Source: an optimization exercise on an open RTL-to-GDS flow (aim: small area, a short achievable clock period and few clock cycles per item). Production flows keep margins and buffers that such runs may drop.
At most, simulation tests tie the RTL to the original design; equivalence was not proved.
Some runs may be left out. An edit can pass the tests and still lose a function that they never use.
Function not checked in runs 2 to 10, 12 and 13: the RTL went through the layout flow alone.
With no activity given, the tool overestimates toggling in this design, so its power and IR-drop figures are unreliable.

$ cat flow/run.sh
#!/bin/bash
# synth_recipe.tcl (not shown) runs the flow's synth.tcl, then flattens the netlist and writes it again
# the make line also repeats each setting of config.mk as NAME=value (left out here)
make -C /OpenROAD-flow-scripts/flow DESIGN_CONFIG=/design/flow/config.mk WORK_HOME=/design/flow/orfs CLKGATE_MAP_FILE= SYNTH_SCRIPT=/design/flow/synth_recipe.tcl finish
$ cat flow/config.mk
export PLATFORM = sky130hd
export DESIGN_NAME = initialization
export DESIGN_NICKNAME = initialization
export VERILOG_FILES = /design/flow/design.v
export SDC_FILE = /design/flow/constraint.sdc
export NUM_CORES = 4
export LEC_CHECK = 0
export CAP_MARGIN = 20
export CORE_MARGIN = 2
export CORE_UTILIZATION = 35
export SLEW_MARGIN = 20
$ cat flow/constraint.sdc
create_clock -name core_clock -period 5.0 [get_ports {clk}]
set_input_delay 1.0000 -clock core_clock [delete_from_list [all_inputs] [get_ports {clk}]]
set_output_delay 1.0000 -clock core_clock [all_outputs]
set_load 0.01 [all_outputs]
$ cat flow/design.v
`timescale 1ns/1ps
  module sbox(
    input [63:0] x0, x1, x2, x3, x4,
    output [63:0] sl0, sl1, sl2, sl3, sl4
    );
            assign sl0 = (x4 & x1) ^ x3 ^ (x2 & x1) ^ x2 ^ (x1 & x0) ^ x1 ^ x0;      
            assign sl1 = x4 ^ (x3 & x2) ^ (x3 & x1) ^ x3 ^ x2 ^ x1 ^ x0 ^ (x2 & x1);
            assign sl2 = (x4 & x3) ^ x4 ^ x2 ^ x1 ^ 64'hffffffffffffffff;               
            assign sl3 = (x4 & x0) ^ (x3 & x0) ^ x4 ^ x3 ^ x2 ^x1 ^ x0;                 
            assign sl4 = (x4 & x1) ^ x4 ^ x3 ^ (x1 & x0) ^ x1;                          
        endmodule
`timescale 1ns / 1ps
module linear_sub(
        input [63:0] x0, x1, x2, x3, x4,
    output [63:0] o0, o1, o2, o3, o4
    );
    assign o0 = x0 ^ ((x0 >> 19) | ((x0 & (1<<19)-1) << (64-19))) ^ ((x0 >> 28) | ((x0 & (1<<28)-1) << (64-28)));
    assign o1 = x1 ^ ((x1 >> 61) | ((x1 & (1<<61)-1) << (64-61))) ^ ((x1 >> 39) | ((x1 & (1<<39)-1) << (64-39)));
    assign o2 = x2 ^ ((x2 >> 1)  | ((x2 & (1<<1)-1) << (64-1)))   ^ ((x2 >> 6)  | ((x2 & (1<<6)-1)  << (64-6)));
    assign o3 = x3 ^ ((x3 >> 10) | ((x3 & (1<<10)-1) << (64-10))) ^ ((x3 >> 17) | ((x3 & (1<<17)-1) << (64-17)));
    assign o4 = x4 ^ ((x4 >> 7)  | ((x4 & (1<<7)-1) << (64-7)))   ^ ((x4 >> 41) | ((x4 & (1<<41)-1) << (64-41)));
endmodule
module RND_Const(
    input  [63:0] x2_in,
    input  [3:0]  rnd,
    input [3:0] rnds,
    output [63:0] x2_out
);
reg [63:0] out_buf;
reg [7:0] rc;
assign x2_out = out_buf;
always @(*) begin
    if(rnds==6)
        rc = 8'h96 - rnd*8'h0F;
    else if(rnds==8)
        rc = 8'hB4 - rnd*8'h0F;
    else
        rc = 8'hF0 - rnd*8'h0F;
    out_buf = x2_in ^ {56'd0, rc};
end
endmodule
`timescale 1ns / 1ps
module Perm(
    input clk,
    input [319:0] S,
    input start,
    input [3:0]rnd_type,
    output reg finish,
    output reg [319:0] S_out
    );
    wire [63:0] x0,x1,x2,x3,x4;
    reg [63:0] x0_t,x1_t,x2_t,x3_t,x4_t;
    reg [3:0] rnd_total,rnd_no;
    always@(posedge clk)begin
    if(start==1)begin
    {x0_t,x1_t,x2_t,x3_t,x4_t}<=S;
    rnd_total<=rnd_type;
    rnd_no<=0;
    finish<=0;
    end
    else if(start!=1 && rnd_no<rnd_total) begin
    x0_t <= x0;
    x1_t <= x1;
    x2_t <= x2;
    x3_t <= x3;
    x4_t <= x4;
    rnd_no<=rnd_no+1;
    end
    else if(rnd_no==rnd_total)begin
    finish<=1;
    S_out<={x0_t,x1_t,x2_t,x3_t,x4_t};
    end
    end
    wire [63:0]a1;
    RND_Const  L1(.rnds(rnd_total),.x2_in(x2_t),.rnd(rnd_no),.x2_out(a1));
    wire [63:0] b0,b1,b2,b3,b4;
    sbox L2(.x0(x0_t),.x1(x1_t),.x2(a1),.x3(x3_t),.x4(x4_t),
            .sl0(b0),.sl1(b1),.sl2(b2),.sl3(b3),.sl4(b4));
    linear_sub L3(.x0(b0),.x1(b1),.x2(b2),.x3(b3),.x4(b4),
            .o0(x0),.o1(x1),.o2(x2),.o3(x3),.o4(x4));
 endmodule           
`timescale 1ns / 1ps
module initialization(
    input [127:0]key,
    input [127:0]nonce,
    input clk,
    input rst,
    input start,
    output reg finish,
    output reg [319:0] state
 );
   reg [319:0]S;
   wire[319:0] perm_out;
   reg [2:0]layer;
   reg perm_start;
   wire perm_done;
   localparam [63:0] IV= 64'h00001000808c0001;
   localparam [3:0] rnd= 4'd12;
   localparam Idle=2'd0;
   localparam Permu=2'd1;
   localparam key_xor =2'd2;
   localparam done =2'd3;
   always@(posedge clk)begin
   if(rst) begin
   layer<= Idle;
   perm_start<=0;
   finish<=0;
   end
   else begin
   case(layer)
       Idle: begin
       if(start) begin
       finish<=0;
       S<={IV,key,nonce};
       perm_start <=1'b1;
       layer<=Permu;
       end
       end
       Permu: begin
       perm_start<=0;
       if(perm_done && !perm_start)begin
       layer<=key_xor;
       S<=perm_out;
       end
       end
       key_xor:begin
       S<=S^{192'b0,key};
       layer<=done;
       end
       done: begin
       state<=S;
       finish<=1;
       layer<=Idle;
       end
       endcase
       end
       end
       Perm P(.clk(clk),.S(S),.start(perm_start),.rnd_type(rnd),.finish(perm_done),.S_out(perm_out));
endmodule
Run 1, clock wires, drivers and flops:
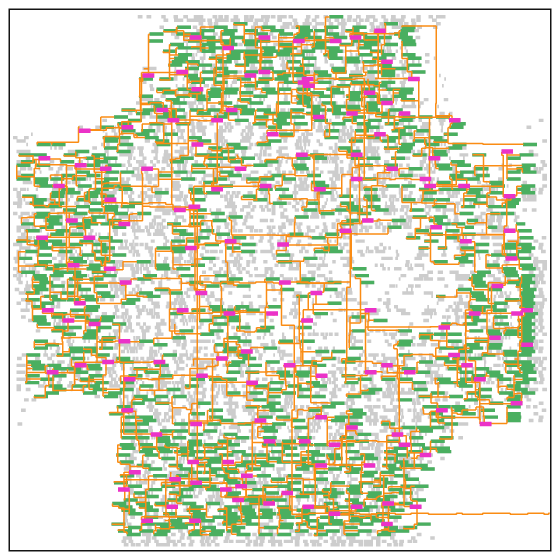
green -> flip-flops  # count 1289
magenta -> clock drivers  # count 145
orange -> clock wires  # length 18500 µm
flops lie = spread over the die
clk latency of the worst-skew pair: 0.83 ns
clock skew: 0.0528 ns

Run 1, finished layout with every layer on:
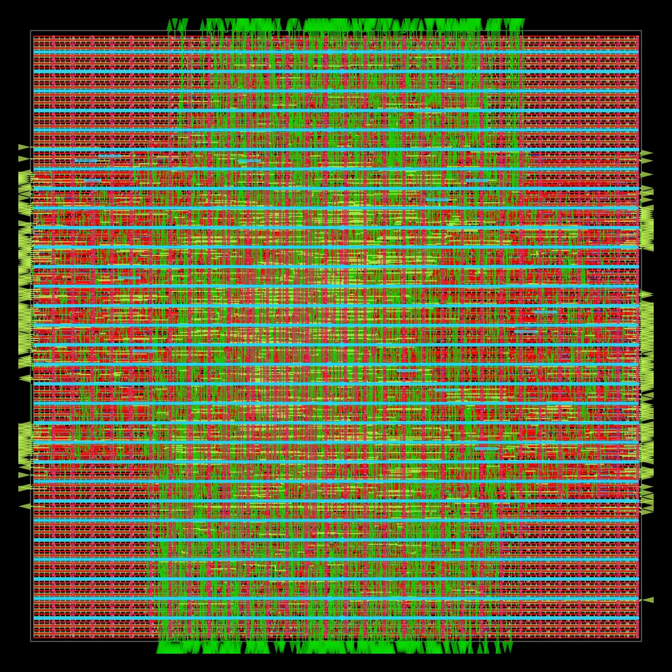
non-filler cells, final: 7887
Site Rows: 154
cell area after layout: 76400 µm²
Die Wd: 426 µm

==> results.py, run 1 <==
metrics = {
    "run_status": {
        "outcome": "timing/DRC/antenna clean",
    },
    "finish": {
        "nFillCells": 16300,
        "seq_area_um2": 38600,
        "drive_gt1_share_pct": 10.7,
        "layout_common_cells": "edfxtp_1, xnor2_1, clkdlybuf4s50_1",
        "multi_input_comb_area_um2": 22700,
        "nets": 5712,
    },
    "sta": {
        "setup_viol": 0,
        "worst_slew_pin_slew_ns": 1.30,
        "max_freq_mhz": 226,
        "slew_headroom_pct": 12.7,
        "rsz0062_at_grt": "no",
        "fin_ws_ns": 0.579,
        "hold_ws_ns": 0.444,
        "timing.setup.tns_ns": 0,
        "drv_slew": 0,
        "layout_min_cycle_time_ns": 4.42,
        "final-hold-violation-count": 0,
    },
    "worst_setup_path": {
        "arrival_ns": 4.97,
        "crit_type": "flop to flop",
        "cp_cell_sequence": "inv_1, fa_1, ha_1, inv_1, ha_1, fa_1, xor2_1, xnor2_1, xnor2_1, xnor2_1, xnor2_1, o21ai_0",
        "reg2reg_from": "P.rnd_no[2]",
        "slowest_stage": "xnor2_1",
        "crit_buf_inv": 2,
        "cp-end-kind": "flop",
        "ff2ff_path_depth": 12,
        "crit_family": "XOR/XNOR gates",
        "critPathRequiredTime_ns": 5.54,
        "path_depth": 12,
        "r2r_end": "P.x2_t[3]",
        "startpoint": "P.rnd_no[2]",
    },
    "synth": {
        "synthTopCellsByCount": "edfxtp_1, xnor2_1, nand2_1",
        "synth_top_area_share_pct": 61.8,
        "synth_top_family_by_area": "XOR/XNOR gates",
        "yosysSeqAreaShare_pct": 62.1,
        "synthAdderAreaFrac_pct": 0.591,
        "synthTopCellsByArea": "edfxtp_1, xnor2_1, xor2_1",
        "syn_avg_cell_area_um2": 13.1,
        "async_flop_share_pct": 0,
        "syn_inst": 4739,
        "synth_warnings": 3,
        "synth_compound_area_share_pct": 5.82,
        "ys.flop_type": "edfxtp_1",
        "synth_seq_cells": 1289,
    },
    "clock_tree": {
        "ctsResizeCount": 0,
        "numCtsBuffers": 145,
        "cts_tree": "yes",
        "clkTransAtPathRegs_ns": 0.06,
        "post-cts-setup-buffer-count": 0,
    },
    "placement": {
        "port_buffers": 579,
        "pre_cts_ws_ns": 0.616,
        "place_congestion": 1.02,
    },
    "route": {
        "drc": 0,
        "met1Wirelength_mm": 97.8,
        "drtIter0Drc": 5022,
        "highest_layer": "met5",
        "viasPerCell": 5.28,
        "drtAntennaViolNets": 0,
        "routed_wl_mm": 241,
        "dr.pass1.iters": 5,
        "vias": 41600,
        "wl_met2_mm": 113,
    },
    "run": {
        "cap_violations": 0,
    },
    "global_routing": {
        "grt_pass1_vias": 39700,
        "grt_use_total_pct": 26.0,
    },
    "hold_path": {
        "min_path_type": "flop to flop",
    },
    "floorplanning": {
        "floorplan.initialDensity_pct": 35.3,
        "die_area_um2": 181000,
        "pin_count": 580,
    },
}
Testbench counts for the RTL of run 1, summed over its fixed seeds: cycles 6,920, items 384.
Run 1, cells coloured by class:
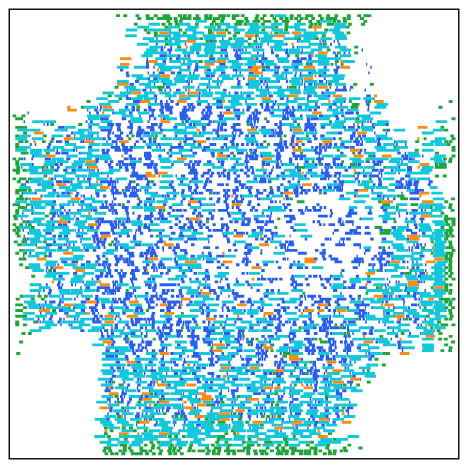
green -> remaining buffers and delay cells  # cells 699
orange -> clock drivers and dummy loads  # cells 263
cyan -> sequential cells  # cells 1289
blue -> combinational and other logic  # cells 3291
Seq/total area: 50.5%
fin util: 43.4%
Core Area: 176000 µm²

## run 1: flip-flops by register name, indices dropped and copies added (netlist names), 2 cells and up
name / count
P.S_out: 320
P.rnd_no: 4
P.x0_t: 64
P.x1_t: 64
P.x2_t: 64
P.x3_t: 64
P.x4_t: 64
S: 320
layer: 2
state: 320
## run 1: area by class of cell
class | instances | share of cell area [%]
antenna | 5 | 0.0164
inverter | 143 | 0.702
clock buffer | 174 | 4.96
multi-input combinational | 3148 | 29.7
timing repair buffer | 699 | 9.05
clock inverter | 89 | 1.24
sequential | 1289 | 50.5
tap | 2340 | 3.83
## run 1: through the flow
stage	instance area, µm²	utilization (%)
floorplan	62300	-
global placement	71600	40.6
detailed placement	71700	40.6
CTS	76400	43.3
global route	76400	43.4
finish	76400	43.4
## run 1: routing by layer
metal  track usage (%)  vias to the layer above
li1                  -                    18100
met1              34.4                    21200
met2              41.5                     1931
met3              4.68                      423
met4              11.5                       26
met5                 0                        -
Run 1, IR drop over the die:
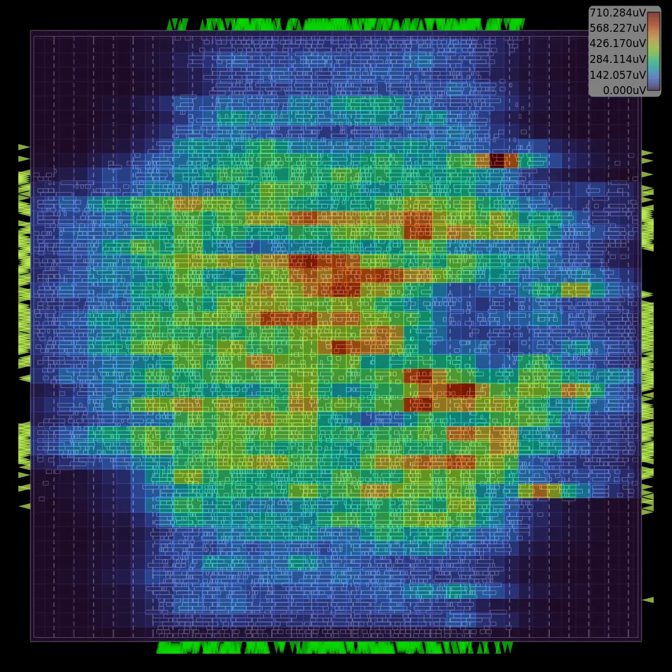

## Run 2: what changed since run 1
==> flow/design.v (replaced) <==
`timescale 1ns/1ps
module sbox(
    input  [63:0] x0, x1, x2, x3, x4,
    output [63:0] sl0, sl1, sl2, sl3, sl4
    );
    wire [63:0] a0 = x0 ^ x4;
    wire [63:0] a4 = x4 ^ x3;
    wire [63:0] a2 = x2 ^ x1;
    wire [63:0] b0 = a0 ^ (~x1 & a2);
    wire [63:0] b1 = x1 ^ (~a2 & x3);
    wire [63:0] b2 = a2 ^ (~x3 & a4);
    wire [63:0] b3 = x3 ^ (~a4 & a0);
    wire [63:0] b4 = a4 ^ (~a0 & x1);
    assign sl0 = b0 ^ b4;
    assign sl1 = b1 ^ b0;
    assign sl2 = ~b2;
    assign sl3 = b3 ^ b2;
    assign sl4 = b4;
endmodule
`timescale 1ns / 1ps
module linear_sub(
    input  [63:0] x0, x1, x2, x3, x4,
    input  [63:0] k3, k4,
    output [63:0] o0, o1, o2, o3, o4
    );
    function [63:0] ror(input [63:0] x, input integer n);
        ror = (x >> n) | (x << (64 - n));
    endfunction
    assign o0 = (x0 ^ ror(x0, 19)) ^ ror(x0, 28);
    assign o1 = (x1 ^ ror(x1, 61)) ^ ror(x1, 39);
    assign o2 = (x2 ^ ror(x2, 1))  ^ ror(x2, 6);
    assign o3 = (x3 ^ ror(x3, 10)) ^ (ror(x3, 17) ^ k3);
    assign o4 = (x4 ^ ror(x4, 7))  ^ (ror(x4, 41) ^ k4);
endmodule
`timescale 1ns / 1ps
module RND_Const(
    input  [63:0] x2_in,
    input  [3:0]  rnd,
    output [63:0] x2_out
);
    wire [3:0] hi = 4'd15 - rnd;
    assign x2_out = x2_in ^ {56'd0, hi, rnd};
endmodule
`timescale 1ns / 1ps
module Perm(
    input  [319:0] S,
    input  [3:0]   rnd,
    input  [63:0]  k3, k4,
    output [319:0] S_out
    );
    wire [63:0] x0, x1, x2, x3, x4;
    assign {x0, x1, x2, x3, x4} = S;
    wire [63:0] c2;
    RND_Const L1(.x2_in(x2), .rnd(rnd), .x2_out(c2));
    wire [63:0] b0, b1, b2, b3, b4;
    sbox L2(.x0(x0), .x1(x1), .x2(c2), .x3(x3), .x4(x4),
            .sl0(b0), .sl1(b1), .sl2(b2), .sl3(b3), .sl4(b4));
    linear_sub L3(.x0(b0), .x1(b1), .x2(b2), .x3(b3), .x4(b4), .k3(k3), .k4(k4),
            .o0(S_out[319:256]), .o1(S_out[255:192]), .o2(S_out[191:128]),
            .o3(S_out[127:64]), .o4(S_out[63:0]));
endmodule
`timescale 1ns / 1ps
module initialization(
    input [127:0] key,
    input [127:0] nonce,
    input clk,
    input rst,
    input start,
    output reg finish,
    output reg [319:0] state
 );
   localparam [63:0] IV = 64'h00001000808c0001;
   reg        busy;
   reg [3:0]  rnd;
   reg        last;    
   wire [127:0] kx = last ? key : 128'd0;
   wire [319:0] nxt;
   Perm P(.S(state), .rnd(rnd), .k3(kx[127:64]), .k4(kx[63:0]), .S_out(nxt));
   always @(posedge clk) begin
      if (rst) begin
         busy   <= 1'b0;
         finish <= 1'b0;
      end else if (start && !busy) begin
         busy   <= 1'b1;
         finish <= 1'b0;
      end else if (busy && last) begin
         busy   <= 1'b0;
         finish <= 1'b1;
      end
   end
   always @(posedge clk) begin
      if (start && !busy) begin
         state <= {IV, key, nonce};
         rnd   <= 4'd0;
         last  <= 1'b0;
      end else if (busy) begin
         state <= nxt;
         rnd   <= rnd + 4'd1;
         last  <= (rnd == 4'd10);
      end
   end
endmodule
--- a/flow/config.mk
+++ b/flow/config.mk
@@ -5,6 +5,7 @@
 export SDC_FILE = /design/flow/constraint.sdc
 export NUM_CORES = 4
 export LEC_CHECK = 0
+export ABC_AREA = 1
 export CAP_MARGIN = 20
 export CORE_MARGIN = 2
 export CORE_UTILIZATION = 35
Run 2, IR drop over the die:
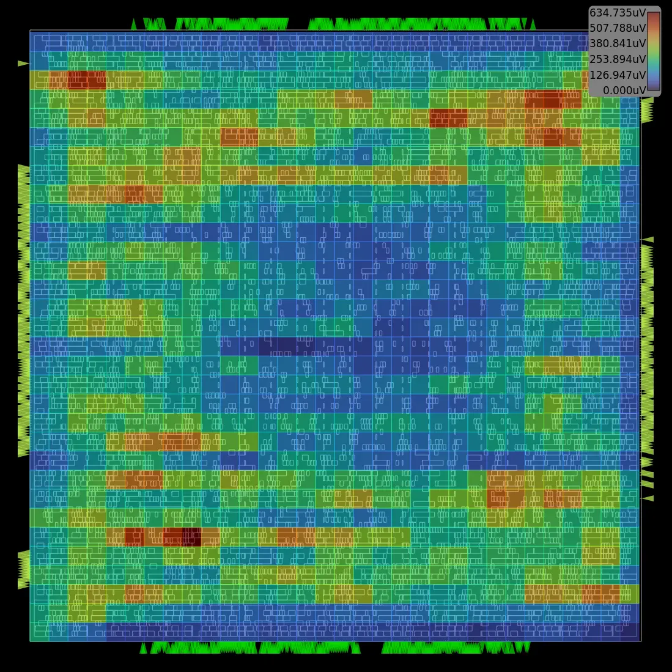

==> run 2 against run 1 <==
Still clean. Cell count fell by 2.3%. Utilization up 0.93 points. Highest routed layer unchanged.
==> results.py, run 2 <==
metrics = {
    "run_status": {
        "outcome": "timing/DRC/antenna clean",
    },
    "route": {
        "wl_met3_mm": 25.2,
        "highest_layer": "met5",
        "viasPerCell": 5.44,
        "drc": 0,
        "drtAntennaViolNets": 0,
        "wl_met2_mm": 99.1,
        "vias": 41900,
        "drtIter0Drc": 5547,
        "met1Wirelength_mm": 93.6,
        "dr.pass1.iters": 9,
        "wl_per_cell_um": 30.5,
        "routed_wl_mm": 235,
    },
    "sta": {
        "worst_slew_pin_slew_ns": 1.27,
        "max_freq_mhz": 297,
        "slew_headroom_pct": 15.0,
        "rsz0062_at_grt": "no",
        "fin_ws_ns": 1.63,
        "drv_slew": 0,
        "timing.setup.tns_ns": 0,
        "final-hold-violation-count": 0,
        "hold_ws_ns": 0.483,
        "layout_min_cycle_time_ns": 3.37,
        "setup_viol": 0,
        "clock_skew_ns": 0.0370,
    },
    "finish": {
        "instances_no_fill": 7703,
        "largest_reg_flops": 320,
        "largest_register": "state",
        "layout_common_cells": "nand2_1, inv_1, nand3_1",
        "drive_gt1_share_pct": 4.80,
        "final_util_pct": 44.3,
        "final_common_cell": "nand2_1",
        "largest_registers": "state: 320 flops, rnd: 4 flops",
        "nets": 6751,
        "syn2layout_area_growth_pct": 25.5,
        "design_area_um2": 44200,
    },
    "worst_setup_path": {
        "startpoint": "state[252]",
        "crit_end": "state[107]",
        "critPathRequiredTime_ns": 5.41,
        "crit_type": "flop to flop",
        "cp-end-kind": "flop",
        "reg2reg_from": "state[252]",
        "crit_buf_inv": 1,
        "slowest_stage": "xor2_1",
        "r2r_end": "state[107]",
        "crit_family": "XOR/XNOR gates",
        "cp_cell_sequence": "inv_1, ha_1, xnor2_2, xor2_1, nand2_1, nand2_1, nand3_1, nand3_1, nand2_1",
        "ff2ff_path_depth": 9,
        "path_depth": 9,
        "arrival_ns": 3.78,
    },
    "placement": {
        "port_buffers": 579,
        "place_congestion": 1.10,
        "pre_cts_ws_ns": 1.70,
        "place_area_um2": 42600,
    },
    "synth": {
        "syn_avg_cell_area_um2": 6.09,
        "synth_compound_area_share_pct": 3.39,
        "synthXorXnorAreaFrac_pct": 12.9,
        "syn_inst": 5783,
        "synthAdderAreaFrac_pct": 4.62,
        "synth_seq_cells": 327,
        "synthTopCellsByArea": "nand2_1, edfxtp_1, nand3_1",
        "yosysSeqAreaShare_pct": 25.9,
        "yosysUniqueCellTypes": 37,
        "ys.flop_type": "edfxtp_1",
        "synth_nets": 6172,
        "synth_top_area_share_pct": 31.7,
        "synthMuxAreaShare_pct": 0,
        "synth_top_family_by_area": "simple AND/OR/NAND/NOR gates",
        "synth_warnings": 2,
        "synthTopCellsByCount": "nand2_1, inv_1, nand3_1",
        "async_flop_share_pct": 0,
    },
    "clock_tree": {
        "htreeDepth": 2,
        "ctsResizeCount": 0,
        "clkTransAtPathRegs_ns": 0.06,
        "cts_sinks": 327,
        "cts_tree": "yes",
        "numCtsBuffers": 45,
        "cts_hold_buf": 0,
        "post-cts-setup-buffer-count": 0,
        "insertion_delay_ns": 0.66,
    },
    "global_routing": {
        "grt_pass1_wl_mm": 308,
        "grt_pass1_vias": 36900,
        "overflow": 0,
        "grt_use_total_pct": 44.1,
    },
    "floorplanning": {
        "fp.dieW_um": 321,
        "floorplan.initialDensity_pct": 35.3,
        "core_area_um2": 99900,
        "pin_count": 580,
    },
    "hold_path": {
        "holdPathEnd": "state[318]",
        "hold_depth": 2,
        "holdCritStartpoint": "state[318]",
        "min_path_type": "flop to flop",
    },
    "run": {
        "cap_violations": 0,
    },
}
Run 2, finished layout with every layer on:
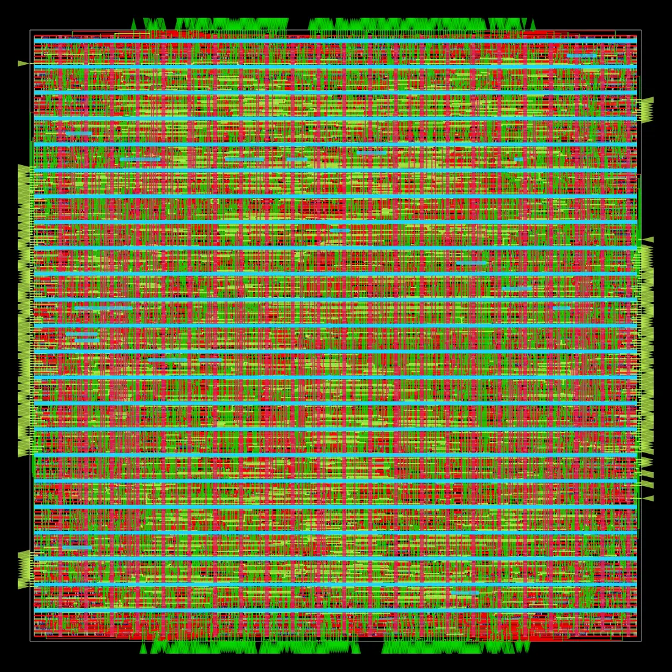
Site Rows: 116
die area: 103000 µm²
Die Span Y: 321 µm

run 2: cell types whose count changed after synthesis, moves of 115 or more:
cell      before   now
inv_1        143   697
nor2_1       210    83
nor3_1       117     2
nand3_1        0   616
nand2_1      365  2976
clkbuf_1     144    26
a22oi_1      128     0
mux2_2       216     0
edfxtp_1    1280   256
xnor2_1      936   151
o21ai_0      349   142
and3_1       118     0
run 2: kinds of logic after synthesis:
logic type	after synthesis
AOI/OAI and AO/OA	216
adders and majority gates	130
buffers and inverters	812
and+or+nand+nor	3833
DFF	327
xor gates and xnor gates	465
run 2: area by class of cell:
class	instances	area (µm²)
inverter	724	2730
clock buffer	57	1250
antenna	6	15.0
clock inverter	27	273
tap	1298	1620
timing repair buffer	620	6200
multi-input combinational	4644	23000
fill	10500	55600
sequential	327	9110
run 2: layer usage:
layer	track usage [%]	vias up
met2	66.2	2456
met5	0	-
met4	27.0	36
li1	-	19100
met1	56.8	19800
met3	10.8	501
Run 2, the metal 2 layer:
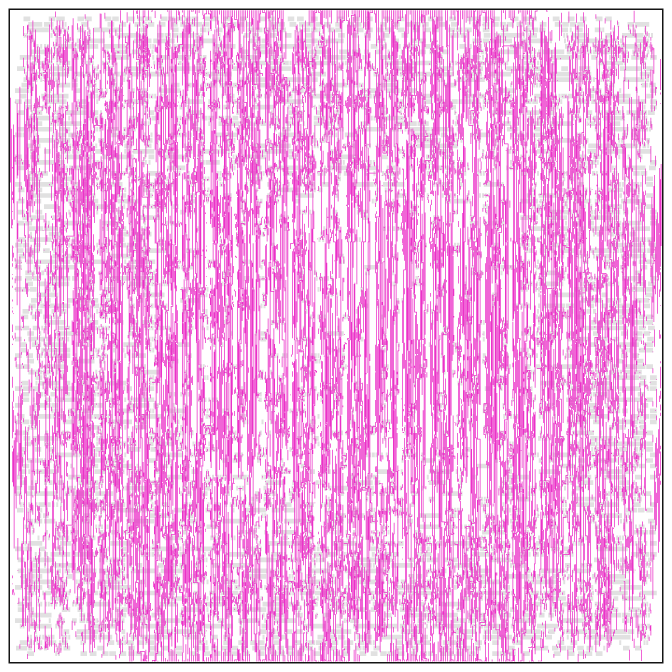

## Run 3: what changed since run 2
--- a/flow/config.mk
+++ b/flow/config.mk
@@ -5,7 +5,6 @@
 export SDC_FILE = /design/flow/constraint.sdc
 export NUM_CORES = 4
 export LEC_CHECK = 0
-export ABC_AREA = 1
 export CAP_MARGIN = 20
 export CORE_MARGIN = 2
 export CORE_UTILIZATION = 35
Run 3, the metal 2 layer:
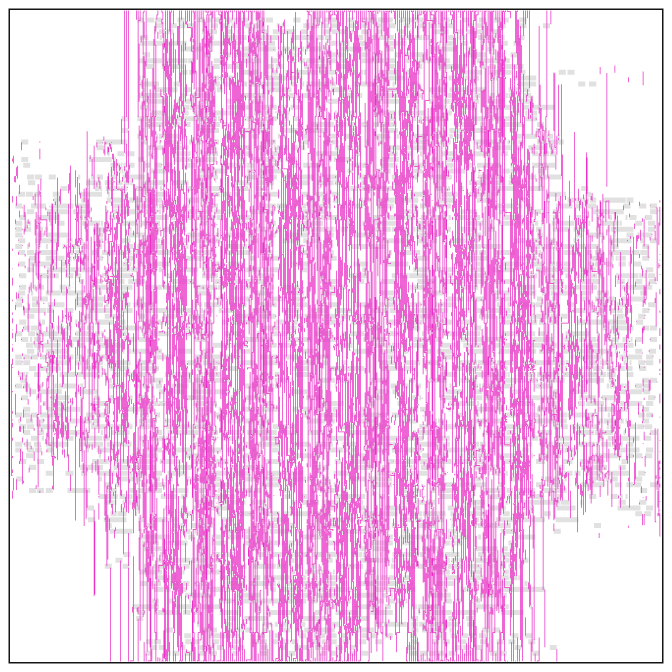
wire length on this layer = 72.4 mm
nets with wire on the layer = 3284
share of all routed wire = 45%
main direction = vertical
met2 GRT Util: 53.0%
total wire length: 162 mm
via count: 24900

Run 3, IR drop over the die:
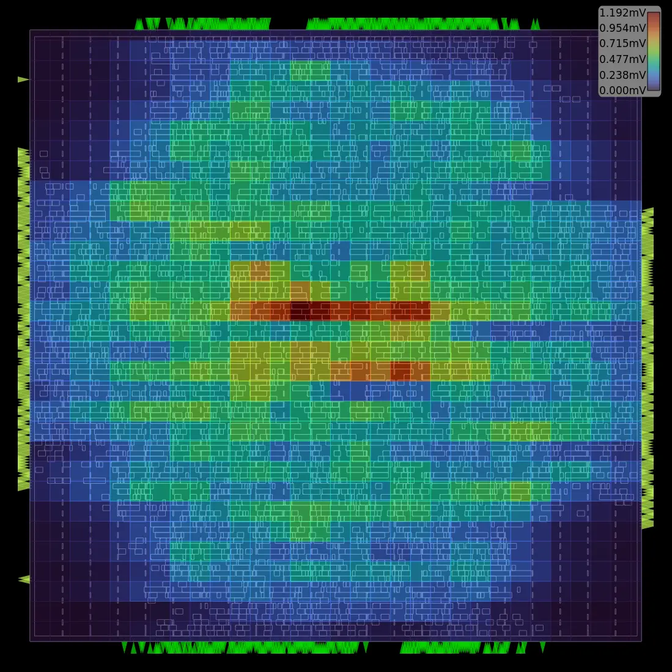

==> run 3 against run 2 <==
Still clean on timing, DRC and antenna. Worst hold slack better by 0.052 ns. Synthesized cell count shrank 52%. Utilization grew 1.0 points. Register-to-register slack gained 0.25 ns. Sequential cell count stayed put. Global-route usage is 10 points lower. Setup slack better by 0.25 ns. Highest routed layer unchanged.
==> results.py, run 3 <==
metrics = {
    "run_status": {
        "outcome": "timing/DRC/antenna clean",
    },
    "global_routing": {
        "grt-busiest-layer": "met2",
        "grt_pass1_vias": 23700,
    },
    "finish": {
        "seq_share_pct": 22.4,
        "diodes": 8,
        "final_common_cell": "clkdlybuf4s50_1",
        "clk_share_pct": 3.66,
        "largest_reg_flops": 320,
        "n_sequential_cell": 327,
        "drive_gt1_share_pct": 6.44,
        "largest_register": "state",
        "inverters": 199,
        "nMultiInputCombCells": 2162,
        "seq_area_um2": 9120,
        "buffer_area_share_pct": 15.3,
    },
    "worst_setup_path": {
        "cp-end-kind": "flop",
        "crit_family": "XOR/XNOR gates",
        "arrival_ns": 3.47,
        "critPathRequiredTime_ns": 5.35,
        "crit_type": "flop to flop",
        "slowest_stage": "xnor2_1",
    },
    "placement": {
        "place_area_um2": 39200,
        "place_congestion": 1.00,
        "port_buffers": 579,
    },
    "synth": {
        "synth_warnings": 2,
        "syn_avg_cell_area_um2": 11.4,
        "syn_inst": 2779,
        "async_flop_share_pct": 0,
        "synth_seq_cells": 327,
        "yosysSeqAreaShare_pct": 28.7,
        "synthTopCellsByArea": "edfxtp_1, xnor3_1, xnor2_1",
    },
    "floorplanning": {
        "tapCellCount": 1176,
        "fp.dieW_um": 305,
        "core_area_um2": 90000,
        "floorplan.initialDensity_pct": 35.3,
        "rows": 110,
    },
    "route": {
        "drtAntennaViolNets": 0,
        "met1Wirelength_mm": 59.8,
        "drtIter0Drc": 3070,
        "wl_met2_mm": 72.4,
        "viasPerCell": 5.44,
    },
    "clock_tree": {
        "cts_sinks": 327,
        "insertion_delay_ns": 0.60,
        "numCtsBuffers": 44,
        "cts_tree": "yes",
        "htreeDepth": 2,
        "clkTransAtPathRegs_ns": 0.06,
        "ctsResizeCount": 0,
    },
    "sta": {
        "setup_viol": 0,
        "rsz0062_at_grt": "no",
        "worst_slew_pin_slew_ns": 1.37,
        "layout_min_cycle_time_ns": 3.12,
    },
    "hold_path": {
        "min_path_type": "flop to flop",
    },
}
==> run 3: final timing paths <==
check / endpoint / startpoint / cells past startpoint
min: finish / finish / 2
max reg2reg: state[124] / rnd[2] / 7
max: state[124] / rnd[2] / 7
min reg2reg: finish / finish / 2
==> run 3: cells by family after synthesis <==
kind of cell	after synthesis	synth area share [%]
simple gates	563	7.02
mux	57	1.97
buf+inv	290	3.44
fa+ha+maj	194	7.15
compound gates	335	5.72
flops	327	28.7
xor+xnor	1013	46.0
==> run 3: through the flow <==
stage	setup slack, ns	util [%]	hold WS [ns]	cells
2_1_floorplan	1.35	-	0.497	2779
3_3_place_gp	1.70	43.5	0.504	4497
3_5_place_dp	1.67	43.6	0.507	4497
4_1_cts	1.92	45.2	0.517	4577
5_1_grt	1.79	45.3	0.554	4579
6_report	1.88	45.3	0.535	4585
Run 3, clock wires, drivers and flops:
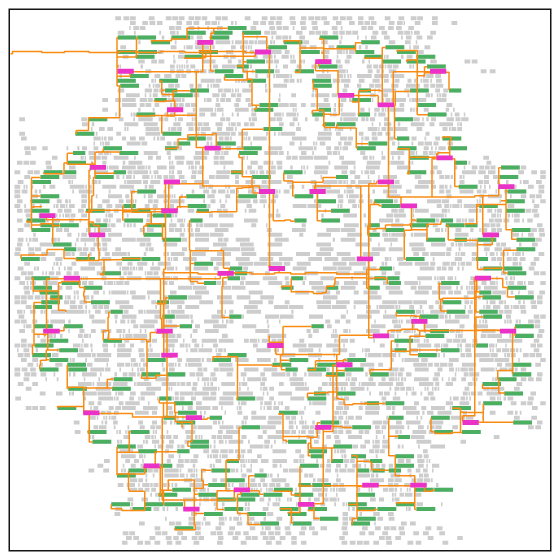

## Run 4: what changed since run 3
--- a/flow/config.mk
+++ b/flow/config.mk
@@ -8,4 +8,5 @@
 export CAP_MARGIN = 20
 export CORE_MARGIN = 2
 export CORE_UTILIZATION = 35
+export SETUP_SLACK_MARGIN = 2.5
 export SLEW_MARGIN = 20
Run 4, clock wires, drivers and flops:
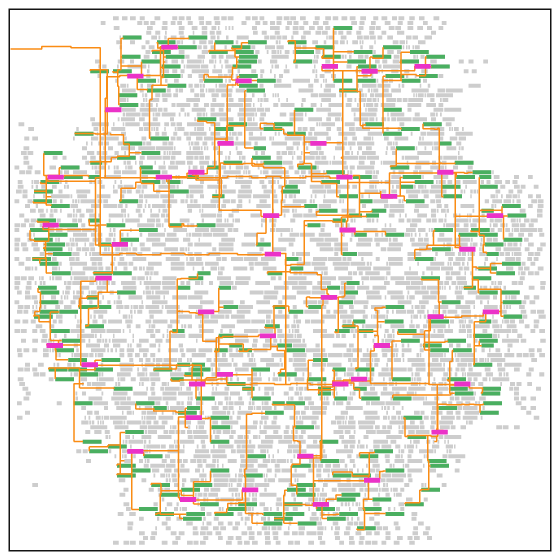
orange -> clock wires  # length 6140 µm
green -> flip-flops  # count 327
magenta -> clock drivers  # count 44
flops lie = spread over the die
clock skew: 0.0275 ns
clk latency of the worst-skew pair: 0.60 ns

Run 4, I/O nets highlighted:
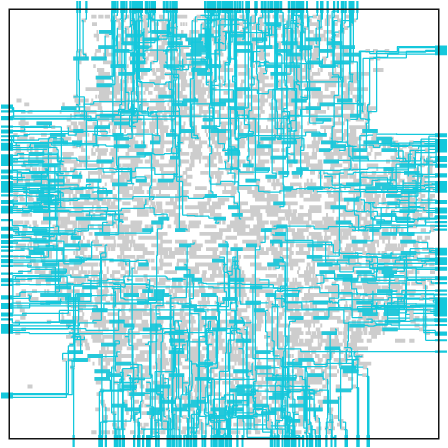
cyan -> state  # bits 320, direction output, edge 98 top, 83 bottom, 70 left, 69 right, end cells 320, buffers 331, wire 28.2 mm
# IOs: 580
IO buf count: 579

==> run 4 against run 3 <==
Clock-buffer cell count grew 1. Sequential cell count is the same. First-iteration DRC count grew 16%. Cell count grew 5.3%. Critical path depth shrank 1. Final area grew 10%. Synthesized area is the same. Synthesized cell count is the same. Register-to-register slack gained 0.54 ns. Utilization grew 4.7 points. Critical path type unchanged. Largest cell class unchanged.
==> results.py, run 4 <==
metrics = {
    "route": {
        "wl_met3_mm": 19.8,
        "drtAntennaViolNets": 0,
        "vias": 26700,
        "wl_per_cell_um": 34.6,
        "met1Wirelength_mm": 59.6,
        "highest_layer": "met5",
        "viasPerCell": 5.53,
    },
    "placement": {
        "place_congestion": 1.03,
        "place_area_um2": 39400,
        "pre_cts_ws_ns": 1.61,
    },
    "run": {
        "cap_violations": 0,
    },
    "global_routing": {
        "use_met3_pct": 9.60,
        "met1_usage_pct": 42.2,
        "grt-busiest-layer": "met2",
        "grt_pass1_wl_mm": 217,
        "met2_usage_pct": 54.6,
        "grt_pass1_vias": 25600,
    },
    "floorplanning": {
        "die_area_um2": 93200,
        "die_y_um": 305,
        "rows": 110,
        "floorplan.initialDensity_pct": 35.3,
    },
    "finish": {
        "final_common_cell": "dlygate4sd2_1",
        "final_util_pct": 50.0,
        "nets": 3994,
        "largest_registers": "state: 320 flops, rnd: 4 flops",
        "largest_reg_flops": 320,
        "syn2layout_area_growth_pct": 41.7,
        "design_area_um2": 45000,
        "layout_common_cells": "dlygate4sd2_1, buf_4, clkdlybuf4s50_1",
    },
    "synth": {
        "synthTopCellsByArea": "edfxtp_1, xnor3_1, xnor2_1",
        "yosysUniqueCellTypes": 40,
        "syn_avg_cell_area_um2": 11.4,
        "synth_top_area_share_pct": 24.2,
        "async_flop_share_pct": 0,
        "yosysSeqAreaShare_pct": 28.7,
        "synthTopCellsByCount": "xnor2_1, nor2_1, xnor3_1",
        "synthMuxAreaShare_pct": 1.97,
        "synth_nets": 3168,
        "yosys.area_share.simple_pct": 7.02,
        "synth_top_family_by_area": "XOR/XNOR gates",
        "synth_seq_cells": 327,
    },
    "sta": {
        "worst_slew_pin_slew_ns": 0.930,
        "rsz0062_at_grt": "yes",
        "setup_viol": 0,
        "max_freq_mhz": 387,
        "hold_ws_ns": 0.539,
        "fin_ws_ns": 2.42,
        "final-hold-violation-count": 0,
        "layout_min_cycle_time_ns": 2.58,
    },
    "clock_tree": {
        "cts_hold_buf": 0,
        "cts_sinks": 327,
        "post-cts-setup-buffer-count": 146,
        "clkTransAtPathRegs_ns": 0.06,
    },
    "run_status": {
        "outcome": "timing/DRC/antenna clean",
    },
    "hold_path": {
        "min_path_type": "flop to flop",
        "holdPathEnd": "rnd[1]",
        "hold_depth": 2,
    },
    "worst_setup_path": {
        "reg2reg_from": "state[11]",
        "slowest_stage": "nor2_2",
        "crit_buf_inv": 1,
        "ff2ff_path_depth": 6,
        "arrival_ns": 2.93,
        "crit_family": "XOR/XNOR gates",
        "crit_type": "flop to flop",
    },
}
[run 4: cell types whose count changed in the layout (fill, tap and decap cells not counted), moves of 16 or more]
cell,delta
clkdlybuf4s50_1,-317
dlygate4sd2_1,+302
buf_4,+218
xnor2_1,-161
xnor2_4,+81
xnor2_2,+80
dfxtp_1,-46
dfxtp_2,+34
xor2_1,-25
buf_12,+16
[run 4: how the worst max path moves through the flow]
stage / from / endpoint / depth (start not counted)
3_3_place_gp: start / state[89] / 4
2_1_floorplan: state[128] / state[111] / 6
5_1_grt: state[11] / state[4] / 6
6_report: state[11] / state[4] / 6
3_5_place_dp: start / state[170] / 4
4_1_cts: state[235] / state[107] / 7
[run 4: layout make-up]
cell class	count	area, µm²
Tap cell	1176	1470
Fill cell	8270	45000
Timing Repair inverter	1	8.76
Antenna cell	11	27.5
Clock buffer	62	1240
Timing Repair Buffer	869	7850
Multi-Input combinational cell	2163	24200
Sequential cell	327	9200
Clock inverter	18	196
Inverter	199	773
Run 4, IR drop over the die:
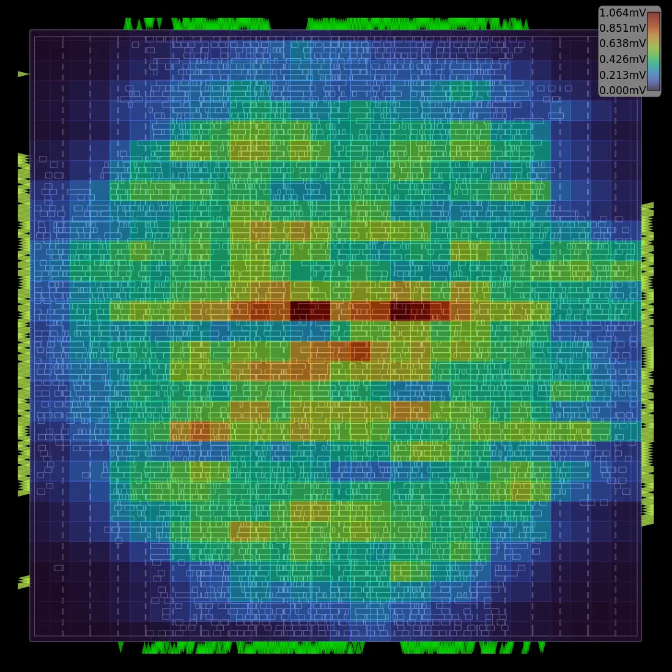

## Run 5: what changed since run 4
==> flow/flow/run.sh (new file) <==
#!/bin/bash
set -euo pipefail
export BUFFER_PORTS_ARGS="-buffer_cell sky130_fd_sc_hd__buf_2"
bash standard.sh > standard.log 2>&1
==> flow/standard.sh (new file) <==
#!/bin/bash
# synth_recipe.tcl (not shown) runs the flow's synth.tcl, then flattens the netlist and writes it again
# the make line also repeats each setting of config.mk as NAME=value (left out here)
make -C /OpenROAD-flow-scripts/flow DESIGN_CONFIG=/design/flow/config.mk WORK_HOME=/design/flow/orfs CLKGATE_MAP_FILE= SYNTH_SCRIPT=/design/flow/synth_recipe.tcl "${@:-finish}"
--- a/flow/config.mk
+++ b/flow/config.mk
@@ -8,5 +8,4 @@
 export CAP_MARGIN = 20
 export CORE_MARGIN = 2
 export CORE_UTILIZATION = 35
-export SETUP_SLACK_MARGIN = 2.5
 export SLEW_MARGIN = 20
removed: flow/run.sh
Run 5, IR drop over the die:
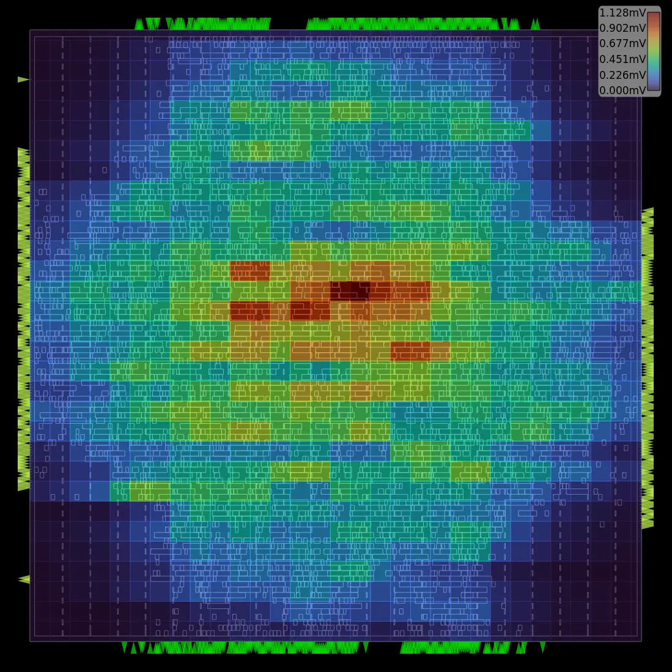

Run 5, clock wires, drivers and flops:
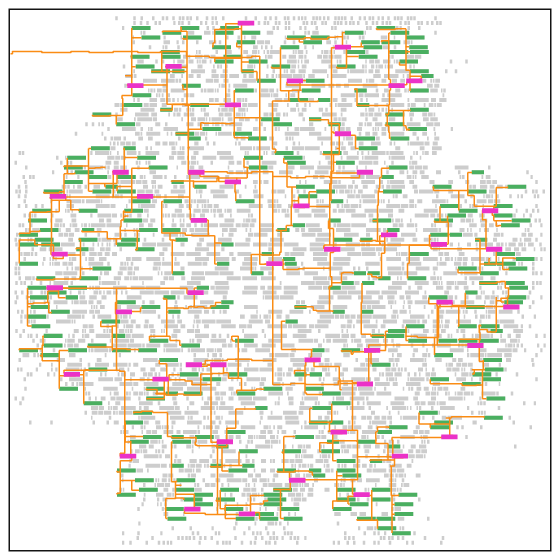
magenta -> clock drivers  # count 46
green -> flip-flops  # count 327
orange -> clock wires  # length 6180 µm
routed clock nets = 47
flops lie = spread over the die
clk latency of the worst-skew pair: 0.61 ns

==> run 5 against run 4 <==
Critical path type unchanged. Sequential cell count unchanged. Clock skew fell by 0.0033 ns. Via count down 5.5%. Highest routed layer unchanged. Critical path depth unchanged. Non-clock buffer count is 236 lower. Still clean. Utilization is 7.9 points lower. Cell count down 4.8%.
==> results.py, run 5 <==
metrics = {
    "run_status": {
        "outcome": "timing/DRC/antenna clean",
    },
    "sta": {
        "worst_slew_pin_slew_ns": 1.32,
        "clock_skew_ns": 0.0243,
        "timing.setup.tns_ns": 0,
        "slew_headroom_pct": 11.6,
        "setup_viol": 0,
        "drv_slew": 0,
        "fin_ws_ns": 1.50,
        "max_freq_mhz": 286,
        "final-hold-violation-count": 0,
        "rsz0062_at_grt": "no",
        "layout_min_cycle_time_ns": 3.50,
        "hold_ws_ns": 0.530,
    },
    "finish": {
        "n_sequential_cell": 327,
        "diodes": 9,
        "clock_buffers": 65,
        "buffer_area_share_pct": 8.98,
        "largest_reg_flops": 320,
        "layout_common_cells": "buf_2, xnor2_1, xnor3_1",
        "buffers": 633,
        "seq_share_pct": 24.1,
        "largest_class": "multi-input combinational cells",
        "largest_register": "state",
        "final_common_cell": "buf_2",
        "nets": 3758,
        "drive_gt1_share_pct": 23.3,
        "multi_input_area_share_pct": 57.1,
        "inverters": 199,
        "syn2layout_area_growth_pct": 19.3,
        "largest_registers": "state: 320 flops, rnd: 4 flops",
        "nFillCells": 8808,
        "multi_input_comb_area_um2": 21600,
        "seq_area_um2": 9120,
        "nMultiInputCombCells": 2162,
    },
    "clock_tree": {
        "ctsResizeCount": 0,
        "cts_sinks": 327,
        "htreeDepth": 2,
        "cts_hold_buf": 0,
        "post-cts-setup-buffer-count": 0,
        "cts_tree": "yes",
        "clkTransAtPathRegs_ns": 0.06,
        "numCtsBuffers": 46,
    },
    "synth": {
        "synthTopCellsByArea": "edfxtp_1, xnor3_1, xnor2_1",
        "synth_seq_cells": 327,
        "synthTopCellsByCount": "xnor2_1, nor2_1, xnor3_1",
        "synth_nets": 3168,
        "yosysMostFrequentCell": "xnor2_1",
        "async_flop_share_pct": 0,
        "synth_top_area_share_pct": 24.2,
        "yosysSeqAreaShare_pct": 28.7,
        "ys.flop_type": "edfxtp_1",
        "syn_avg_cell_area_um2": 11.4,
    },
    "global_routing": {
        "grt_pass1_vias": 24000,
        "grt_pass1_wl_mm": 207,
        "use_met3_pct": 9.98,
        "met1_usage_pct": 39.7,
        "met2_usage_pct": 52.4,
        "grt-busiest-layer": "met2",
        "grt_use_total_pct": 33.1,
        "overflow": 0,
    },
    "floorplanning": {
        "die_area_um2": 93200,
        "rows": 110,
        "floorplan.initialDensity_pct": 35.3,
        "fp.dieW_um": 305,
        "tapCellCount": 1176,
        "die_y_um": 305,
        "pin_count": 580,
        "core_area_um2": 90000,
    },
    "placement": {
        "place_congestion": 1.02,
        "pre_cts_ws_ns": 1.44,
        "port_buffers": 579,
    },
    "route": {
        "routed_wl_mm": 159,
        "vias": 25200,
        "wl_per_cell_um": 34.5,
        "dr.pass1.iters": 5,
        "drtAntennaViolNets": 0,
        "drc": 0,
        "drtIter0Drc": 3310,
    },
    "worst_setup_path": {
        "startpoint": "state[135]",
        "ff2ff_path_depth": 6,
        "arrival_ns": 3.85,
        "crit_family": "XOR/XNOR gates",
        "slowest_stage": "xnor2_1",
        "critPathRequiredTime_ns": 5.35,
        "crit_end": "state[125]",
        "path_depth": 6,
        "cp-end-kind": "flop",
        "cp_cell_sequence": "xnor2_1, ha_1, xnor2_1, xnor2_1, xor3_1, mux2_2",
        "crit_type": "flop to flop",
        "crit_buf_inv": 0,
        "reg2reg_from": "state[135]",
    },
    "run": {
        "cap_violations": 0,
    },
    "hold_path": {
        "holdCritStartpoint": "finish",
        "min_path_type": "flop to flop",
        "hold_depth": 2,
        "holdPathEnd": "finish",
    },
}
## run 5: logic make-up (layout without fill, tap and decap cells)
kind of cell | after synthesis | count (layout) | share of synthesized area (%)
buffers and inverters | 290 | 918 | 3.44
XOR/XNOR | 1013 | 1013 | 46.0
multiplexers | 57 | 57 | 1.97
flip-flops | 327 | 327 | 28.7
adder cells (fa/ha/maj) | 194 | 194 | 7.15
AO/OA/AOI/OAI | 335 | 335 | 5.72
AND/OR/NAND/NOR | 563 | 563 | 7.02
other | 0 | 9 | 0
## run 5: through the flow
step           instances  utilization (%)  area [µm²]
2_1_floorplan       2779                -       31800
3_3_place_gp        4497             40.4       36300
3_5_place_dp        4497             40.4       36300
4_1_cts             4583             42.0       37800
5_1_grt             4586             42.1       37900
6_report            4592             42.1       37900
## run 5: layer usage
layer  up-vias  routed length, µm
li1      10600                  -
met1     12500              56800
met2      1707              71400
met3       378              19000
met4        28              11200
met5         -                197
Run 5, the metal 2 layer:
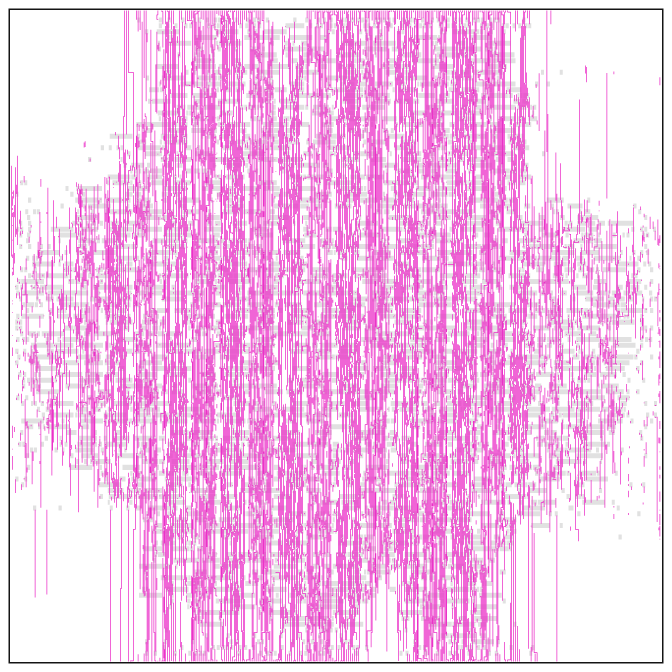

## Run 6: what changed since run 5
--- a/flow/config.mk
+++ b/flow/config.mk
@@ -8,4 +8,5 @@
 export CAP_MARGIN = 20
 export CORE_MARGIN = 2
 export CORE_UTILIZATION = 35
+export SETUP_SLACK_MARGIN = 2.5
 export SLEW_MARGIN = 20
Run 6, the metal 2 layer:
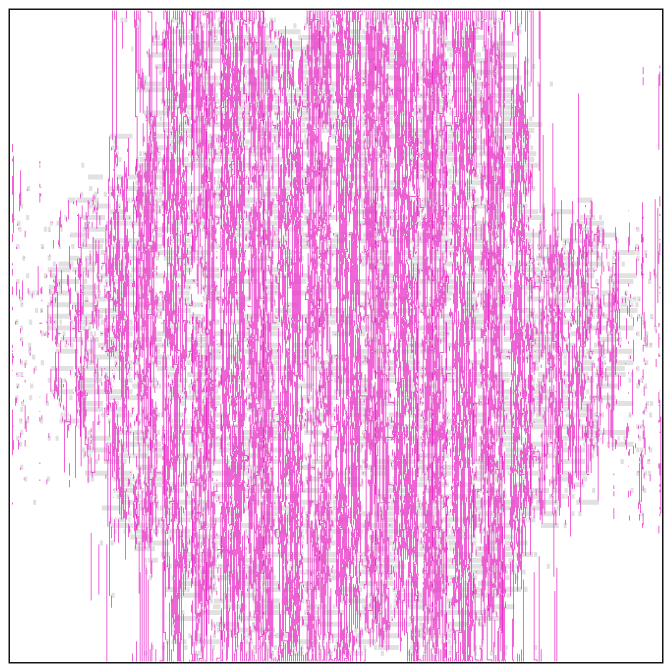
total wire length: 162 mm
via count: 25700
met2 GRT Util: 52.1%

Run 6, clock wires, drivers and flops:
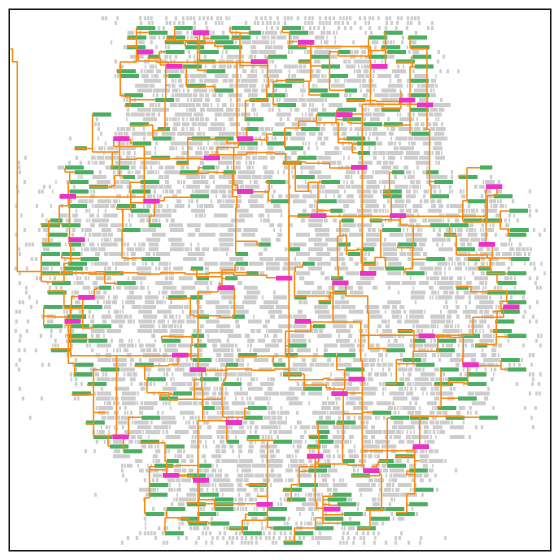
green -> flip-flops  # count 327
magenta -> clock drivers  # count 44
orange -> clock wires  # length 6390 µm
routed clock nets = 45
clock skew: 0.0154 ns
clk latency of the worst-skew pair: 0.60 ns

==> run 6 against run 5 <==
Die area unchanged. Still clean on timing, DRC and antenna. Critical endpoint is now state[111]. Worst hold slack worse by 0.012 ns. Utilization up 3.4 points.
==> results.py, run 6 <==
metrics = {
    "finish": {
        "final_common_cell": "buf_2",
        "drive_gt1_share_pct": 31.1,
        "nets": 3855,
        "layout_common_cells": "buf_2, xnor2_1, edfxtp_1",
        "largest_registers": "state: 320 flops, rnd: 4 flops",
        "design_area_um2": 41000,
        "final_util_pct": 45.5,
        "largest_reg_flops": 320,
        "largest_register": "state",
    },
    "worst_setup_path": {
        "crit_buf_inv": 0,
        "crit_type": "flop to flop",
        "arrival_ns": 3.00,
        "critPathMaxFanout": 6,
        "critPathRequiredTime_ns": 5.35,
        "slowest_stage": "xnor3_1",
        "crit_family": "XOR/XNOR gates",
        "cp_cell_sequence": "xor2_1, ha_1, xnor2_4, xnor2_4, xnor3_1, mux2_2",
        "cp-end-kind": "flop",
    },
    "synth": {
        "synthAdderAreaFrac_pct": 7.15,
        "synth_top_area_share_pct": 24.2,
        "synthMuxAreaShare_pct": 1.97,
        "yosysSeqAreaShare_pct": 28.7,
        "yosysUniqueCellTypes": 40,
        "synthTopCellsByArea": "edfxtp_1, xnor3_1, xnor2_1",
        "synth_compound_area_share_pct": 5.72,
        "yosysMostFrequentCell": "xnor2_1",
        "ys.flop_type": "edfxtp_1",
        "synth_nets": 3168,
        "synth_warnings": 2,
        "synth_seq_cells": 327,
        "syn_avg_cell_area_um2": 11.4,
        "synth_top_family_by_area": "XOR/XNOR gates",
        "syn_inst": 2779,
    },
    "route": {
        "dr.pass1.iters": 8,
        "wl_per_cell_um": 34.5,
        "drtIter0Drc": 3241,
        "viasPerCell": 5.47,
        "drc": 0,
        "drtAntennaViolNets": 0,
    },
    "clock_tree": {
        "cts_sinks": 327,
        "htreeDepth": 2,
        "cts_tree": "yes",
        "cts_hold_buf": 0,
        "numCtsBuffers": 44,
        "clkTransAtPathRegs_ns": 0.06,
    },
    "hold_path": {
        "min_path_type": "flop to flop",
    },
    "sta": {
        "worst_slew_pin_slew_ns": 1.09,
        "slew_headroom_pct": 27.3,
        "hold_ws_ns": 0.518,
        "layout_min_cycle_time_ns": 2.65,
        "timing.setup.tns_ns": 0,
        "fin_ws_ns": 2.35,
        "drv_slew": 0,
        "rsz0062_at_grt": "yes",
        "setup_viol": 0,
        "final-hold-violation-count": 0,
    },
    "placement": {
        "place_congestion": 1.05,
        "place_area_um2": 36400,
        "pre_cts_ws_ns": 1.38,
    },
    "floorplanning": {
        "floorplan.initialDensity_pct": 35.3,
        "core_area_um2": 90000,
        "die_y_um": 305,
        "pin_count": 580,
        "die_area_um2": 93200,
        "fp.dieW_um": 305,
    },
    "global_routing": {
        "grt_pass1_vias": 24400,
        "grt_use_total_pct": 33.5,
        "overflow": 0,
        "grt_pass1_wl_mm": 210,
    },
    "run": {
        "cap_violations": 0,
    },
    "run_status": {
        "outcome": "timing/DRC/antenna clean",
    },
}
run 6: cell counts after synthesis:
Identical to the previous run, type by type.
run 6: worst paths after layout:
path | start | slack (ns) | cells after the start | to
worst max register to register | rnd[0] | 2.35 | 6 | state[111]
worst min-delay path | finish | 0.52 | 2 | finish
worst min register to register | finish | 0.52 | 2 | finish
worst max-delay path | rnd[0] | 2.35 | 6 | state[111]
run 6: cell type report:
class                      instances  area (µm²)
clock inverter                    25         213
timing repair buffer             730        4220
antenna                           23        57.6
sequential                       327        9120
fill                            8589       49100
tap                             1176        1470
multi-input combinational       2164       23900
inverter                         199         759
clock buffer                      55        1200
run 6: timing repair:
action,4_1_cts,5_1_grt
hold endpoints to repair,0,0
resized for setup,219,70
pin swaps,20,30
gates cloned,0,2
setup endpoints to repair,464,207
setup buffers,23,62
run 6: layer usage:
metal  global-route usage [%]  vias to the layer above  share of wire (%)
met5                        0                        -               0.10
met3                     10.3                      438                 12
met1                     40.4                    12700                 35
met2                     52.1                     1694                 45
met4                     21.4                       28                7.8
li1                         -                    10900                  -
Run 6, I/O nets highlighted:
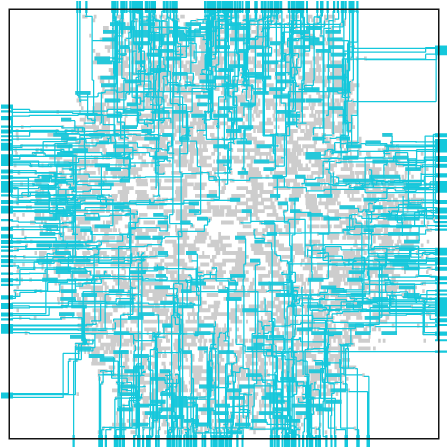

## Run 7: what changed since run 6
--- a/flow/config.mk
+++ b/flow/config.mk
@@ -7,6 +7,6 @@
 export LEC_CHECK = 0
 export CAP_MARGIN = 20
 export CORE_MARGIN = 2
-export CORE_UTILIZATION = 35
+export CORE_UTILIZATION = 55
 export SETUP_SLACK_MARGIN = 2.5
 export SLEW_MARGIN = 20
Run 7, I/O nets highlighted:
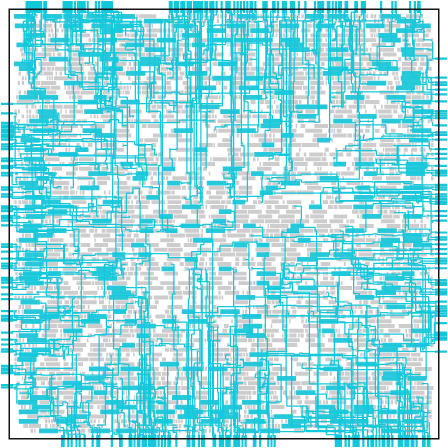
cyan -> state  # bits 320, direction output, edge 108 top, 93 bottom, 61 right, 58 left, end cells 320, buffers 326, wire 25.3 mm

==> run 7 against run 6 <==
Via count up 3.1%. Final area fell by 1.2%. Die area is 36% lower.
==> results.py, run 7 <==
metrics = {
    "run_status": {
        "outcome": "timing/DRC/antenna clean",
    },
    "finish": {
        "syn2layout_area_growth_pct": 27.3,
        "drive_gt1_share_pct": 30.3,
        "diodes": 8,
        "clock_buffers": 65,
        "multi_input_comb_area_um2": 24100,
        "largest_register": "state",
        "multi_input_area_share_pct": 59.6,
        "largest_class": "multi-input combinational cells",
        "largest_reg_flops": 320,
        "inverters": 200,
        "buffer_area_share_pct": 9.98,
        "nets": 3823,
        "n_sequential_cell": 327,
        "seq_share_pct": 22.6,
        "nFillCells": 4172,
    },
    "synth": {
        "synth_warnings": 2,
        "ys.flop_type": "edfxtp_1",
        "synthAdderAreaFrac_pct": 7.15,
        "syn_inst": 2779,
        "yosysMostFrequentCell": "xnor2_1",
        "synth_compound_area_share_pct": 5.72,
        "syn_avg_cell_area_um2": 11.4,
        "synth_top_family_by_area": "XOR/XNOR gates",
        "yosysUniqueCellTypes": 40,
        "synthTopCellsByCount": "xnor2_1, nor2_1, xnor3_1",
        "synth_seq_cells": 327,
        "yosys.area_share.simple_pct": 7.02,
        "synthXorXnorAreaFrac_pct": 46.0,
    },
    "route": {
        "drtIter0Drc": 3771,
        "vias": 26500,
        "wl_per_cell_um": 35.2,
        "drc": 0,
        "routed_wl_mm": 149,
        "dr.pass1.iters": 5,
        "viasPerCell": 6.25,
    },
    "worst_setup_path": {
        "critPathRequiredTime_ns": 5.35,
        "crit_type": "flop to flop",
        "reg2reg_from": "state[141]",
        "ff2ff_path_depth": 5,
        "crit_end": "state[124]",
        "critPathMaxFanout": 4,
    },
    "global_routing": {
        "grt_use_total_pct": 48.9,
        "overflow": 0,
    },
    "hold_path": {
        "hold_depth": 2,
        "holdCritStartpoint": "finish",
    },
    "floorplanning": {
        "core_area_um2": 57400,
        "die_y_um": 244,
        "fp.dieW_um": 244,
        "rows": 88,
        "tapCellCount": 765,
    },
    "sta": {
        "final-hold-violation-count": 0,
        "worst_slew_pin_slew_ns": 0.935,
        "max_freq_mhz": 376,
        "slew_headroom_pct": 37.2,
        "drv_slew": 0,
        "setup_viol": 0,
        "layout_min_cycle_time_ns": 2.66,
        "rsz0062_at_grt": "yes",
    },
    "clock_tree": {
        "numCtsBuffers": 43,
        "insertion_delay_ns": 0.60,
        "clkTransAtPathRegs_ns": 0.07,
        "cts_hold_buf": 0,
        "cts_sinks": 327,
    },
    "placement": {
        "place_congestion": 1.05,
        "port_buffers": 579,
    },
    "run": {
        "cap_violations": 0,
    },
}
Run 7, clock wires, drivers and flops:
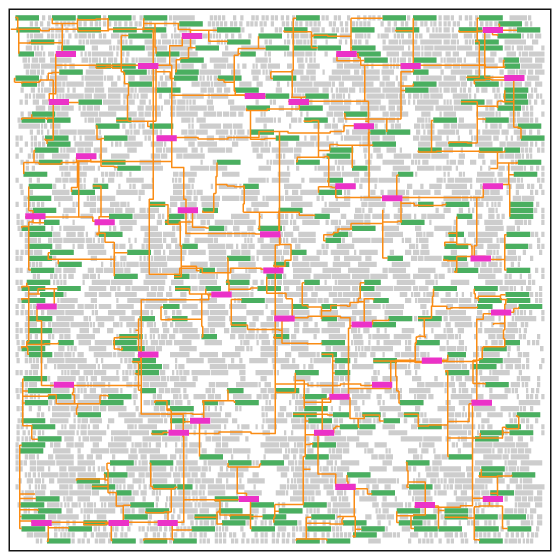
green -> flip-flops  # count 327
orange -> clock wires  # length 5690 µm
magenta -> clock drivers  # count 43
routed clock nets = 44
clock skew: 0.0247 ns

## run 7: cell counts after synthesis
Identical to the previous run, type by type.
## run 7: timing repair
action | CTS | global route
pin swaps | 22 | 18
buffers inserted | 33 | 31
endpoints found under the setup margin | 446 | 124
gates resized for setup | 227 | 85
cloned | 0 | 1
## run 7: metal layers
| metal | global-route usage (%) | share of wire, % | vias to the layer above |
|---|---|---|---|
| met1 | 59.0 | 33 | 12900 |
| met5 | 0 | 0.062 | - |
| met4 | 33.5 | 8.9 | 14 |
| met3 | 16.7 | 15 | 572 |
| li1 | - | - | 10800 |
| met2 | 73.9 | 43 | 2258 |
## run 7: critical path, cell delays in order, from the launching register on
cell	delay [ns]
edfxtp_1	0.46
ha_1	0.41
xnor2_4	0.23
xnor2_2	0.58
xnor3_1	0.46
mux2_2	0.27
## run 7: per-stage QoR
step	std cells	setup slack, ns	utilization, %	cell area (µm²)
2_1_floorplan	2779	2.54	-	31800
3_5_place_dp	4089	1.44	62.5	35900
6_report	4241	2.34	70.5	40400
4_1_cts	4201	2.25	68.8	39500
5_1_grt	4233	2.37	70.5	40400
3_3_place_gp	4089	1.51	62.5	35900
Run 7, IR drop over the die:
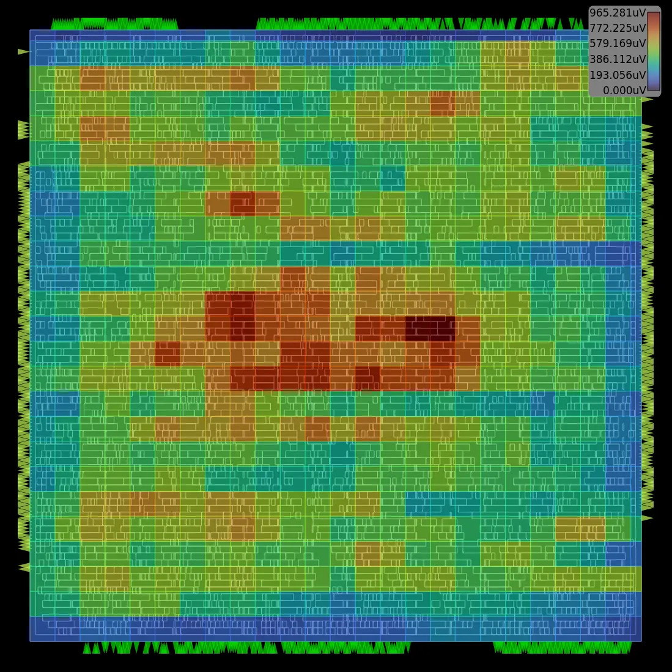

## Run 8: what changed since run 7
--- a/flow/design.v
+++ b/flow/design.v
@@ -89,14 +89,14 @@
       end
    end
    always @(posedge clk) begin
-      if (start && !busy) begin
+      if (busy) begin
+         state <= nxt;
+         rnd   <= rnd + 4'd1;
+         last  <= (rnd == 4'd10);
+      end else if (start) begin
          state <= {IV, key, nonce};
          rnd   <= 4'd0;
          last  <= 1'b0;
-      end else if (busy) begin
-         state <= nxt;
-         rnd   <= rnd + 4'd1;
-         last  <= (rnd == 4'd10);
       end
    end
 endmodule
--- a/flow/config.mk
+++ b/flow/config.mk
@@ -7,6 +7,6 @@
 export LEC_CHECK = 0
 export CAP_MARGIN = 20
 export CORE_MARGIN = 2
-export CORE_UTILIZATION = 55
+export CORE_UTILIZATION = 35
 export SETUP_SLACK_MARGIN = 2.5
 export SLEW_MARGIN = 20
Run 8, IR drop over the die:
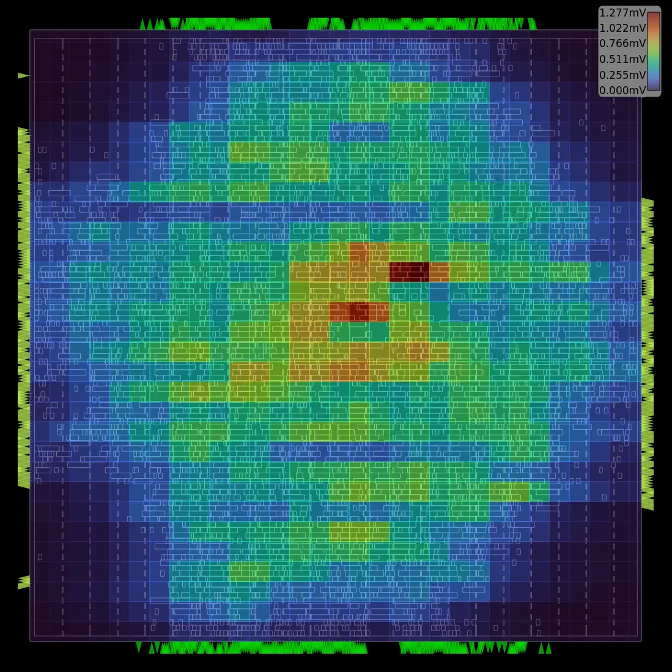

==> run 8 against run 7 <==
Still clean. Critical path depth is the same. Setup slack improved by 0.088 ns. Sequential share of layout area up 0.60 points. First-iteration DRC count is 15% lower. Via count shrank 4.7%. Worst hold slack worse by 0.013 ns. Synthesized area is 0.57% higher. Largest cell class unchanged.
==> results.py, run 8 <==
metrics = {
    "sta": {
        "worst_slew_pin_slew_ns": 0.948,
        "drv_slew": 0,
        "hold_ws_ns": 0.479,
        "layout_min_cycle_time_ns": 2.57,
        "max_freq_mhz": 389,
        "slew_headroom_pct": 36.5,
        "fin_ws_ns": 2.43,
    },
    "synth": {
        "synthTopCellsByCount": "xnor2_1, edfxtp_1, xnor3_1",
        "yosysUniqueCellTypes": 31,
        "yosysMostFrequentCell": "xnor2_1",
        "synth_compound_area_share_pct": 3.76,
        "synth_seq_cells": 327,
        "synth_nets": 3016,
        "syn_inst": 2627,
        "synth_top_family_by_area": "XOR/XNOR gates",
        "ys.flop_type": "edfxtp_1",
        "async_flop_share_pct": 0,
        "synthXorXnorAreaFrac_pct": 44.2,
        "synth_top_area_share_pct": 30.6,
        "yosysSeqAreaShare_pct": 30.7,
        "yosys.area_share.simple_pct": 6.39,
        "synthMuxAreaShare_pct": 4.70,
        "synthTopCellsByArea": "edfxtp_1, xnor3_1, xnor2_1",
        "synth_warnings": 2,
    },
    "finish": {
        "instances_no_fill": 4574,
        "syn2layout_area_growth_pct": 32.5,
        "final_util_pct": 46.9,
        "clk_share_pct": 3.15,
        "drive_gt1_share_pct": 37.4,
        "clock_buffers": 57,
        "nFillCells": 8338,
        "buffers": 752,
        "seq_share_pct": 23.2,
        "multi_input_area_share_pct": 57.7,
        "largest_register": "state",
        "layout_common_cells": "buf_2, edfxtp_1, xnor3_1",
        "nMultiInputCombCells": 2024,
        "multi_input_comb_area_um2": 24400,
        "diodes": 24,
        "nets": 3733,
        "seq_area_um2": 9800,
        "inverters": 194,
        "largest_reg_flops": 320,
        "largest_class": "multi-input combinational cells",
        "n_sequential_cell": 327,
    },
    "worst_setup_path": {
        "critPathMaxFanout": 5,
        "critPathMaxStageDelay_ns": 0.59,
        "startpoint": "state[79]",
        "cp_cell_sequence": "inv_1, ha_1, xnor3_2, xnor2_2, mux2i_4",
        "reg2reg_from": "state[79]",
        "crit_family": "XOR/XNOR gates",
        "path_depth": 5,
        "crit_end": "state[316]",
        "r2r_end": "state[316]",
        "crit_type": "flop to flop",
        "rrSetupSlack_ns": 2.43,
        "critPathRequiredTime_ns": 5.39,
        "cp-end-kind": "flop",
    },
    "clock_tree": {
        "htreeDepth": 2,
        "cts_sinks": 327,
        "numCtsBuffers": 45,
        "insertion_delay_ns": 0.62,
        "post-cts-setup-buffer-count": 60,
        "cts_hold_buf": 0,
        "clkTransAtPathRegs_ns": 0.06,
    },
    "global_routing": {
        "grt_pass1_vias": 23900,
        "met1_usage_pct": 42.2,
        "grt_use_total_pct": 33.6,
        "use_met3_pct": 8.81,
        "met2_usage_pct": 52.1,
        "grt-busiest-layer": "met2",
    },
    "placement": {
        "place_congestion": 1.05,
        "port_buffers": 579,
        "place_area_um2": 36500,
        "placedCellCount": 4346,
        "pre_cts_ws_ns": 1.85,
    },
    "run_status": {
        "outcome": "timing/DRC/antenna clean",
    },
    "floorplanning": {
        "pin_count": 580,
        "core_area_um2": 90300,
        "rows": 110,
    },
    "route": {
        "drtIter0Drc": 3213,
        "highest_layer": "met5",
        "met1Wirelength_mm": 58.1,
        "drc": 0,
        "viasPerCell": 5.52,
        "wl_per_cell_um": 35.3,
        "dr.pass1.iters": 7,
    },
    "hold_path": {
        "min_path_type": "flop to flop",
    },
}
Run 8, the metal 2 layer:
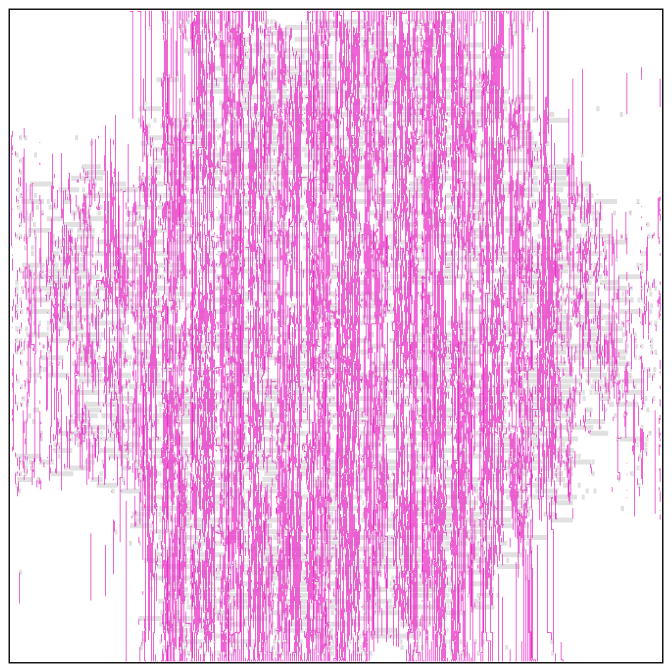
total wire length: 162 mm
via count: 25200

[run 8: cell types whose count changed after synthesis, moves of 35 or more]
| cell | change |
|---|---|
| dfxtp_1 | -69 |
| edfxtp_1 | +69 |
| o21ai_0 | -60 |
| mux2i_1 | +53 |
| nand2_1 | -52 |
| xnor2_1 | -81 |
| nor2_1 | -35 |
[run 8: how the worst min path moves through the flow]
| stage | from | endpoint | depth (start not counted) | slack [ns] |
|---|---|---|---|---|
| finish | finish | finish | 2 | 0.48 |
| detailed placement | finish | finish | 2 | 0.48 |
| floorplan | finish | finish | 2 | 0.50 |
| global placement | finish | finish | 2 | 0.47 |
| global route | finish | finish | 2 | 0.52 |
| CTS | finish | finish | 2 | 0.49 |
[run 8: cells by family after synthesis]
logic type | count (synthesis)
AO/OA/AOI/OAI | 240
XOR/XNOR | 955
adder cells (fa/ha/maj) | 193
buffers and inverters | 276
flip-flops | 327
multiplexers | 140
AND/OR/NAND/NOR | 496
Run 8, clock wires, drivers and flops:
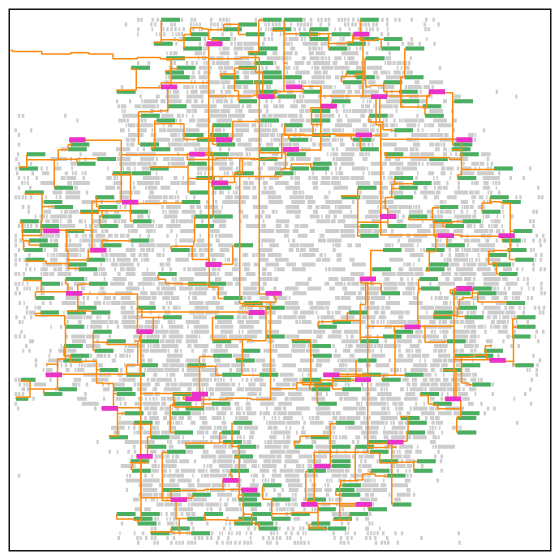

## Run 9: what changed since run 8
--- a/flow/config.mk
+++ b/flow/config.mk
@@ -8,5 +8,5 @@
 export CAP_MARGIN = 20
 export CORE_MARGIN = 2
 export CORE_UTILIZATION = 35
-export SETUP_SLACK_MARGIN = 2.5
+export SETUP_SLACK_MARGIN = 3.0
 export SLEW_MARGIN = 20
Run 9, clock wires, drivers and flops:
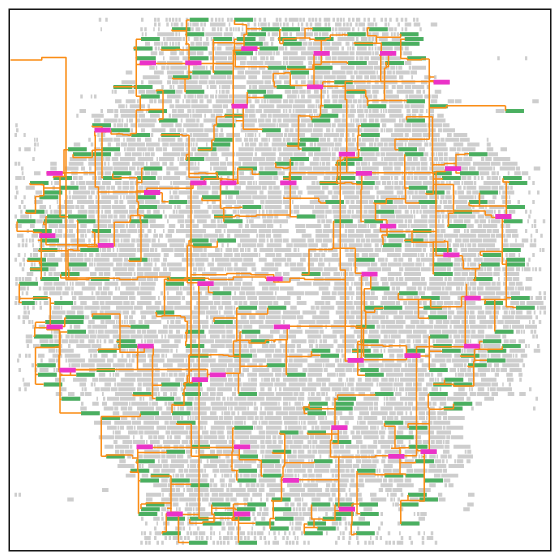
clock skew: 0.0233 ns
clk latency of the worst-skew pair: 0.61 ns

Run 9, IR drop over the die:
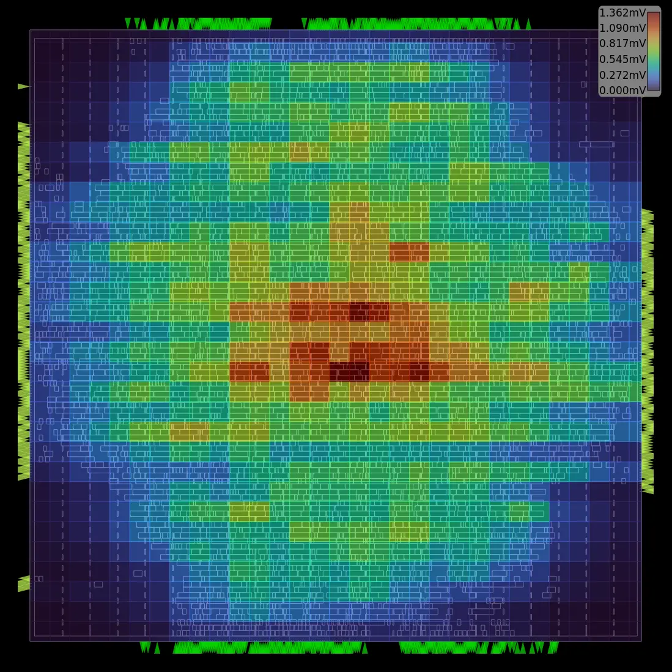

==> run 9 against run 8 <==
Via count up 18%. Clock skew up 0.0033 ns. Non-clock buffer count up 787. Synthesized cell count unchanged. Final area up 39%. Cell count up 17%. Sequential cell count unchanged. Global-route usage up 3.3 points.
==> results.py, run 9 <==
metrics = {
    "synth": {
        "synth_top_area_share_pct": 30.6,
        "yosys.area_share.simple_pct": 6.39,
        "synth_compound_area_share_pct": 3.76,
        "yosysSeqAreaShare_pct": 30.7,
        "syn_inst": 2627,
        "yosysMostFrequentCell": "xnor2_1",
        "synthAdderAreaFrac_pct": 7.07,
        "async_flop_share_pct": 0,
        "synthTopCellsByArea": "edfxtp_1, xnor3_1, xnor2_1",
        "synth_nets": 3016,
        "synth_seq_cells": 327,
        "yosysUniqueCellTypes": 31,
        "synthTopCellsByCount": "xnor2_1, edfxtp_1, xnor3_1",
        "ys.flop_type": "edfxtp_1",
        "synth_warnings": 2,
        "synth_top_family_by_area": "XOR/XNOR gates",
    },
    "hold_path": {
        "holdCritStartpoint": "finish",
        "holdPathEnd": "finish",
        "min_path_type": "flop to flop",
        "hold_depth": 2,
    },
    "route": {
        "wl_met2_mm": 81.2,
        "wl_met3_mm": 24.0,
        "viasPerCell": 5.55,
        "dr.pass1.iters": 5,
        "drtIter0Drc": 3696,
        "drc": 0,
        "vias": 29700,
        "highest_layer": "met5",
        "drtAntennaViolNets": 0,
        "met1Wirelength_mm": 60.6,
        "wl_per_cell_um": 34.8,
    },
    "worst_setup_path": {
        "ff2ff_path_depth": 7,
        "startpoint": "state[35]",
        "cp_cell_sequence": "xnor2_2, buf_4, xor2_4, xor3_2, buf_4, xnor2_2, mux2i_4",
        "crit_buf_inv": 2,
        "slowest_stage": "edfxtp_1",
        "r2r_end": "state[291]",
        "critPathMaxFanout": 4,
        "path_depth": 7,
        "crit_end": "state[291]",
        "arrival_ns": 2.91,
        "critPathMaxStageDelay_ns": 0.52,
        "crit_family": "XOR/XNOR gates",
        "rrSetupSlack_ns": 2.46,
        "cp-end-kind": "flop",
    },
    "floorplanning": {
        "core_area_um2": 90300,
        "pin_count": 580,
        "die_y_um": 306,
        "rows": 110,
        "die_area_um2": 93700,
    },
    "global_routing": {
        "grt_pass1_vias": 28500,
        "use_met3_pct": 11.6,
        "met1_usage_pct": 42.8,
        "overflow": 0,
        "met2_usage_pct": 56.8,
        "grt-busiest-layer": "met2",
        "grt_pass1_wl_mm": 234,
    },
    "sta": {
        "timing.setup.tns_ns": 0,
        "setup_viol": 0,
        "fin_ws_ns": 2.46,
        "max_freq_mhz": 394,
        "layout_min_cycle_time_ns": 2.54,
    },
    "run_status": {
        "outcome": "timing/DRC/antenna clean",
    },
    "finish": {
        "design_area_um2": 58700,
        "syn2layout_area_growth_pct": 83.6,
        "largest_registers": "state: 320 flops, rnd: 4 flops",
        "largest_reg_flops": 320,
        "nets": 4519,
        "layout_common_cells": "buf_6, buf_4, buf_2",
    },
    "placement": {
        "pre_cts_ws_ns": 1.93,
        "port_buffers": 579,
    },
    "run": {
        "cap_violations": 0,
    },
    "clock_tree": {
        "cts_hold_buf": 0,
        "cts_tree": "yes",
        "cts_sinks": 327,
    },
}
## run 9: cell type report
| class | instances | area [µm²] | share of cell area (%) |
|---|---|---|---|
| Antenna cell | 18 | 45.0 | 0.0768 |
| Clock buffer | 57 | 1170 | 2.00 |
| Clock inverter | 20 | 113 | 0.192 |
| Inverter | 194 | 728 | 1.24 |
| Multi-Input combinational cell | 2024 | 30900 | 52.6 |
| Sequential cell | 327 | 9800 | 16.7 |
| Tap cell | 1176 | 1470 | 2.51 |
| Timing Repair Buffer | 1539 | 14400 | 24.6 |
## run 9: metrics by stage
| step | utilization [%] | cells | hold slack (ns) |
|---|---|---|---|
| 2_1_floorplan | - | 2627 | 0.496 |
| 3_3_place_gp | 42.9 | 4329 | 0.467 |
| 3_5_place_dp | 42.9 | 4329 | 0.473 |
| 4_1_cts | 59.7 | 5066 | 0.481 |
| 5_1_grt | 64.9 | 5343 | 0.510 |
| 6_report | 65.0 | 5355 | 0.481 |
## run 9: repair_timing
item / 4_1_cts / 5_1_grt
setup buffers: 651 / 271
endpoints found under the setup margin: 620 / 637
resized for setup: 1495 / 498
pin swaps: 505 / 415
gates cloned: 9 / 0
Run 9, finished layout with every layer on:
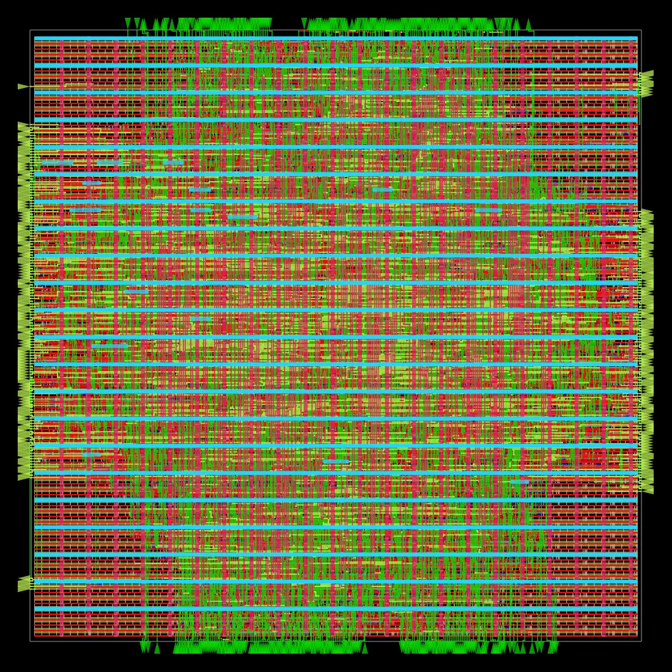

## Run 10: what changed since run 9
--- a/flow/config.mk
+++ b/flow/config.mk
@@ -8,5 +8,5 @@
 export CAP_MARGIN = 20
 export CORE_MARGIN = 2
 export CORE_UTILIZATION = 35
-export SETUP_SLACK_MARGIN = 3.0
+export SETUP_SLACK_MARGIN = 2.0
 export SLEW_MARGIN = 20
Run 10, finished layout with every layer on:
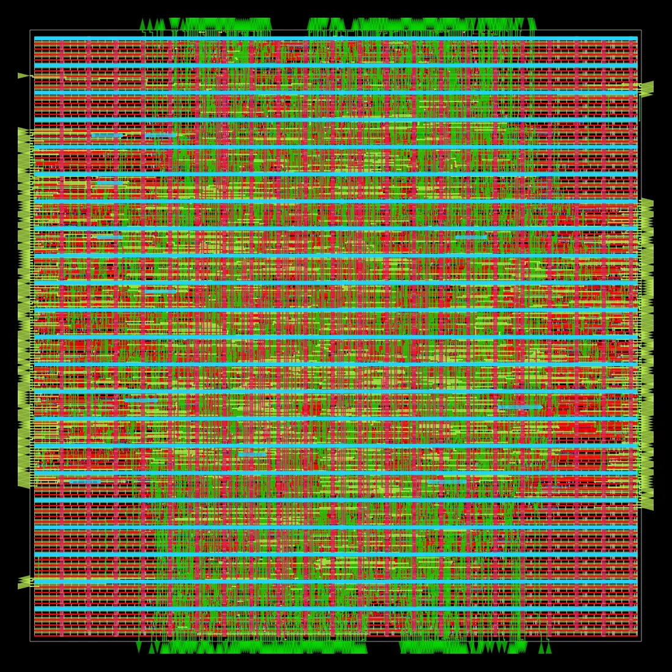
fin util: 42.1%
cell area after layout: 38000 µm²
total wire length: 158 mm
Die Span Y: 306 µm

==> run 10 against run 9 <==
Critical endpoint is now state[200]. Sequential share of layout area is 9.1 points higher. Synthesized cell count stayed put. Via count is 18% lower. Highest routed layer unchanged. Still clean on timing, DRC and antenna.
==> results.py, run 10 <==
metrics = {
    "global_routing": {
        "grt_use_total_pct": 32.9,
        "met1_usage_pct": 41.2,
        "use_met3_pct": 9.03,
        "grt-busiest-layer": "met2",
        "grt_pass1_vias": 23200,
    },
    "finish": {
        "drive_gt1_share_pct": 25.3,
        "nets": 3606,
        "largest_register": "state",
        "instances_no_fill": 4444,
        "nFillCells": 8759,
        "seq_area_um2": 9800,
        "syn2layout_area_growth_pct": 19.0,
        "largest_registers": "state: 320 flops, rnd: 4 flops",
        "largest_reg_flops": 320,
    },
    "sta": {
        "drv_slew": 0,
        "fin_ws_ns": 1.95,
        "slew_headroom_pct": 12.6,
        "setup_viol": 0,
        "worst_slew_pin_slew_ns": 1.30,
        "final-hold-violation-count": 0,
        "layout_min_cycle_time_ns": 3.05,
        "max_freq_mhz": 328,
    },
    "route": {
        "drc": 0,
        "wl_met3_mm": 17.4,
        "drtIter0Drc": 3159,
        "dr.pass1.iters": 5,
        "drtAntennaViolNets": 0,
        "wl_met2_mm": 70.1,
        "viasPerCell": 5.47,
        "wl_per_cell_um": 35.5,
    },
    "floorplanning": {
        "fp.dieW_um": 306,
        "pin_count": 580,
    },
    "worst_setup_path": {
        "rrSetupSlack_ns": 1.95,
        "critPathMaxFanout": 3,
        "slowest_stage": "xor2_1",
        "crit_end": "state[200]",
        "critPathMaxStageDelay_ns": 0.83,
        "critPathRequiredTime_ns": 5.36,
        "cp_cell_sequence": "xnor2_1, xor2_1, xor2_1, xnor3_1, mux2_2",
        "crit_family": "XOR/XNOR gates",
        "cpMostUsedCell": "xor2_1",
        "crit_type": "flop to flop",
        "ff2ff_path_depth": 5,
    },
    "synth": {
        "synth_top_area_share_pct": 30.6,
        "yosysMostFrequentCell": "xnor2_1",
        "synthTopCellsByArea": "edfxtp_1, xnor3_1, xnor2_1",
        "syn_avg_cell_area_um2": 12.2,
        "async_flop_share_pct": 0,
        "yosysUniqueCellTypes": 31,
        "yosysSeqAreaShare_pct": 30.7,
    },
    "hold_path": {
        "holdPathEnd": "finish",
        "holdCritStartpoint": "finish",
    },
    "placement": {
        "place_congestion": 1.05,
        "pre_cts_ws_ns": 1.85,
    },
    "clock_tree": {
        "insertion_delay_ns": 0.61,
        "cts_sinks": 327,
    },
    "run_status": {
        "outcome": "timing/DRC/antenna clean",
    },
    "run": {
        "cap_violations": 0,
    },
}
Run 10, cells coloured by class:
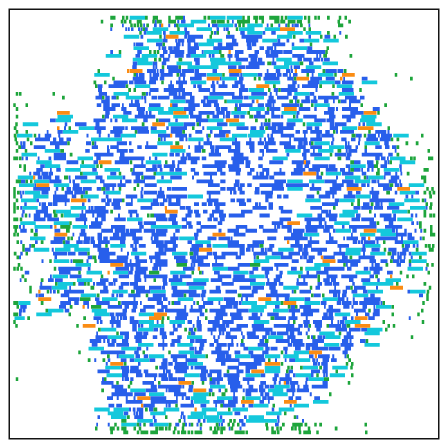
Core Area: 90300 µm²
Site Rows: 110
Seq/total area: 25.8%

[run 10: final cells by class]
| class | instances | area share [%] |
|---|---|---|
| Antenna cell | 21 | 0.138 |
| Multi-Input combinational cell | 2024 | 56.0 |
| Clock inverter | 20 | 0.421 |
| Timing Repair Buffer | 625 | 8.76 |
| Tap cell | 1176 | 3.87 |
| Inverter | 194 | 1.92 |
| Clock buffer | 57 | 3.08 |
| Sequential cell | 327 | 25.8 |
[run 10: cell families (layout without fill, tap and decap cells)]
| kind of cell | Yosys count | count (layout) | share of synthesized area [%] |
|---|---|---|---|
| buf+inv | 276 | 896 | 3.24 |
| compound gates | 240 | 240 | 3.76 |
| flops | 327 | 327 | 30.7 |
| other cells | 0 | 21 | 0 |
| simple gates | 496 | 496 | 6.39 |
| fa+ha+maj | 193 | 193 | 7.07 |
| xor+xnor | 955 | 955 | 44.2 |
| mux | 140 | 140 | 4.70 |
[run 10: what timing repair did]
action	4_1_cts	5_1_grt
buffers inserted	0	0
setup endpoints to repair	10	14
gates resized for setup	6	12
Run 10, clock wires, drivers and flops:
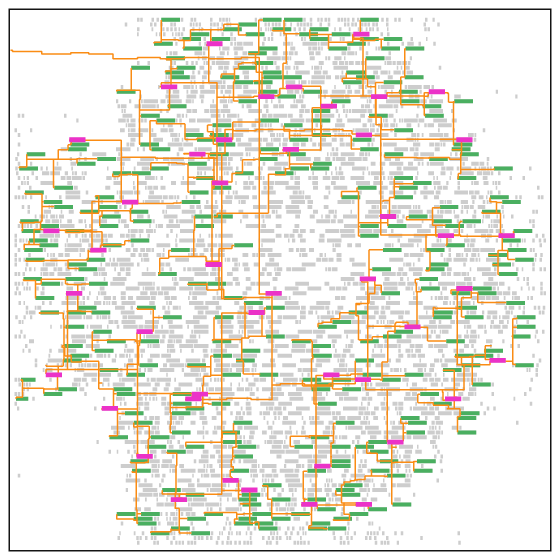

## Run 11: what changed since run 10
--- a/flow/design.v
+++ b/flow/design.v
@@ -72,7 +72,7 @@
    localparam [63:0] IV = 64'h00001000808c0001;
    reg        busy;
    reg [3:0]  rnd;
-   reg        last;    
+   wire       last = (rnd == 4'd11);
    wire [127:0] kx = last ? key : 128'd0;
    wire [319:0] nxt;
    Perm P(.S(state), .rnd(rnd), .k3(kx[127:64]), .k4(kx[63:0]), .S_out(nxt));
@@ -89,14 +89,12 @@
       end
    end
    always @(posedge clk) begin
-      if (busy) begin
+      if (start && !busy) begin
+         state <= {IV, key, nonce};
+         rnd   <= 4'd0;
+      end else if (busy) begin
          state <= nxt;
          rnd   <= rnd + 4'd1;
-         last  <= (rnd == 4'd10);
-      end else if (start) begin
-         state <= {IV, key, nonce};
-         rnd   <= 4'd0;
-         last  <= 1'b0;
       end
    end
 endmodule
==> flow/run.sh (new file) <==
#!/bin/bash
# synth_recipe.tcl (not shown) runs the flow's synth.tcl, then flattens the netlist and writes it again
# the make line also repeats each setting of config.mk as NAME=value (left out here)
make -C /OpenROAD-flow-scripts/flow DESIGN_CONFIG=/design/flow/config.mk WORK_HOME=/design/flow/orfs CLKGATE_MAP_FILE= SYNTH_SCRIPT=/design/flow/synth_recipe.tcl finish
--- a/flow/config.mk
+++ b/flow/config.mk
@@ -8,5 +8,4 @@
 export CAP_MARGIN = 20
 export CORE_MARGIN = 2
 export CORE_UTILIZATION = 35
-export SETUP_SLACK_MARGIN = 2.0
 export SLEW_MARGIN = 20
removed: flow/flow/run.sh
removed: flow/standard.sh
Run 11, clock wires, drivers and flops:
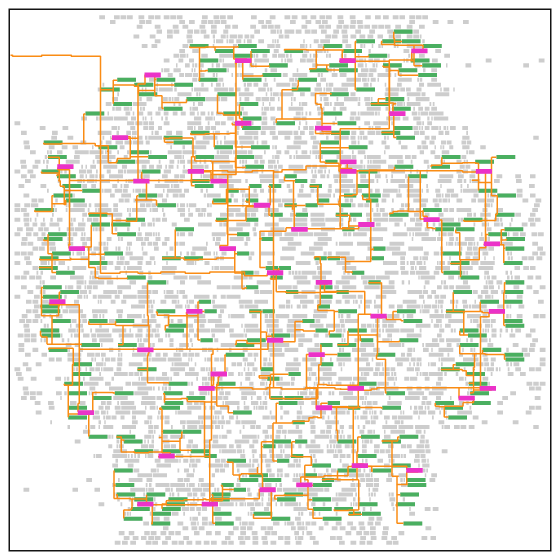
clk latency of the worst-skew pair: 0.60 ns

==> run 11 against run 10 <==
Still clean. Synthesized area down 0.99%. Utilization grew 3.4 points. Setup slack got worse by 0.22 ns. Largest cell class unchanged.
==> results.py, run 11 <==
metrics = {
    "sta": {
        "max_freq_mhz": 306,
        "rsz0062_at_grt": "no",
        "final-hold-violation-count": 0,
        "hold_ws_ns": 0.497,
        "clock_skew_ns": 0.0219,
        "timing.setup.tns_ns": 0,
        "drv_slew": 0,
        "layout_min_cycle_time_ns": 3.27,
    },
    "global_routing": {
        "overflow": 0,
    },
    "finish": {
        "largest_registers": "state: 320 flops, rnd: 4 flops",
        "multi_input_comb_area_um2": 21600,
        "nFillCells": 8478,
        "drive_gt1_share_pct": 6.53,
        "seq_share_pct": 22.3,
        "final_util_pct": 45.5,
        "largest_register": "state",
        "seq_area_um2": 9090,
        "n_sequential_cell": 326,
        "syn2layout_area_growth_pct": 29.1,
        "nMultiInputCombCells": 2158,
        "diodes": 5,
        "design_area_um2": 40800,
        "buffer_area_share_pct": 16.0,
        "inverters": 195,
    },
    "route": {
        "drtIter0Drc": 3465,
        "dr.pass1.iters": 5,
        "drtAntennaViolNets": 0,
        "wl_per_cell_um": 34.8,
        "routed_wl_mm": 160,
    },
    "synth": {
        "synthAdderAreaFrac_pct": 7.13,
        "synth_seq_cells": 326,
        "synth_warnings": 2,
        "synthTopCellsByArea": "edfxtp_1, xnor3_1, xnor2_1",
        "yosysUniqueCellTypes": 35,
        "ys.flop_type": "edfxtp_1",
        "synthTopCellsByCount": "xnor2_1, nand2_1, edfxtp_1",
        "yosysSeqAreaShare_pct": 28.7,
        "async_flop_share_pct": 0,
        "synthXorXnorAreaFrac_pct": 45.8,
        "synth_nets": 3156,
    },
    "clock_tree": {
        "cts_hold_buf": 0,
        "ctsResizeCount": 0,
        "clkTransAtPathRegs_ns": 0.06,
        "cts_sinks": 326,
    },
    "floorplanning": {
        "floorplan.initialDensity_pct": 35.2,
        "die_area_um2": 92800,
        "tapCellCount": 1176,
        "die_y_um": 305,
    },
    "worst_setup_path": {
        "cp-end-kind": "flop",
        "critPathRequiredTime_ns": 5.34,
        "crit_type": "flop to flop",
        "arrival_ns": 3.61,
    },
    "placement": {
        "placedCellCount": 4512,
        "port_buffers": 579,
    },
    "run_status": {
        "outcome": "timing/DRC/antenna clean",
    },
}
Testbench counts for the RTL of run 11, summed over its fixed seeds: cycles 5,000, items 384.
Run 11, I/O nets highlighted:
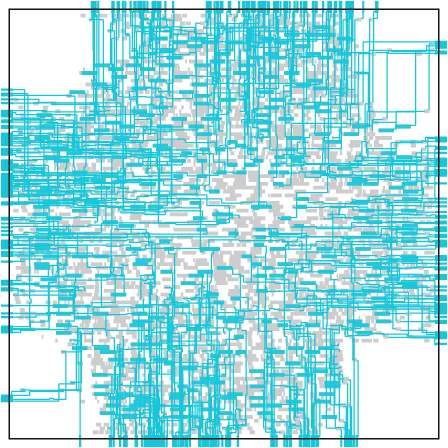

==> run 11: critical path, cell delays in order (launching register included) <==
cell,delay [ns]
dfxtp_1,0.45
ha_1,0.24
and3b_4,0.61
buf_4,0.40
buf_4,0.41
nand2_1,0.14
xnor3_1,0.25
xnor3_1,0.21
mux2_2,0.28
==> run 11: per-layer routing <==
metal / vias up / track usage [%] / part of all wire (%)
met5: - / 0 / 0.024
met4: 6 / 19.0 / 6.8
met3: 305 / 8.55 / 11
met2: 1583 / 52.5 / 44
met1: 12400 / 42.6 / 38
li1: 10700 / - / -
==> run 11: path summary, 6_finish.rpt <==
| path | start | endpoint | slack (ns) | cells after the start |
|---|---|---|---|---|
| worst max register to register | rnd[0] | state[20] | 1.73 | 8 |
| worst min register to register | finish | finish | 0.50 | 2 |
| worst min-delay path | finish | finish | 0.50 | 2 |
| worst max-delay path | rnd[0] | state[20] | 1.73 | 8 |
Run 11, cells coloured by class:
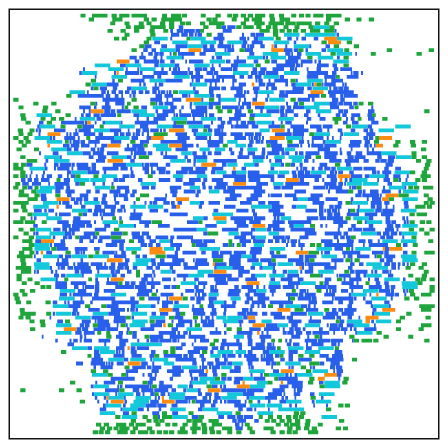

## Run 12: what changed since run 11
--- a/flow/design.v
+++ b/flow/design.v
@@ -71,30 +71,38 @@
  );
    localparam [63:0] IV = 64'h00001000808c0001;
    reg        busy;
-   reg [3:0]  rnd;
-   wire       last = (rnd == 4'd11);
+   reg [3:0]  rnd;     
+   reg        last;    
+   wire       go = start && !busy;
    wire [127:0] kx = last ? key : 128'd0;
+   wire [319:0] src = busy ? state : {IV, key, nonce};
    wire [319:0] nxt;
-   Perm P(.S(state), .rnd(rnd), .k3(kx[127:64]), .k4(kx[63:0]), .S_out(nxt));
+   Perm P(.S(src), .rnd(rnd), .k3(kx[127:64]), .k4(kx[63:0]), .S_out(nxt));
    always @(posedge clk) begin
       if (rst) begin
          busy   <= 1'b0;
          finish <= 1'b0;
-      end else if (start && !busy) begin
+         rnd    <= 4'd0;
+         last   <= 1'b0;
+      end else if (go) begin
          busy   <= 1'b1;
          finish <= 1'b0;
-      end else if (busy && last) begin
-         busy   <= 1'b0;
-         finish <= 1'b1;
+         rnd    <= 4'd1;
+         last   <= 1'b0;
+      end else if (busy) begin
+         if (last) begin
+            busy   <= 1'b0;
+            finish <= 1'b1;
+            rnd    <= 4'd0;
+            last   <= 1'b0;
+         end else begin
+            rnd    <= rnd + 4'd1;
+            last   <= (rnd == 4'd10);
+         end
       end
    end
    always @(posedge clk) begin
-      if (start && !busy) begin
-         state <= {IV, key, nonce};
-         rnd   <= 4'd0;
-      end else if (busy) begin
+      if (go || busy)
          state <= nxt;
-         rnd   <= rnd + 4'd1;
-      end
    end
 endmodule
==> flow/flow/run.sh (new file) <==
#!/bin/bash
set -euo pipefail
export BUFFER_PORTS_ARGS="-buffer_cell sky130_fd_sc_hd__buf_2"
bash standard.sh > standard.log 2>&1
==> flow/standard.sh (new file) <==
#!/bin/bash
# synth_recipe.tcl (not shown) runs the flow's synth.tcl, then flattens the netlist and writes it again
# the make line also repeats each setting of config.mk as NAME=value (left out here)
make -C /OpenROAD-flow-scripts/flow DESIGN_CONFIG=/design/flow/config.mk WORK_HOME=/design/flow/orfs CLKGATE_MAP_FILE= SYNTH_SCRIPT=/design/flow/synth_recipe.tcl "${@:-finish}"
--- a/flow/config.mk
+++ b/flow/config.mk
@@ -8,4 +8,5 @@
 export CAP_MARGIN = 20
 export CORE_MARGIN = 2
 export CORE_UTILIZATION = 35
+export SETUP_SLACK_MARGIN = 2.5
 export SLEW_MARGIN = 20
removed: flow/run.sh
Run 12, cells coloured by class:
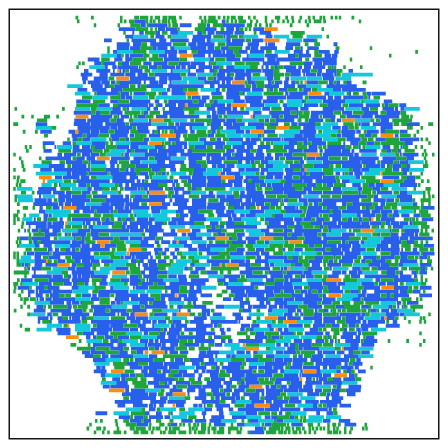
blue -> combinational and other logic  # cells 2324
orange -> clock drivers and dummy loads  # cells 79
cyan -> sequential cells  # cells 327
green -> remaining buffers and delay cells  # cells 1586
cell area after layout: 61500 µm²
Seq/total area: 15.9%
fin util: 68.3%
Core Area: 90100 µm²

Run 12, clock wires, drivers and flops:
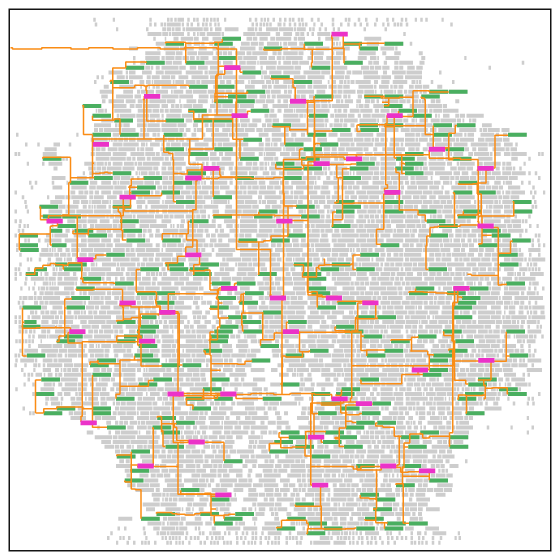
green -> flip-flops  # count 327
magenta -> clock drivers  # count 44
orange -> clock wires  # length 6590 µm
routed clock nets = 45
clock skew: 0.0287 ns
clk latency of the worst-skew pair: 0.62 ns

==> run 12 against run 11 <==
Still clean on timing, DRC and antenna. Sequential cell count is 1 higher. Routed wire length is 24% higher. First-iteration DRC count is 17% higher. Cell count is 20% higher. Setup slack better by 0.11 ns. Synthesized cell count is 1.3% lower. Critical path type unchanged. Register-to-register slack better by 0.11 ns.
==> results.py, run 12 <==
metrics = {
    "run_status": {
        "outcome": "timing/DRC/antenna clean",
    },
    "floorplanning": {
        "fp.dieW_um": 306,
        "die_area_um2": 93600,
        "pin_count": 580,
    },
    "placement": {
        "placedCellCount": 4540,
        "pre_cts_ws_ns": 0.735,
        "port_buffers": 579,
    },
    "finish": {
        "largest_reg_flops": 320,
        "final_common_cell": "buf_2",
        "nFillCells": 5556,
        "nets": 4672,
        "drive_gt1_share_pct": 70.6,
        "largest_register": "state",
        "instances_no_fill": 5510,
        "largest_registers": "state: 320 flops, rnd: 4 flops",
        "layout_common_cells": "buf_2, buf_4, buf_6",
    },
    "route": {
        "drtAntennaViolNets": 0,
        "drtIter0Drc": 4043,
        "drc": 0,
        "vias": 32000,
        "routed_wl_mm": 198,
        "viasPerCell": 5.80,
        "dr.pass1.iters": 5,
        "wl_per_cell_um": 36.0,
    },
    "sta": {
        "hold_ws_ns": 0.495,
        "setup_viol": 0,
        "max_freq_mhz": 316,
        "rsz0062_at_grt": "yes",
        "period_share_pct": 63.3,
        "worst_slew_pin_slew_ns": 0.784,
        "fin_ws_ns": 1.84,
        "timing.setup.tns_ns": 0,
        "slew_headroom_pct": 47.8,
        "drv_slew": 0,
    },
    "clock_tree": {
        "ctsResizeCount": 1595,
        "cts_sinks": 327,
        "clkTransAtPathRegs_ns": 0.06,
        "post-cts-setup-buffer-count": 576,
        "cts_hold_buf": 0,
        "numCtsBuffers": 44,
        "htreeDepth": 2,
    },
    "global_routing": {
        "grt_pass1_vias": 30200,
        "overflow": 0,
        "grt_pass1_wl_mm": 245,
        "grt_use_total_pct": 37.9,
    },
    "synth": {
        "synth_compound_area_share_pct": 6.91,
        "synth_top_family_by_area": "XOR/XNOR gates",
        "syn_inst": 2733,
        "synthXorXnorAreaFrac_pct": 40.4,
        "yosysMostFrequentCell": "xnor2_1",
        "ys.flop_type": "edfxtp_1",
        "synthTopCellsByCount": "xnor2_1, xor2_1, edfxtp_1",
        "yosys.area_share.simple_pct": 4.92,
        "async_flop_share_pct": 0,
        "synthAdderAreaFrac_pct": 5.35,
        "synth_nets": 3122,
        "synth_top_area_share_pct": 30.1,
        "synth_seq_cells": 327,
        "syn_avg_cell_area_um2": 11.7,
        "yosysSeqAreaShare_pct": 30.5,
        "synth_warnings": 2,
        "yosysUniqueCellTypes": 57,
    },
    "hold_path": {
        "hold_depth": 2,
        "holdCritStartpoint": "finish",
    },
    "worst_setup_path": {
        "critPathMaxStageDelay_ns": 0.38,
        "slowest_stage": "dfxtp_4",
        "crit_type": "flop to flop",
        "path_depth": 13,
        "cp-end-kind": "flop",
        "crit_family": "XOR/XNOR gates",
        "ff2ff_path_depth": 13,
        "arrival_ns": 3.52,
        "startpoint": "busy",
        "critPathRequiredTime_ns": 5.36,
        "critPathMaxFanout": 7,
        "reg2reg_from": "busy",
        "cp_cell_sequence": "buf_12, buf_12, buf_6, buf_16, mux2_4, inv_4, ha_4, xnor2_4, xor2_1, xnor2_1, buf_4, xnor3_1, xnor2_1",
    },
    "run": {
        "cap_violations": 0,
    },
}
[run 12: layout make-up]
class                      instances  area, µm²  area share, %
tap                             1176       1470           2.39
clock inverter                    23        260          0.423
sequential                       327       9760           15.9
timing repair buffer            1586      14800           24.1
multi-input combinational       2253      33600           54.6
inverter                          71        364          0.592
clock buffer                      56       1170           1.90
antenna                           18       45.0         0.0732
[run 12: metal layers]
metal | share of wire [%] | wire [µm] | vias to the layer above | GRT usage, %
li1 | - | - | 12500 | -
met1 | 33 | 65300 | 16000 | 45.4
met2 | 44 | 86600 | 2681 | 58.5
met3 | 13 | 25700 | 837 | 11.5
met4 | 10 | 20400 | 18 | 26.0
met5 | 0.065 | 128 | - | 0
[run 12: worst paths after layout]
path	endpoint	slack, ns
worst max-delay path	state[89]	1.84
worst min-delay path	finish	0.50
worst max register to register	state[89]	1.84
worst min register to register	finish	0.50
Run 12, IR drop over the die:
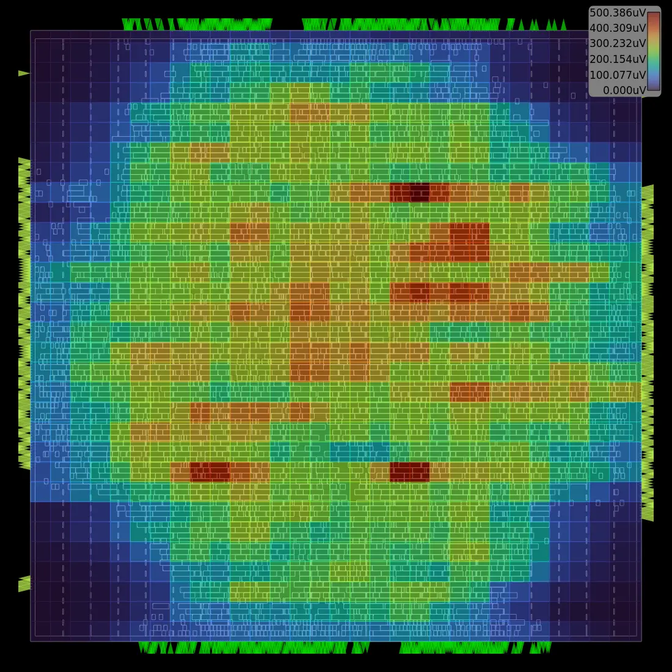

## Run 13: what changed since run 12
--- a/flow/design.v
+++ b/flow/design.v
@@ -1,22 +1,14 @@
 `timescale 1ns/1ps
-module sbox(
-    input  [63:0] x0, x1, x2, x3, x4,
+  module sbox(
+    input [63:0] x0, x1, x2, x3, x4,
     output [63:0] sl0, sl1, sl2, sl3, sl4
     );
-    wire [63:0] a0 = x0 ^ x4;
-    wire [63:0] a4 = x4 ^ x3;
-    wire [63:0] a2 = x2 ^ x1;
-    wire [63:0] b0 = a0 ^ (~x1 & a2);
-    wire [63:0] b1 = x1 ^ (~a2 & x3);
-    wire [63:0] b2 = a2 ^ (~x3 & a4);
-    wire [63:0] b3 = x3 ^ (~a4 & a0);
-    wire [63:0] b4 = a4 ^ (~a0 & x1);
-    assign sl0 = b0 ^ b4;
-    assign sl1 = b1 ^ b0;
-    assign sl2 = ~b2;
-    assign sl3 = b3 ^ b2;
-    assign sl4 = b4;
-endmodule
+            assign sl0 = (x4 & x1) ^ x3 ^ (x2 & x1) ^ x2 ^ (x1 & x0) ^ x1 ^ x0;      
+            assign sl1 = x4 ^ (x3 & x2) ^ (x3 & x1) ^ x3 ^ x2 ^ x1 ^ x0 ^ (x2 & x1);
+            assign sl2 = (x4 & x3) ^ x4 ^ x2 ^ x1 ^ 64'hffffffffffffffff;               
+            assign sl3 = (x4 & x0) ^ (x3 & x0) ^ x4 ^ x3 ^ x2 ^x1 ^ x0;                 
+            assign sl4 = (x4 & x1) ^ x4 ^ x3 ^ (x1 & x0) ^ x1;                          
+        endmodule
 `timescale 1ns / 1ps
 module linear_sub(
     input  [63:0] x0, x1, x2, x3, x4,
@@ -71,38 +63,32 @@
  );
    localparam [63:0] IV = 64'h00001000808c0001;
    reg        busy;
-   reg [3:0]  rnd;     
+   reg [3:0]  rnd;
    reg        last;    
-   wire       go = start && !busy;
    wire [127:0] kx = last ? key : 128'd0;
-   wire [319:0] src = busy ? state : {IV, key, nonce};
    wire [319:0] nxt;
-   Perm P(.S(src), .rnd(rnd), .k3(kx[127:64]), .k4(kx[63:0]), .S_out(nxt));
+   Perm P(.S(state), .rnd(rnd), .k3(kx[127:64]), .k4(kx[63:0]), .S_out(nxt));
    always @(posedge clk) begin
       if (rst) begin
          busy   <= 1'b0;
          finish <= 1'b0;
-         rnd    <= 4'd0;
-         last   <= 1'b0;
-      end else if (go) begin
+      end else if (start && !busy) begin
          busy   <= 1'b1;
          finish <= 1'b0;
-         rnd    <= 4'd1;
-         last   <= 1'b0;
-      end else if (busy) begin
-         if (last) begin
-            busy   <= 1'b0;
-            finish <= 1'b1;
-            rnd    <= 4'd0;
-            last   <= 1'b0;
-         end else begin
-            rnd    <= rnd + 4'd1;
-            last   <= (rnd == 4'd10);
-         end
+      end else if (busy && last) begin
+         busy   <= 1'b0;
+         finish <= 1'b1;
       end
    end
    always @(posedge clk) begin
-      if (go || busy)
+      if (busy) begin
          state <= nxt;
+         rnd   <= rnd + 4'd1;
+         last  <= (rnd == 4'd10);
+      end else if (start) begin
+         state <= {IV, key, nonce};
+         rnd   <= 4'd0;
+         last  <= 1'b0;
+      end
    end
 endmodule
Run 13, IR drop over the die:
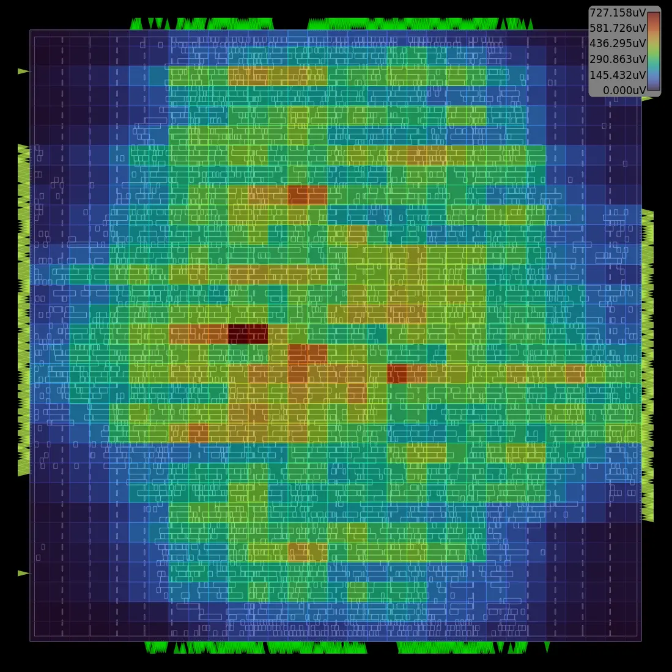

==> run 13 against run 12 <==
Sequential cell count stayed put. Setup slack better by 0.61 ns. Sequential share of layout area increased by 8.4 points. Highest routed layer unchanged.
==> results.py, run 13 <==
metrics = {
    "sta": {
        "timing.setup.tns_ns": 0,
        "period_share_pct": 51.1,
        "setup_viol": 0,
        "slew_headroom_pct": 25.5,
        "clock_skew_ns": 0.0329,
        "max_freq_mhz": 392,
        "drv_slew": 0,
        "final-hold-violation-count": 0,
        "worst_slew_pin_slew_ns": 1.11,
    },
    "route": {
        "drtIter0Drc": 3485,
        "highest_layer": "met5",
        "viasPerCell": 5.62,
        "drc": 0,
        "wl_per_cell_um": 36.4,
        "met1Wirelength_mm": 59.4,
        "wl_met2_mm": 72.5,
    },
    "finish": {
        "clock_buffers": 51,
        "seq_share_pct": 24.3,
        "clk_share_pct": 3.62,
        "layout_common_cells": "buf_2, edfxtp_1, xnor3_1, nand2_1, xnor2_1",
        "largest_reg_flops": 320,
        "nFillCells": 8709,
        "diodes": 4,
        "final_common_cell": "buf_2",
        "buffers": 708,
        "multi_input_area_share_pct": 57.8,
        "inverters": 39,
        "final_util_pct": 44.1,
    },
    "floorplanning": {
        "core_area_um2": 91700,
        "floorplan.initialDensity_pct": 35.3,
        "pin_count": 580,
        "tapCellCount": 1186,
        "fp.dieW_um": 308,
        "die_y_um": 308,
    },
    "clock_tree": {
        "numCtsBuffers": 45,
        "clkTransAtPathRegs_ns": 0.06,
        "ctsResizeCount": 122,
        "cts_tree": "yes",
        "post-cts-setup-buffer-count": 58,
        "cts_hold_buf": 0,
        "htreeDepth": 2,
    },
    "synth": {
        "synthTopCellsByArea": "edfxtp_1, xnor3_1, xor3_1",
        "syn_avg_cell_area_um2": 12.2,
        "yosysSeqAreaShare_pct": 30.3,
        "yosysUniqueCellTypes": 36,
        "ys.flop_type": "edfxtp_1",
        "syn_inst": 2645,
        "synth_top_area_share_pct": 30.1,
        "yosysMostFrequentCell": "edfxtp_1",
        "synth_nets": 2906,
    },
    "global_routing": {
        "grt_use_total_pct": 33.7,
        "grt_pass1_vias": 23300,
    },
    "placement": {
        "port_buffers": 579,
        "placedCellCount": 4361,
    },
    "run": {
        "cap_violations": 0,
    },
    "worst_setup_path": {
        "crit_end": "state[23]",
        "critPathMaxFanout": 17,
        "r2r_end": "state[23]",
        "path_depth": 7,
        "cp-end-kind": "flop",
        "cp_cell_sequence": "buf_12, buf_4, buf_4, nand2_1, xor3_1, xnor3_1, mux2_2",
        "reg2reg_from": "last",
        "rrSetupSlack_ns": 2.45,
        "critPathRequiredTime_ns": 5.35,
        "crit_type": "flop to flop",
        "critPathMaxStageDelay_ns": 0.44,
    },
    "run_status": {
        "outcome": "timing/DRC/antenna clean",
    },
    "hold_path": {
        "holdCritStartpoint": "finish",
        "holdPathEnd": "finish",
    },
}
Run 13, the metal 2 layer:
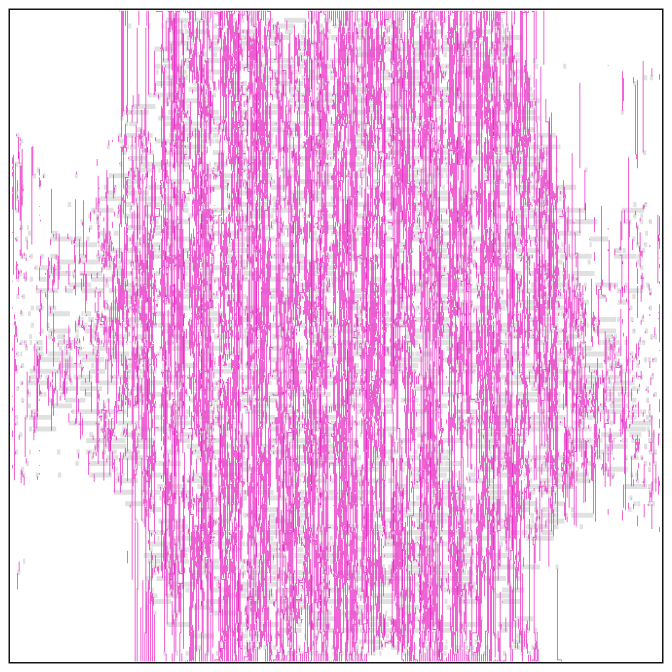
via count: 25400
total wire length: 165 mm
met2 GRT Util: 51.2%

-- run 13: changes by cell type in the layout (fill, tap and decap cells not counted), sizes merged, moves of 88 or more --
cell / delta
buf: -873
xnor2: -403
xor3: +149
nor2: +139
ha: -128
xnor3: +122
nor3: +120
a211oi: -109
xor2: -99
o21ai: +97
nand2: +90
nor2b: +88
-- run 13: logic make-up (layout without fill, tap and decap cells) --
logic type | Yosys count | count (layout) | synth area share, %
adder cells (fa/ha/maj) | 2 | 2 | 0.0773
XOR/XNOR | 1015 | 1015 | 46.1
flip-flops | 327 | 327 | 30.3
multiplexers | 195 | 195 | 6.61
other | 0 | 4 | 0
AND/OR/NAND/NOR | 775 | 775 | 12.0
buffers and inverters | 131 | 827 | 1.74
AO/OA/AOI/OAI | 200 | 200 | 3.14
-- run 13: metrics by stage --
| stage | setup slack (ns) | hold slack [ns] |
|---|---|---|
| floorplan | 1.21 | 0.496 |
| global placement | 1.80 | 0.464 |
| detailed placement | 1.86 | 0.469 |
| CTS | 2.44 | 0.480 |
| global route | 2.46 | 0.540 |
| finish | 2.45 | 0.484 |

==> gallery <==
Finished layout with every layer on.
panel A
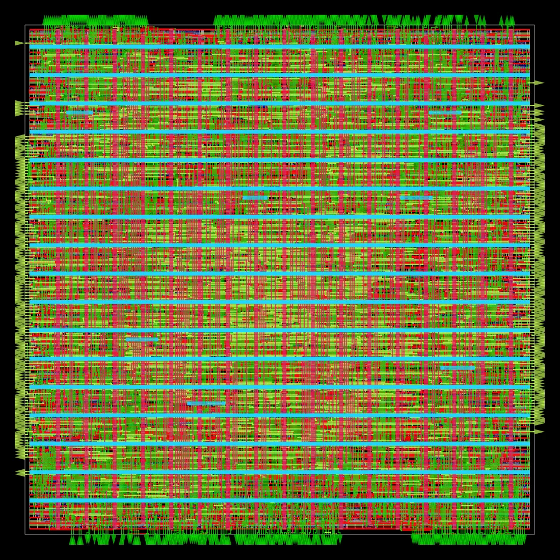
panel B
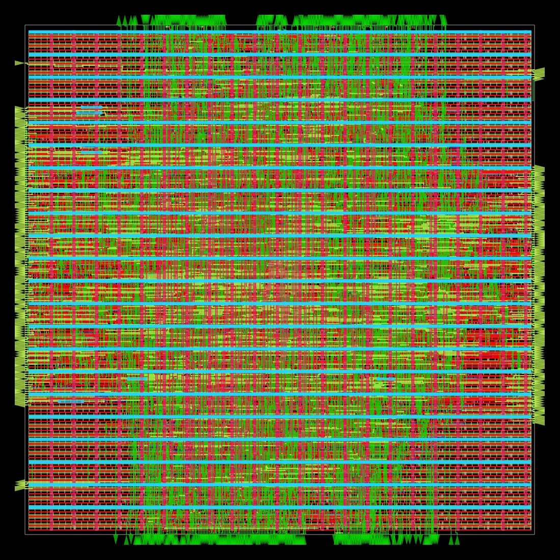
panel C
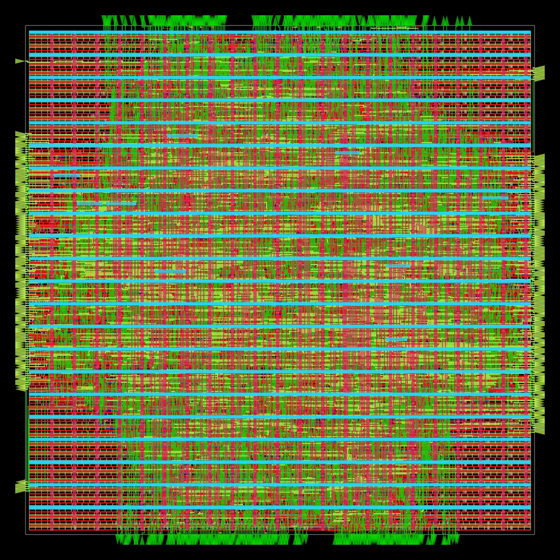
panel C: run 12
panel A: run 7
panel B: run 8
The one with the smallest die is panel A.
The one with the most wire is panel C.


==> notes/layouts.md <==
Pictures saved along the way, in no particular order.

The metal 2 layer.
image #1
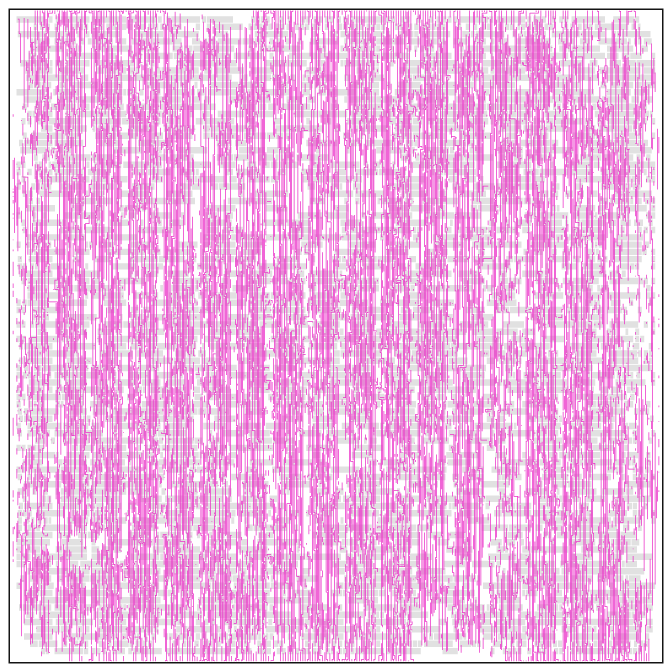
image #2
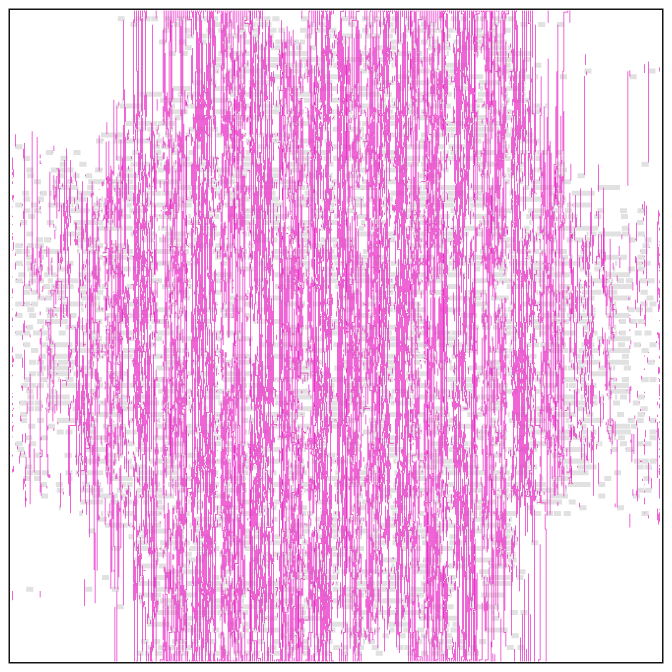
image #3
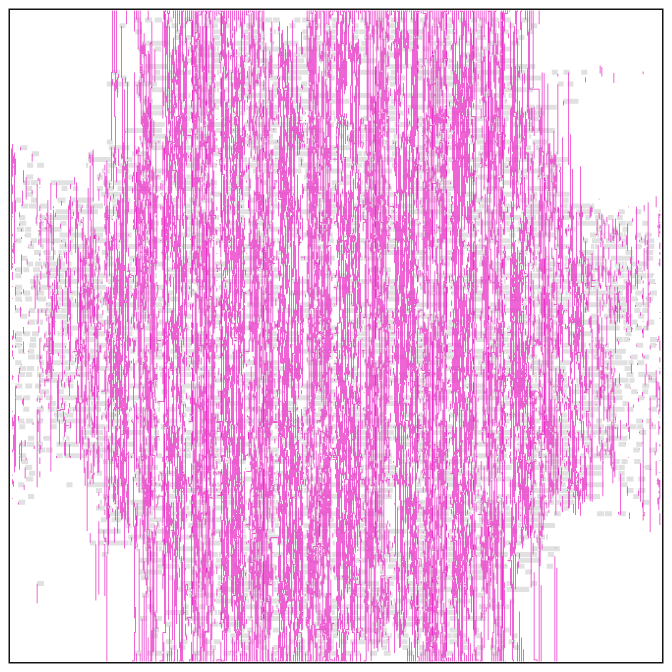
image #4
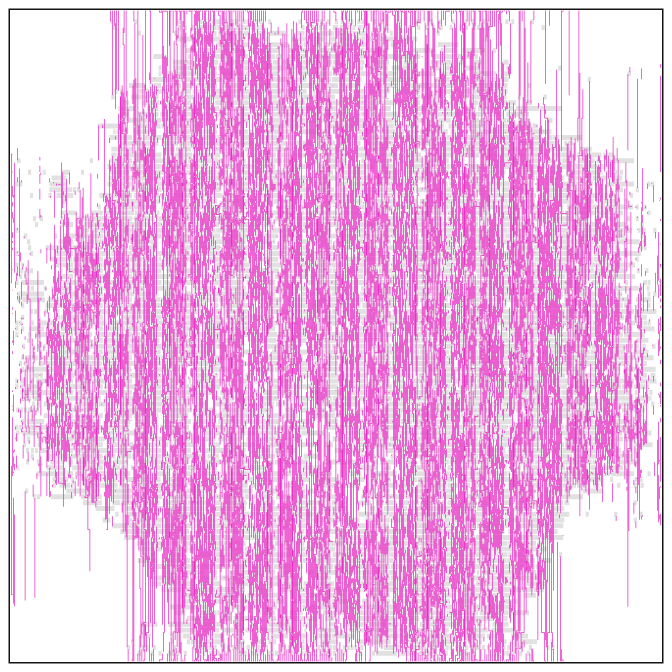
image #5
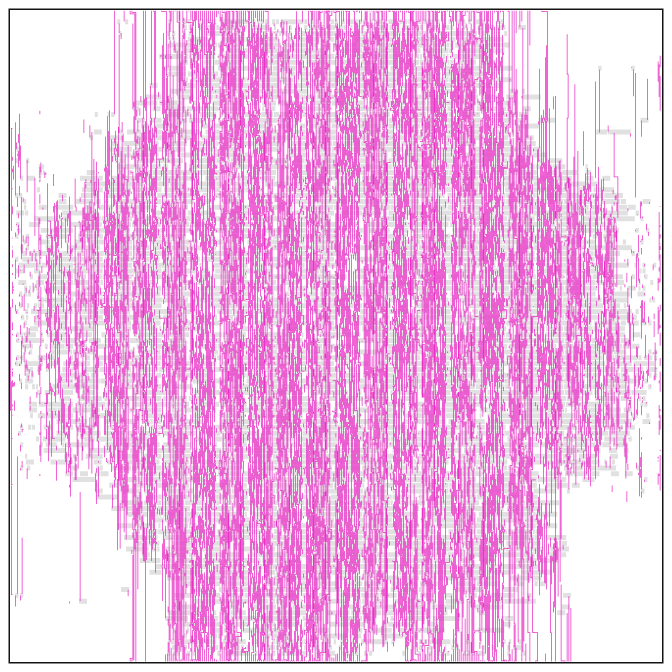
image #6
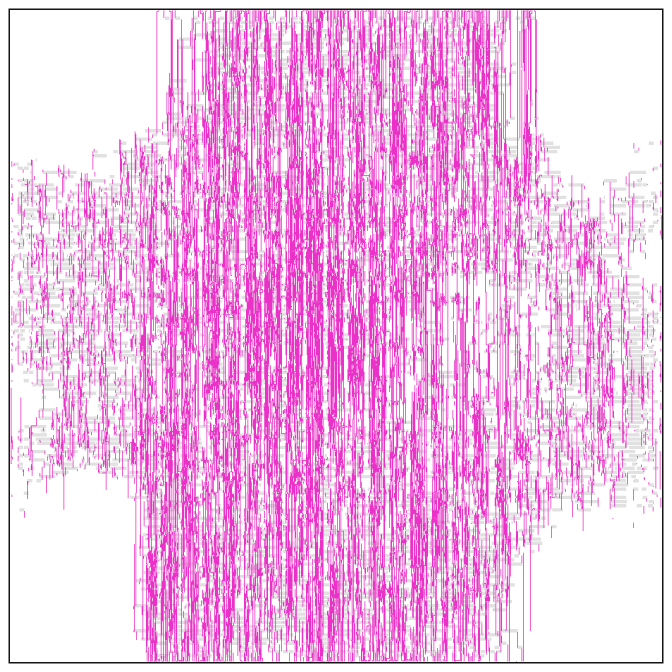
run 7: image #1
run 11: image #2
run 12: image #4
run 1: image #6
run 4: image #3
run 9: image #5

Key to image #1:
main direction = vertical
wire length on this layer = 64.7 mm
nets with wire on the layer = 3455
share of all routed wire = 43%
longest straight run = 137 µm

==> port drivers added, routing unchanged <==
The flow's constraints put no driver on any port. The routed layouts listed below were extracted and timed again, unchanged, in two steps. Step 1 (the two cells are an assumption about what drives the block):
set clk [get_ports {clk}]
set_driving_cell -lib_cell sky130_fd_sc_hd__clkbuf_16 $clk
set_driving_cell -lib_cell sky130_fd_sc_hd__buf_2 [delete_from_list [all_inputs] $clk]
Step 2 adds t to the input delays and takes it off the output delays; t is the mean of the earliest and latest rising clock arrival at the registers after step 1. Input paths then give back, and output paths get back, about the clock's delay inside the block. a / b / c = ideal ports / drivers / drivers and shift; a / b = the first two.
run | shift t [ns] | setup WS [ns] | worst register clock-pin slew, ns | worst slew at a driven data input, ns
run 1 | 0.900 | 0.579 / 0.579 / 0.579 | 0.08 / 0.08 | 0.15
run 2 | 0.717 | 1.628 / 1.628 / 1.563 | 0.08 / 0.08 | 0.08
run 3 | 0.661 | 1.878 / 1.878 / 1.571 | 0.07 / 0.07 | 0.15
run 4 | 0.658 | 2.416 / 2.416 / 1.919 | 0.07 / 0.07 | 0.14
run 5 | 0.665 | 1.499 / 1.499 / 1.293 | 0.07 / 0.07 | 0.14
run 6 | 0.661 | 2.352 / 2.352 / 1.801 | 0.07 / 0.07 | 0.18
run 7 | 0.655 | 2.344 / 2.344 / 1.912 | 0.07 / 0.07 | 0.05
run 8 | 0.678 | 2.431 / 2.431 / 2.197 | 0.06 / 0.06 | 0.13
run 9 | 0.672 | 2.462 / 2.462 / 2.386 | 0.07 / 0.07 | 0.15
run 10 | 0.679 | 1.953 / 1.953 / 1.953 | 0.06 / 0.06 | 0.15
run 11 | 0.661 | 1.730 / 1.730 / 1.402 | 0.07 / 0.07 | 0.20
run 12 | 0.677 | 1.837 / 1.837 / 1.622 | 0.07 / 0.07 | 0.17
run 13 | 0.675 | 2.446 / 2.441 / 2.106 | 0.07 / 0.07 | 0.13
After both steps setup and hold are still met in every run listed. The setup slack of run 6, which loses most, moves by 0.000 ns with the drivers and by -0.551 ns with both steps.
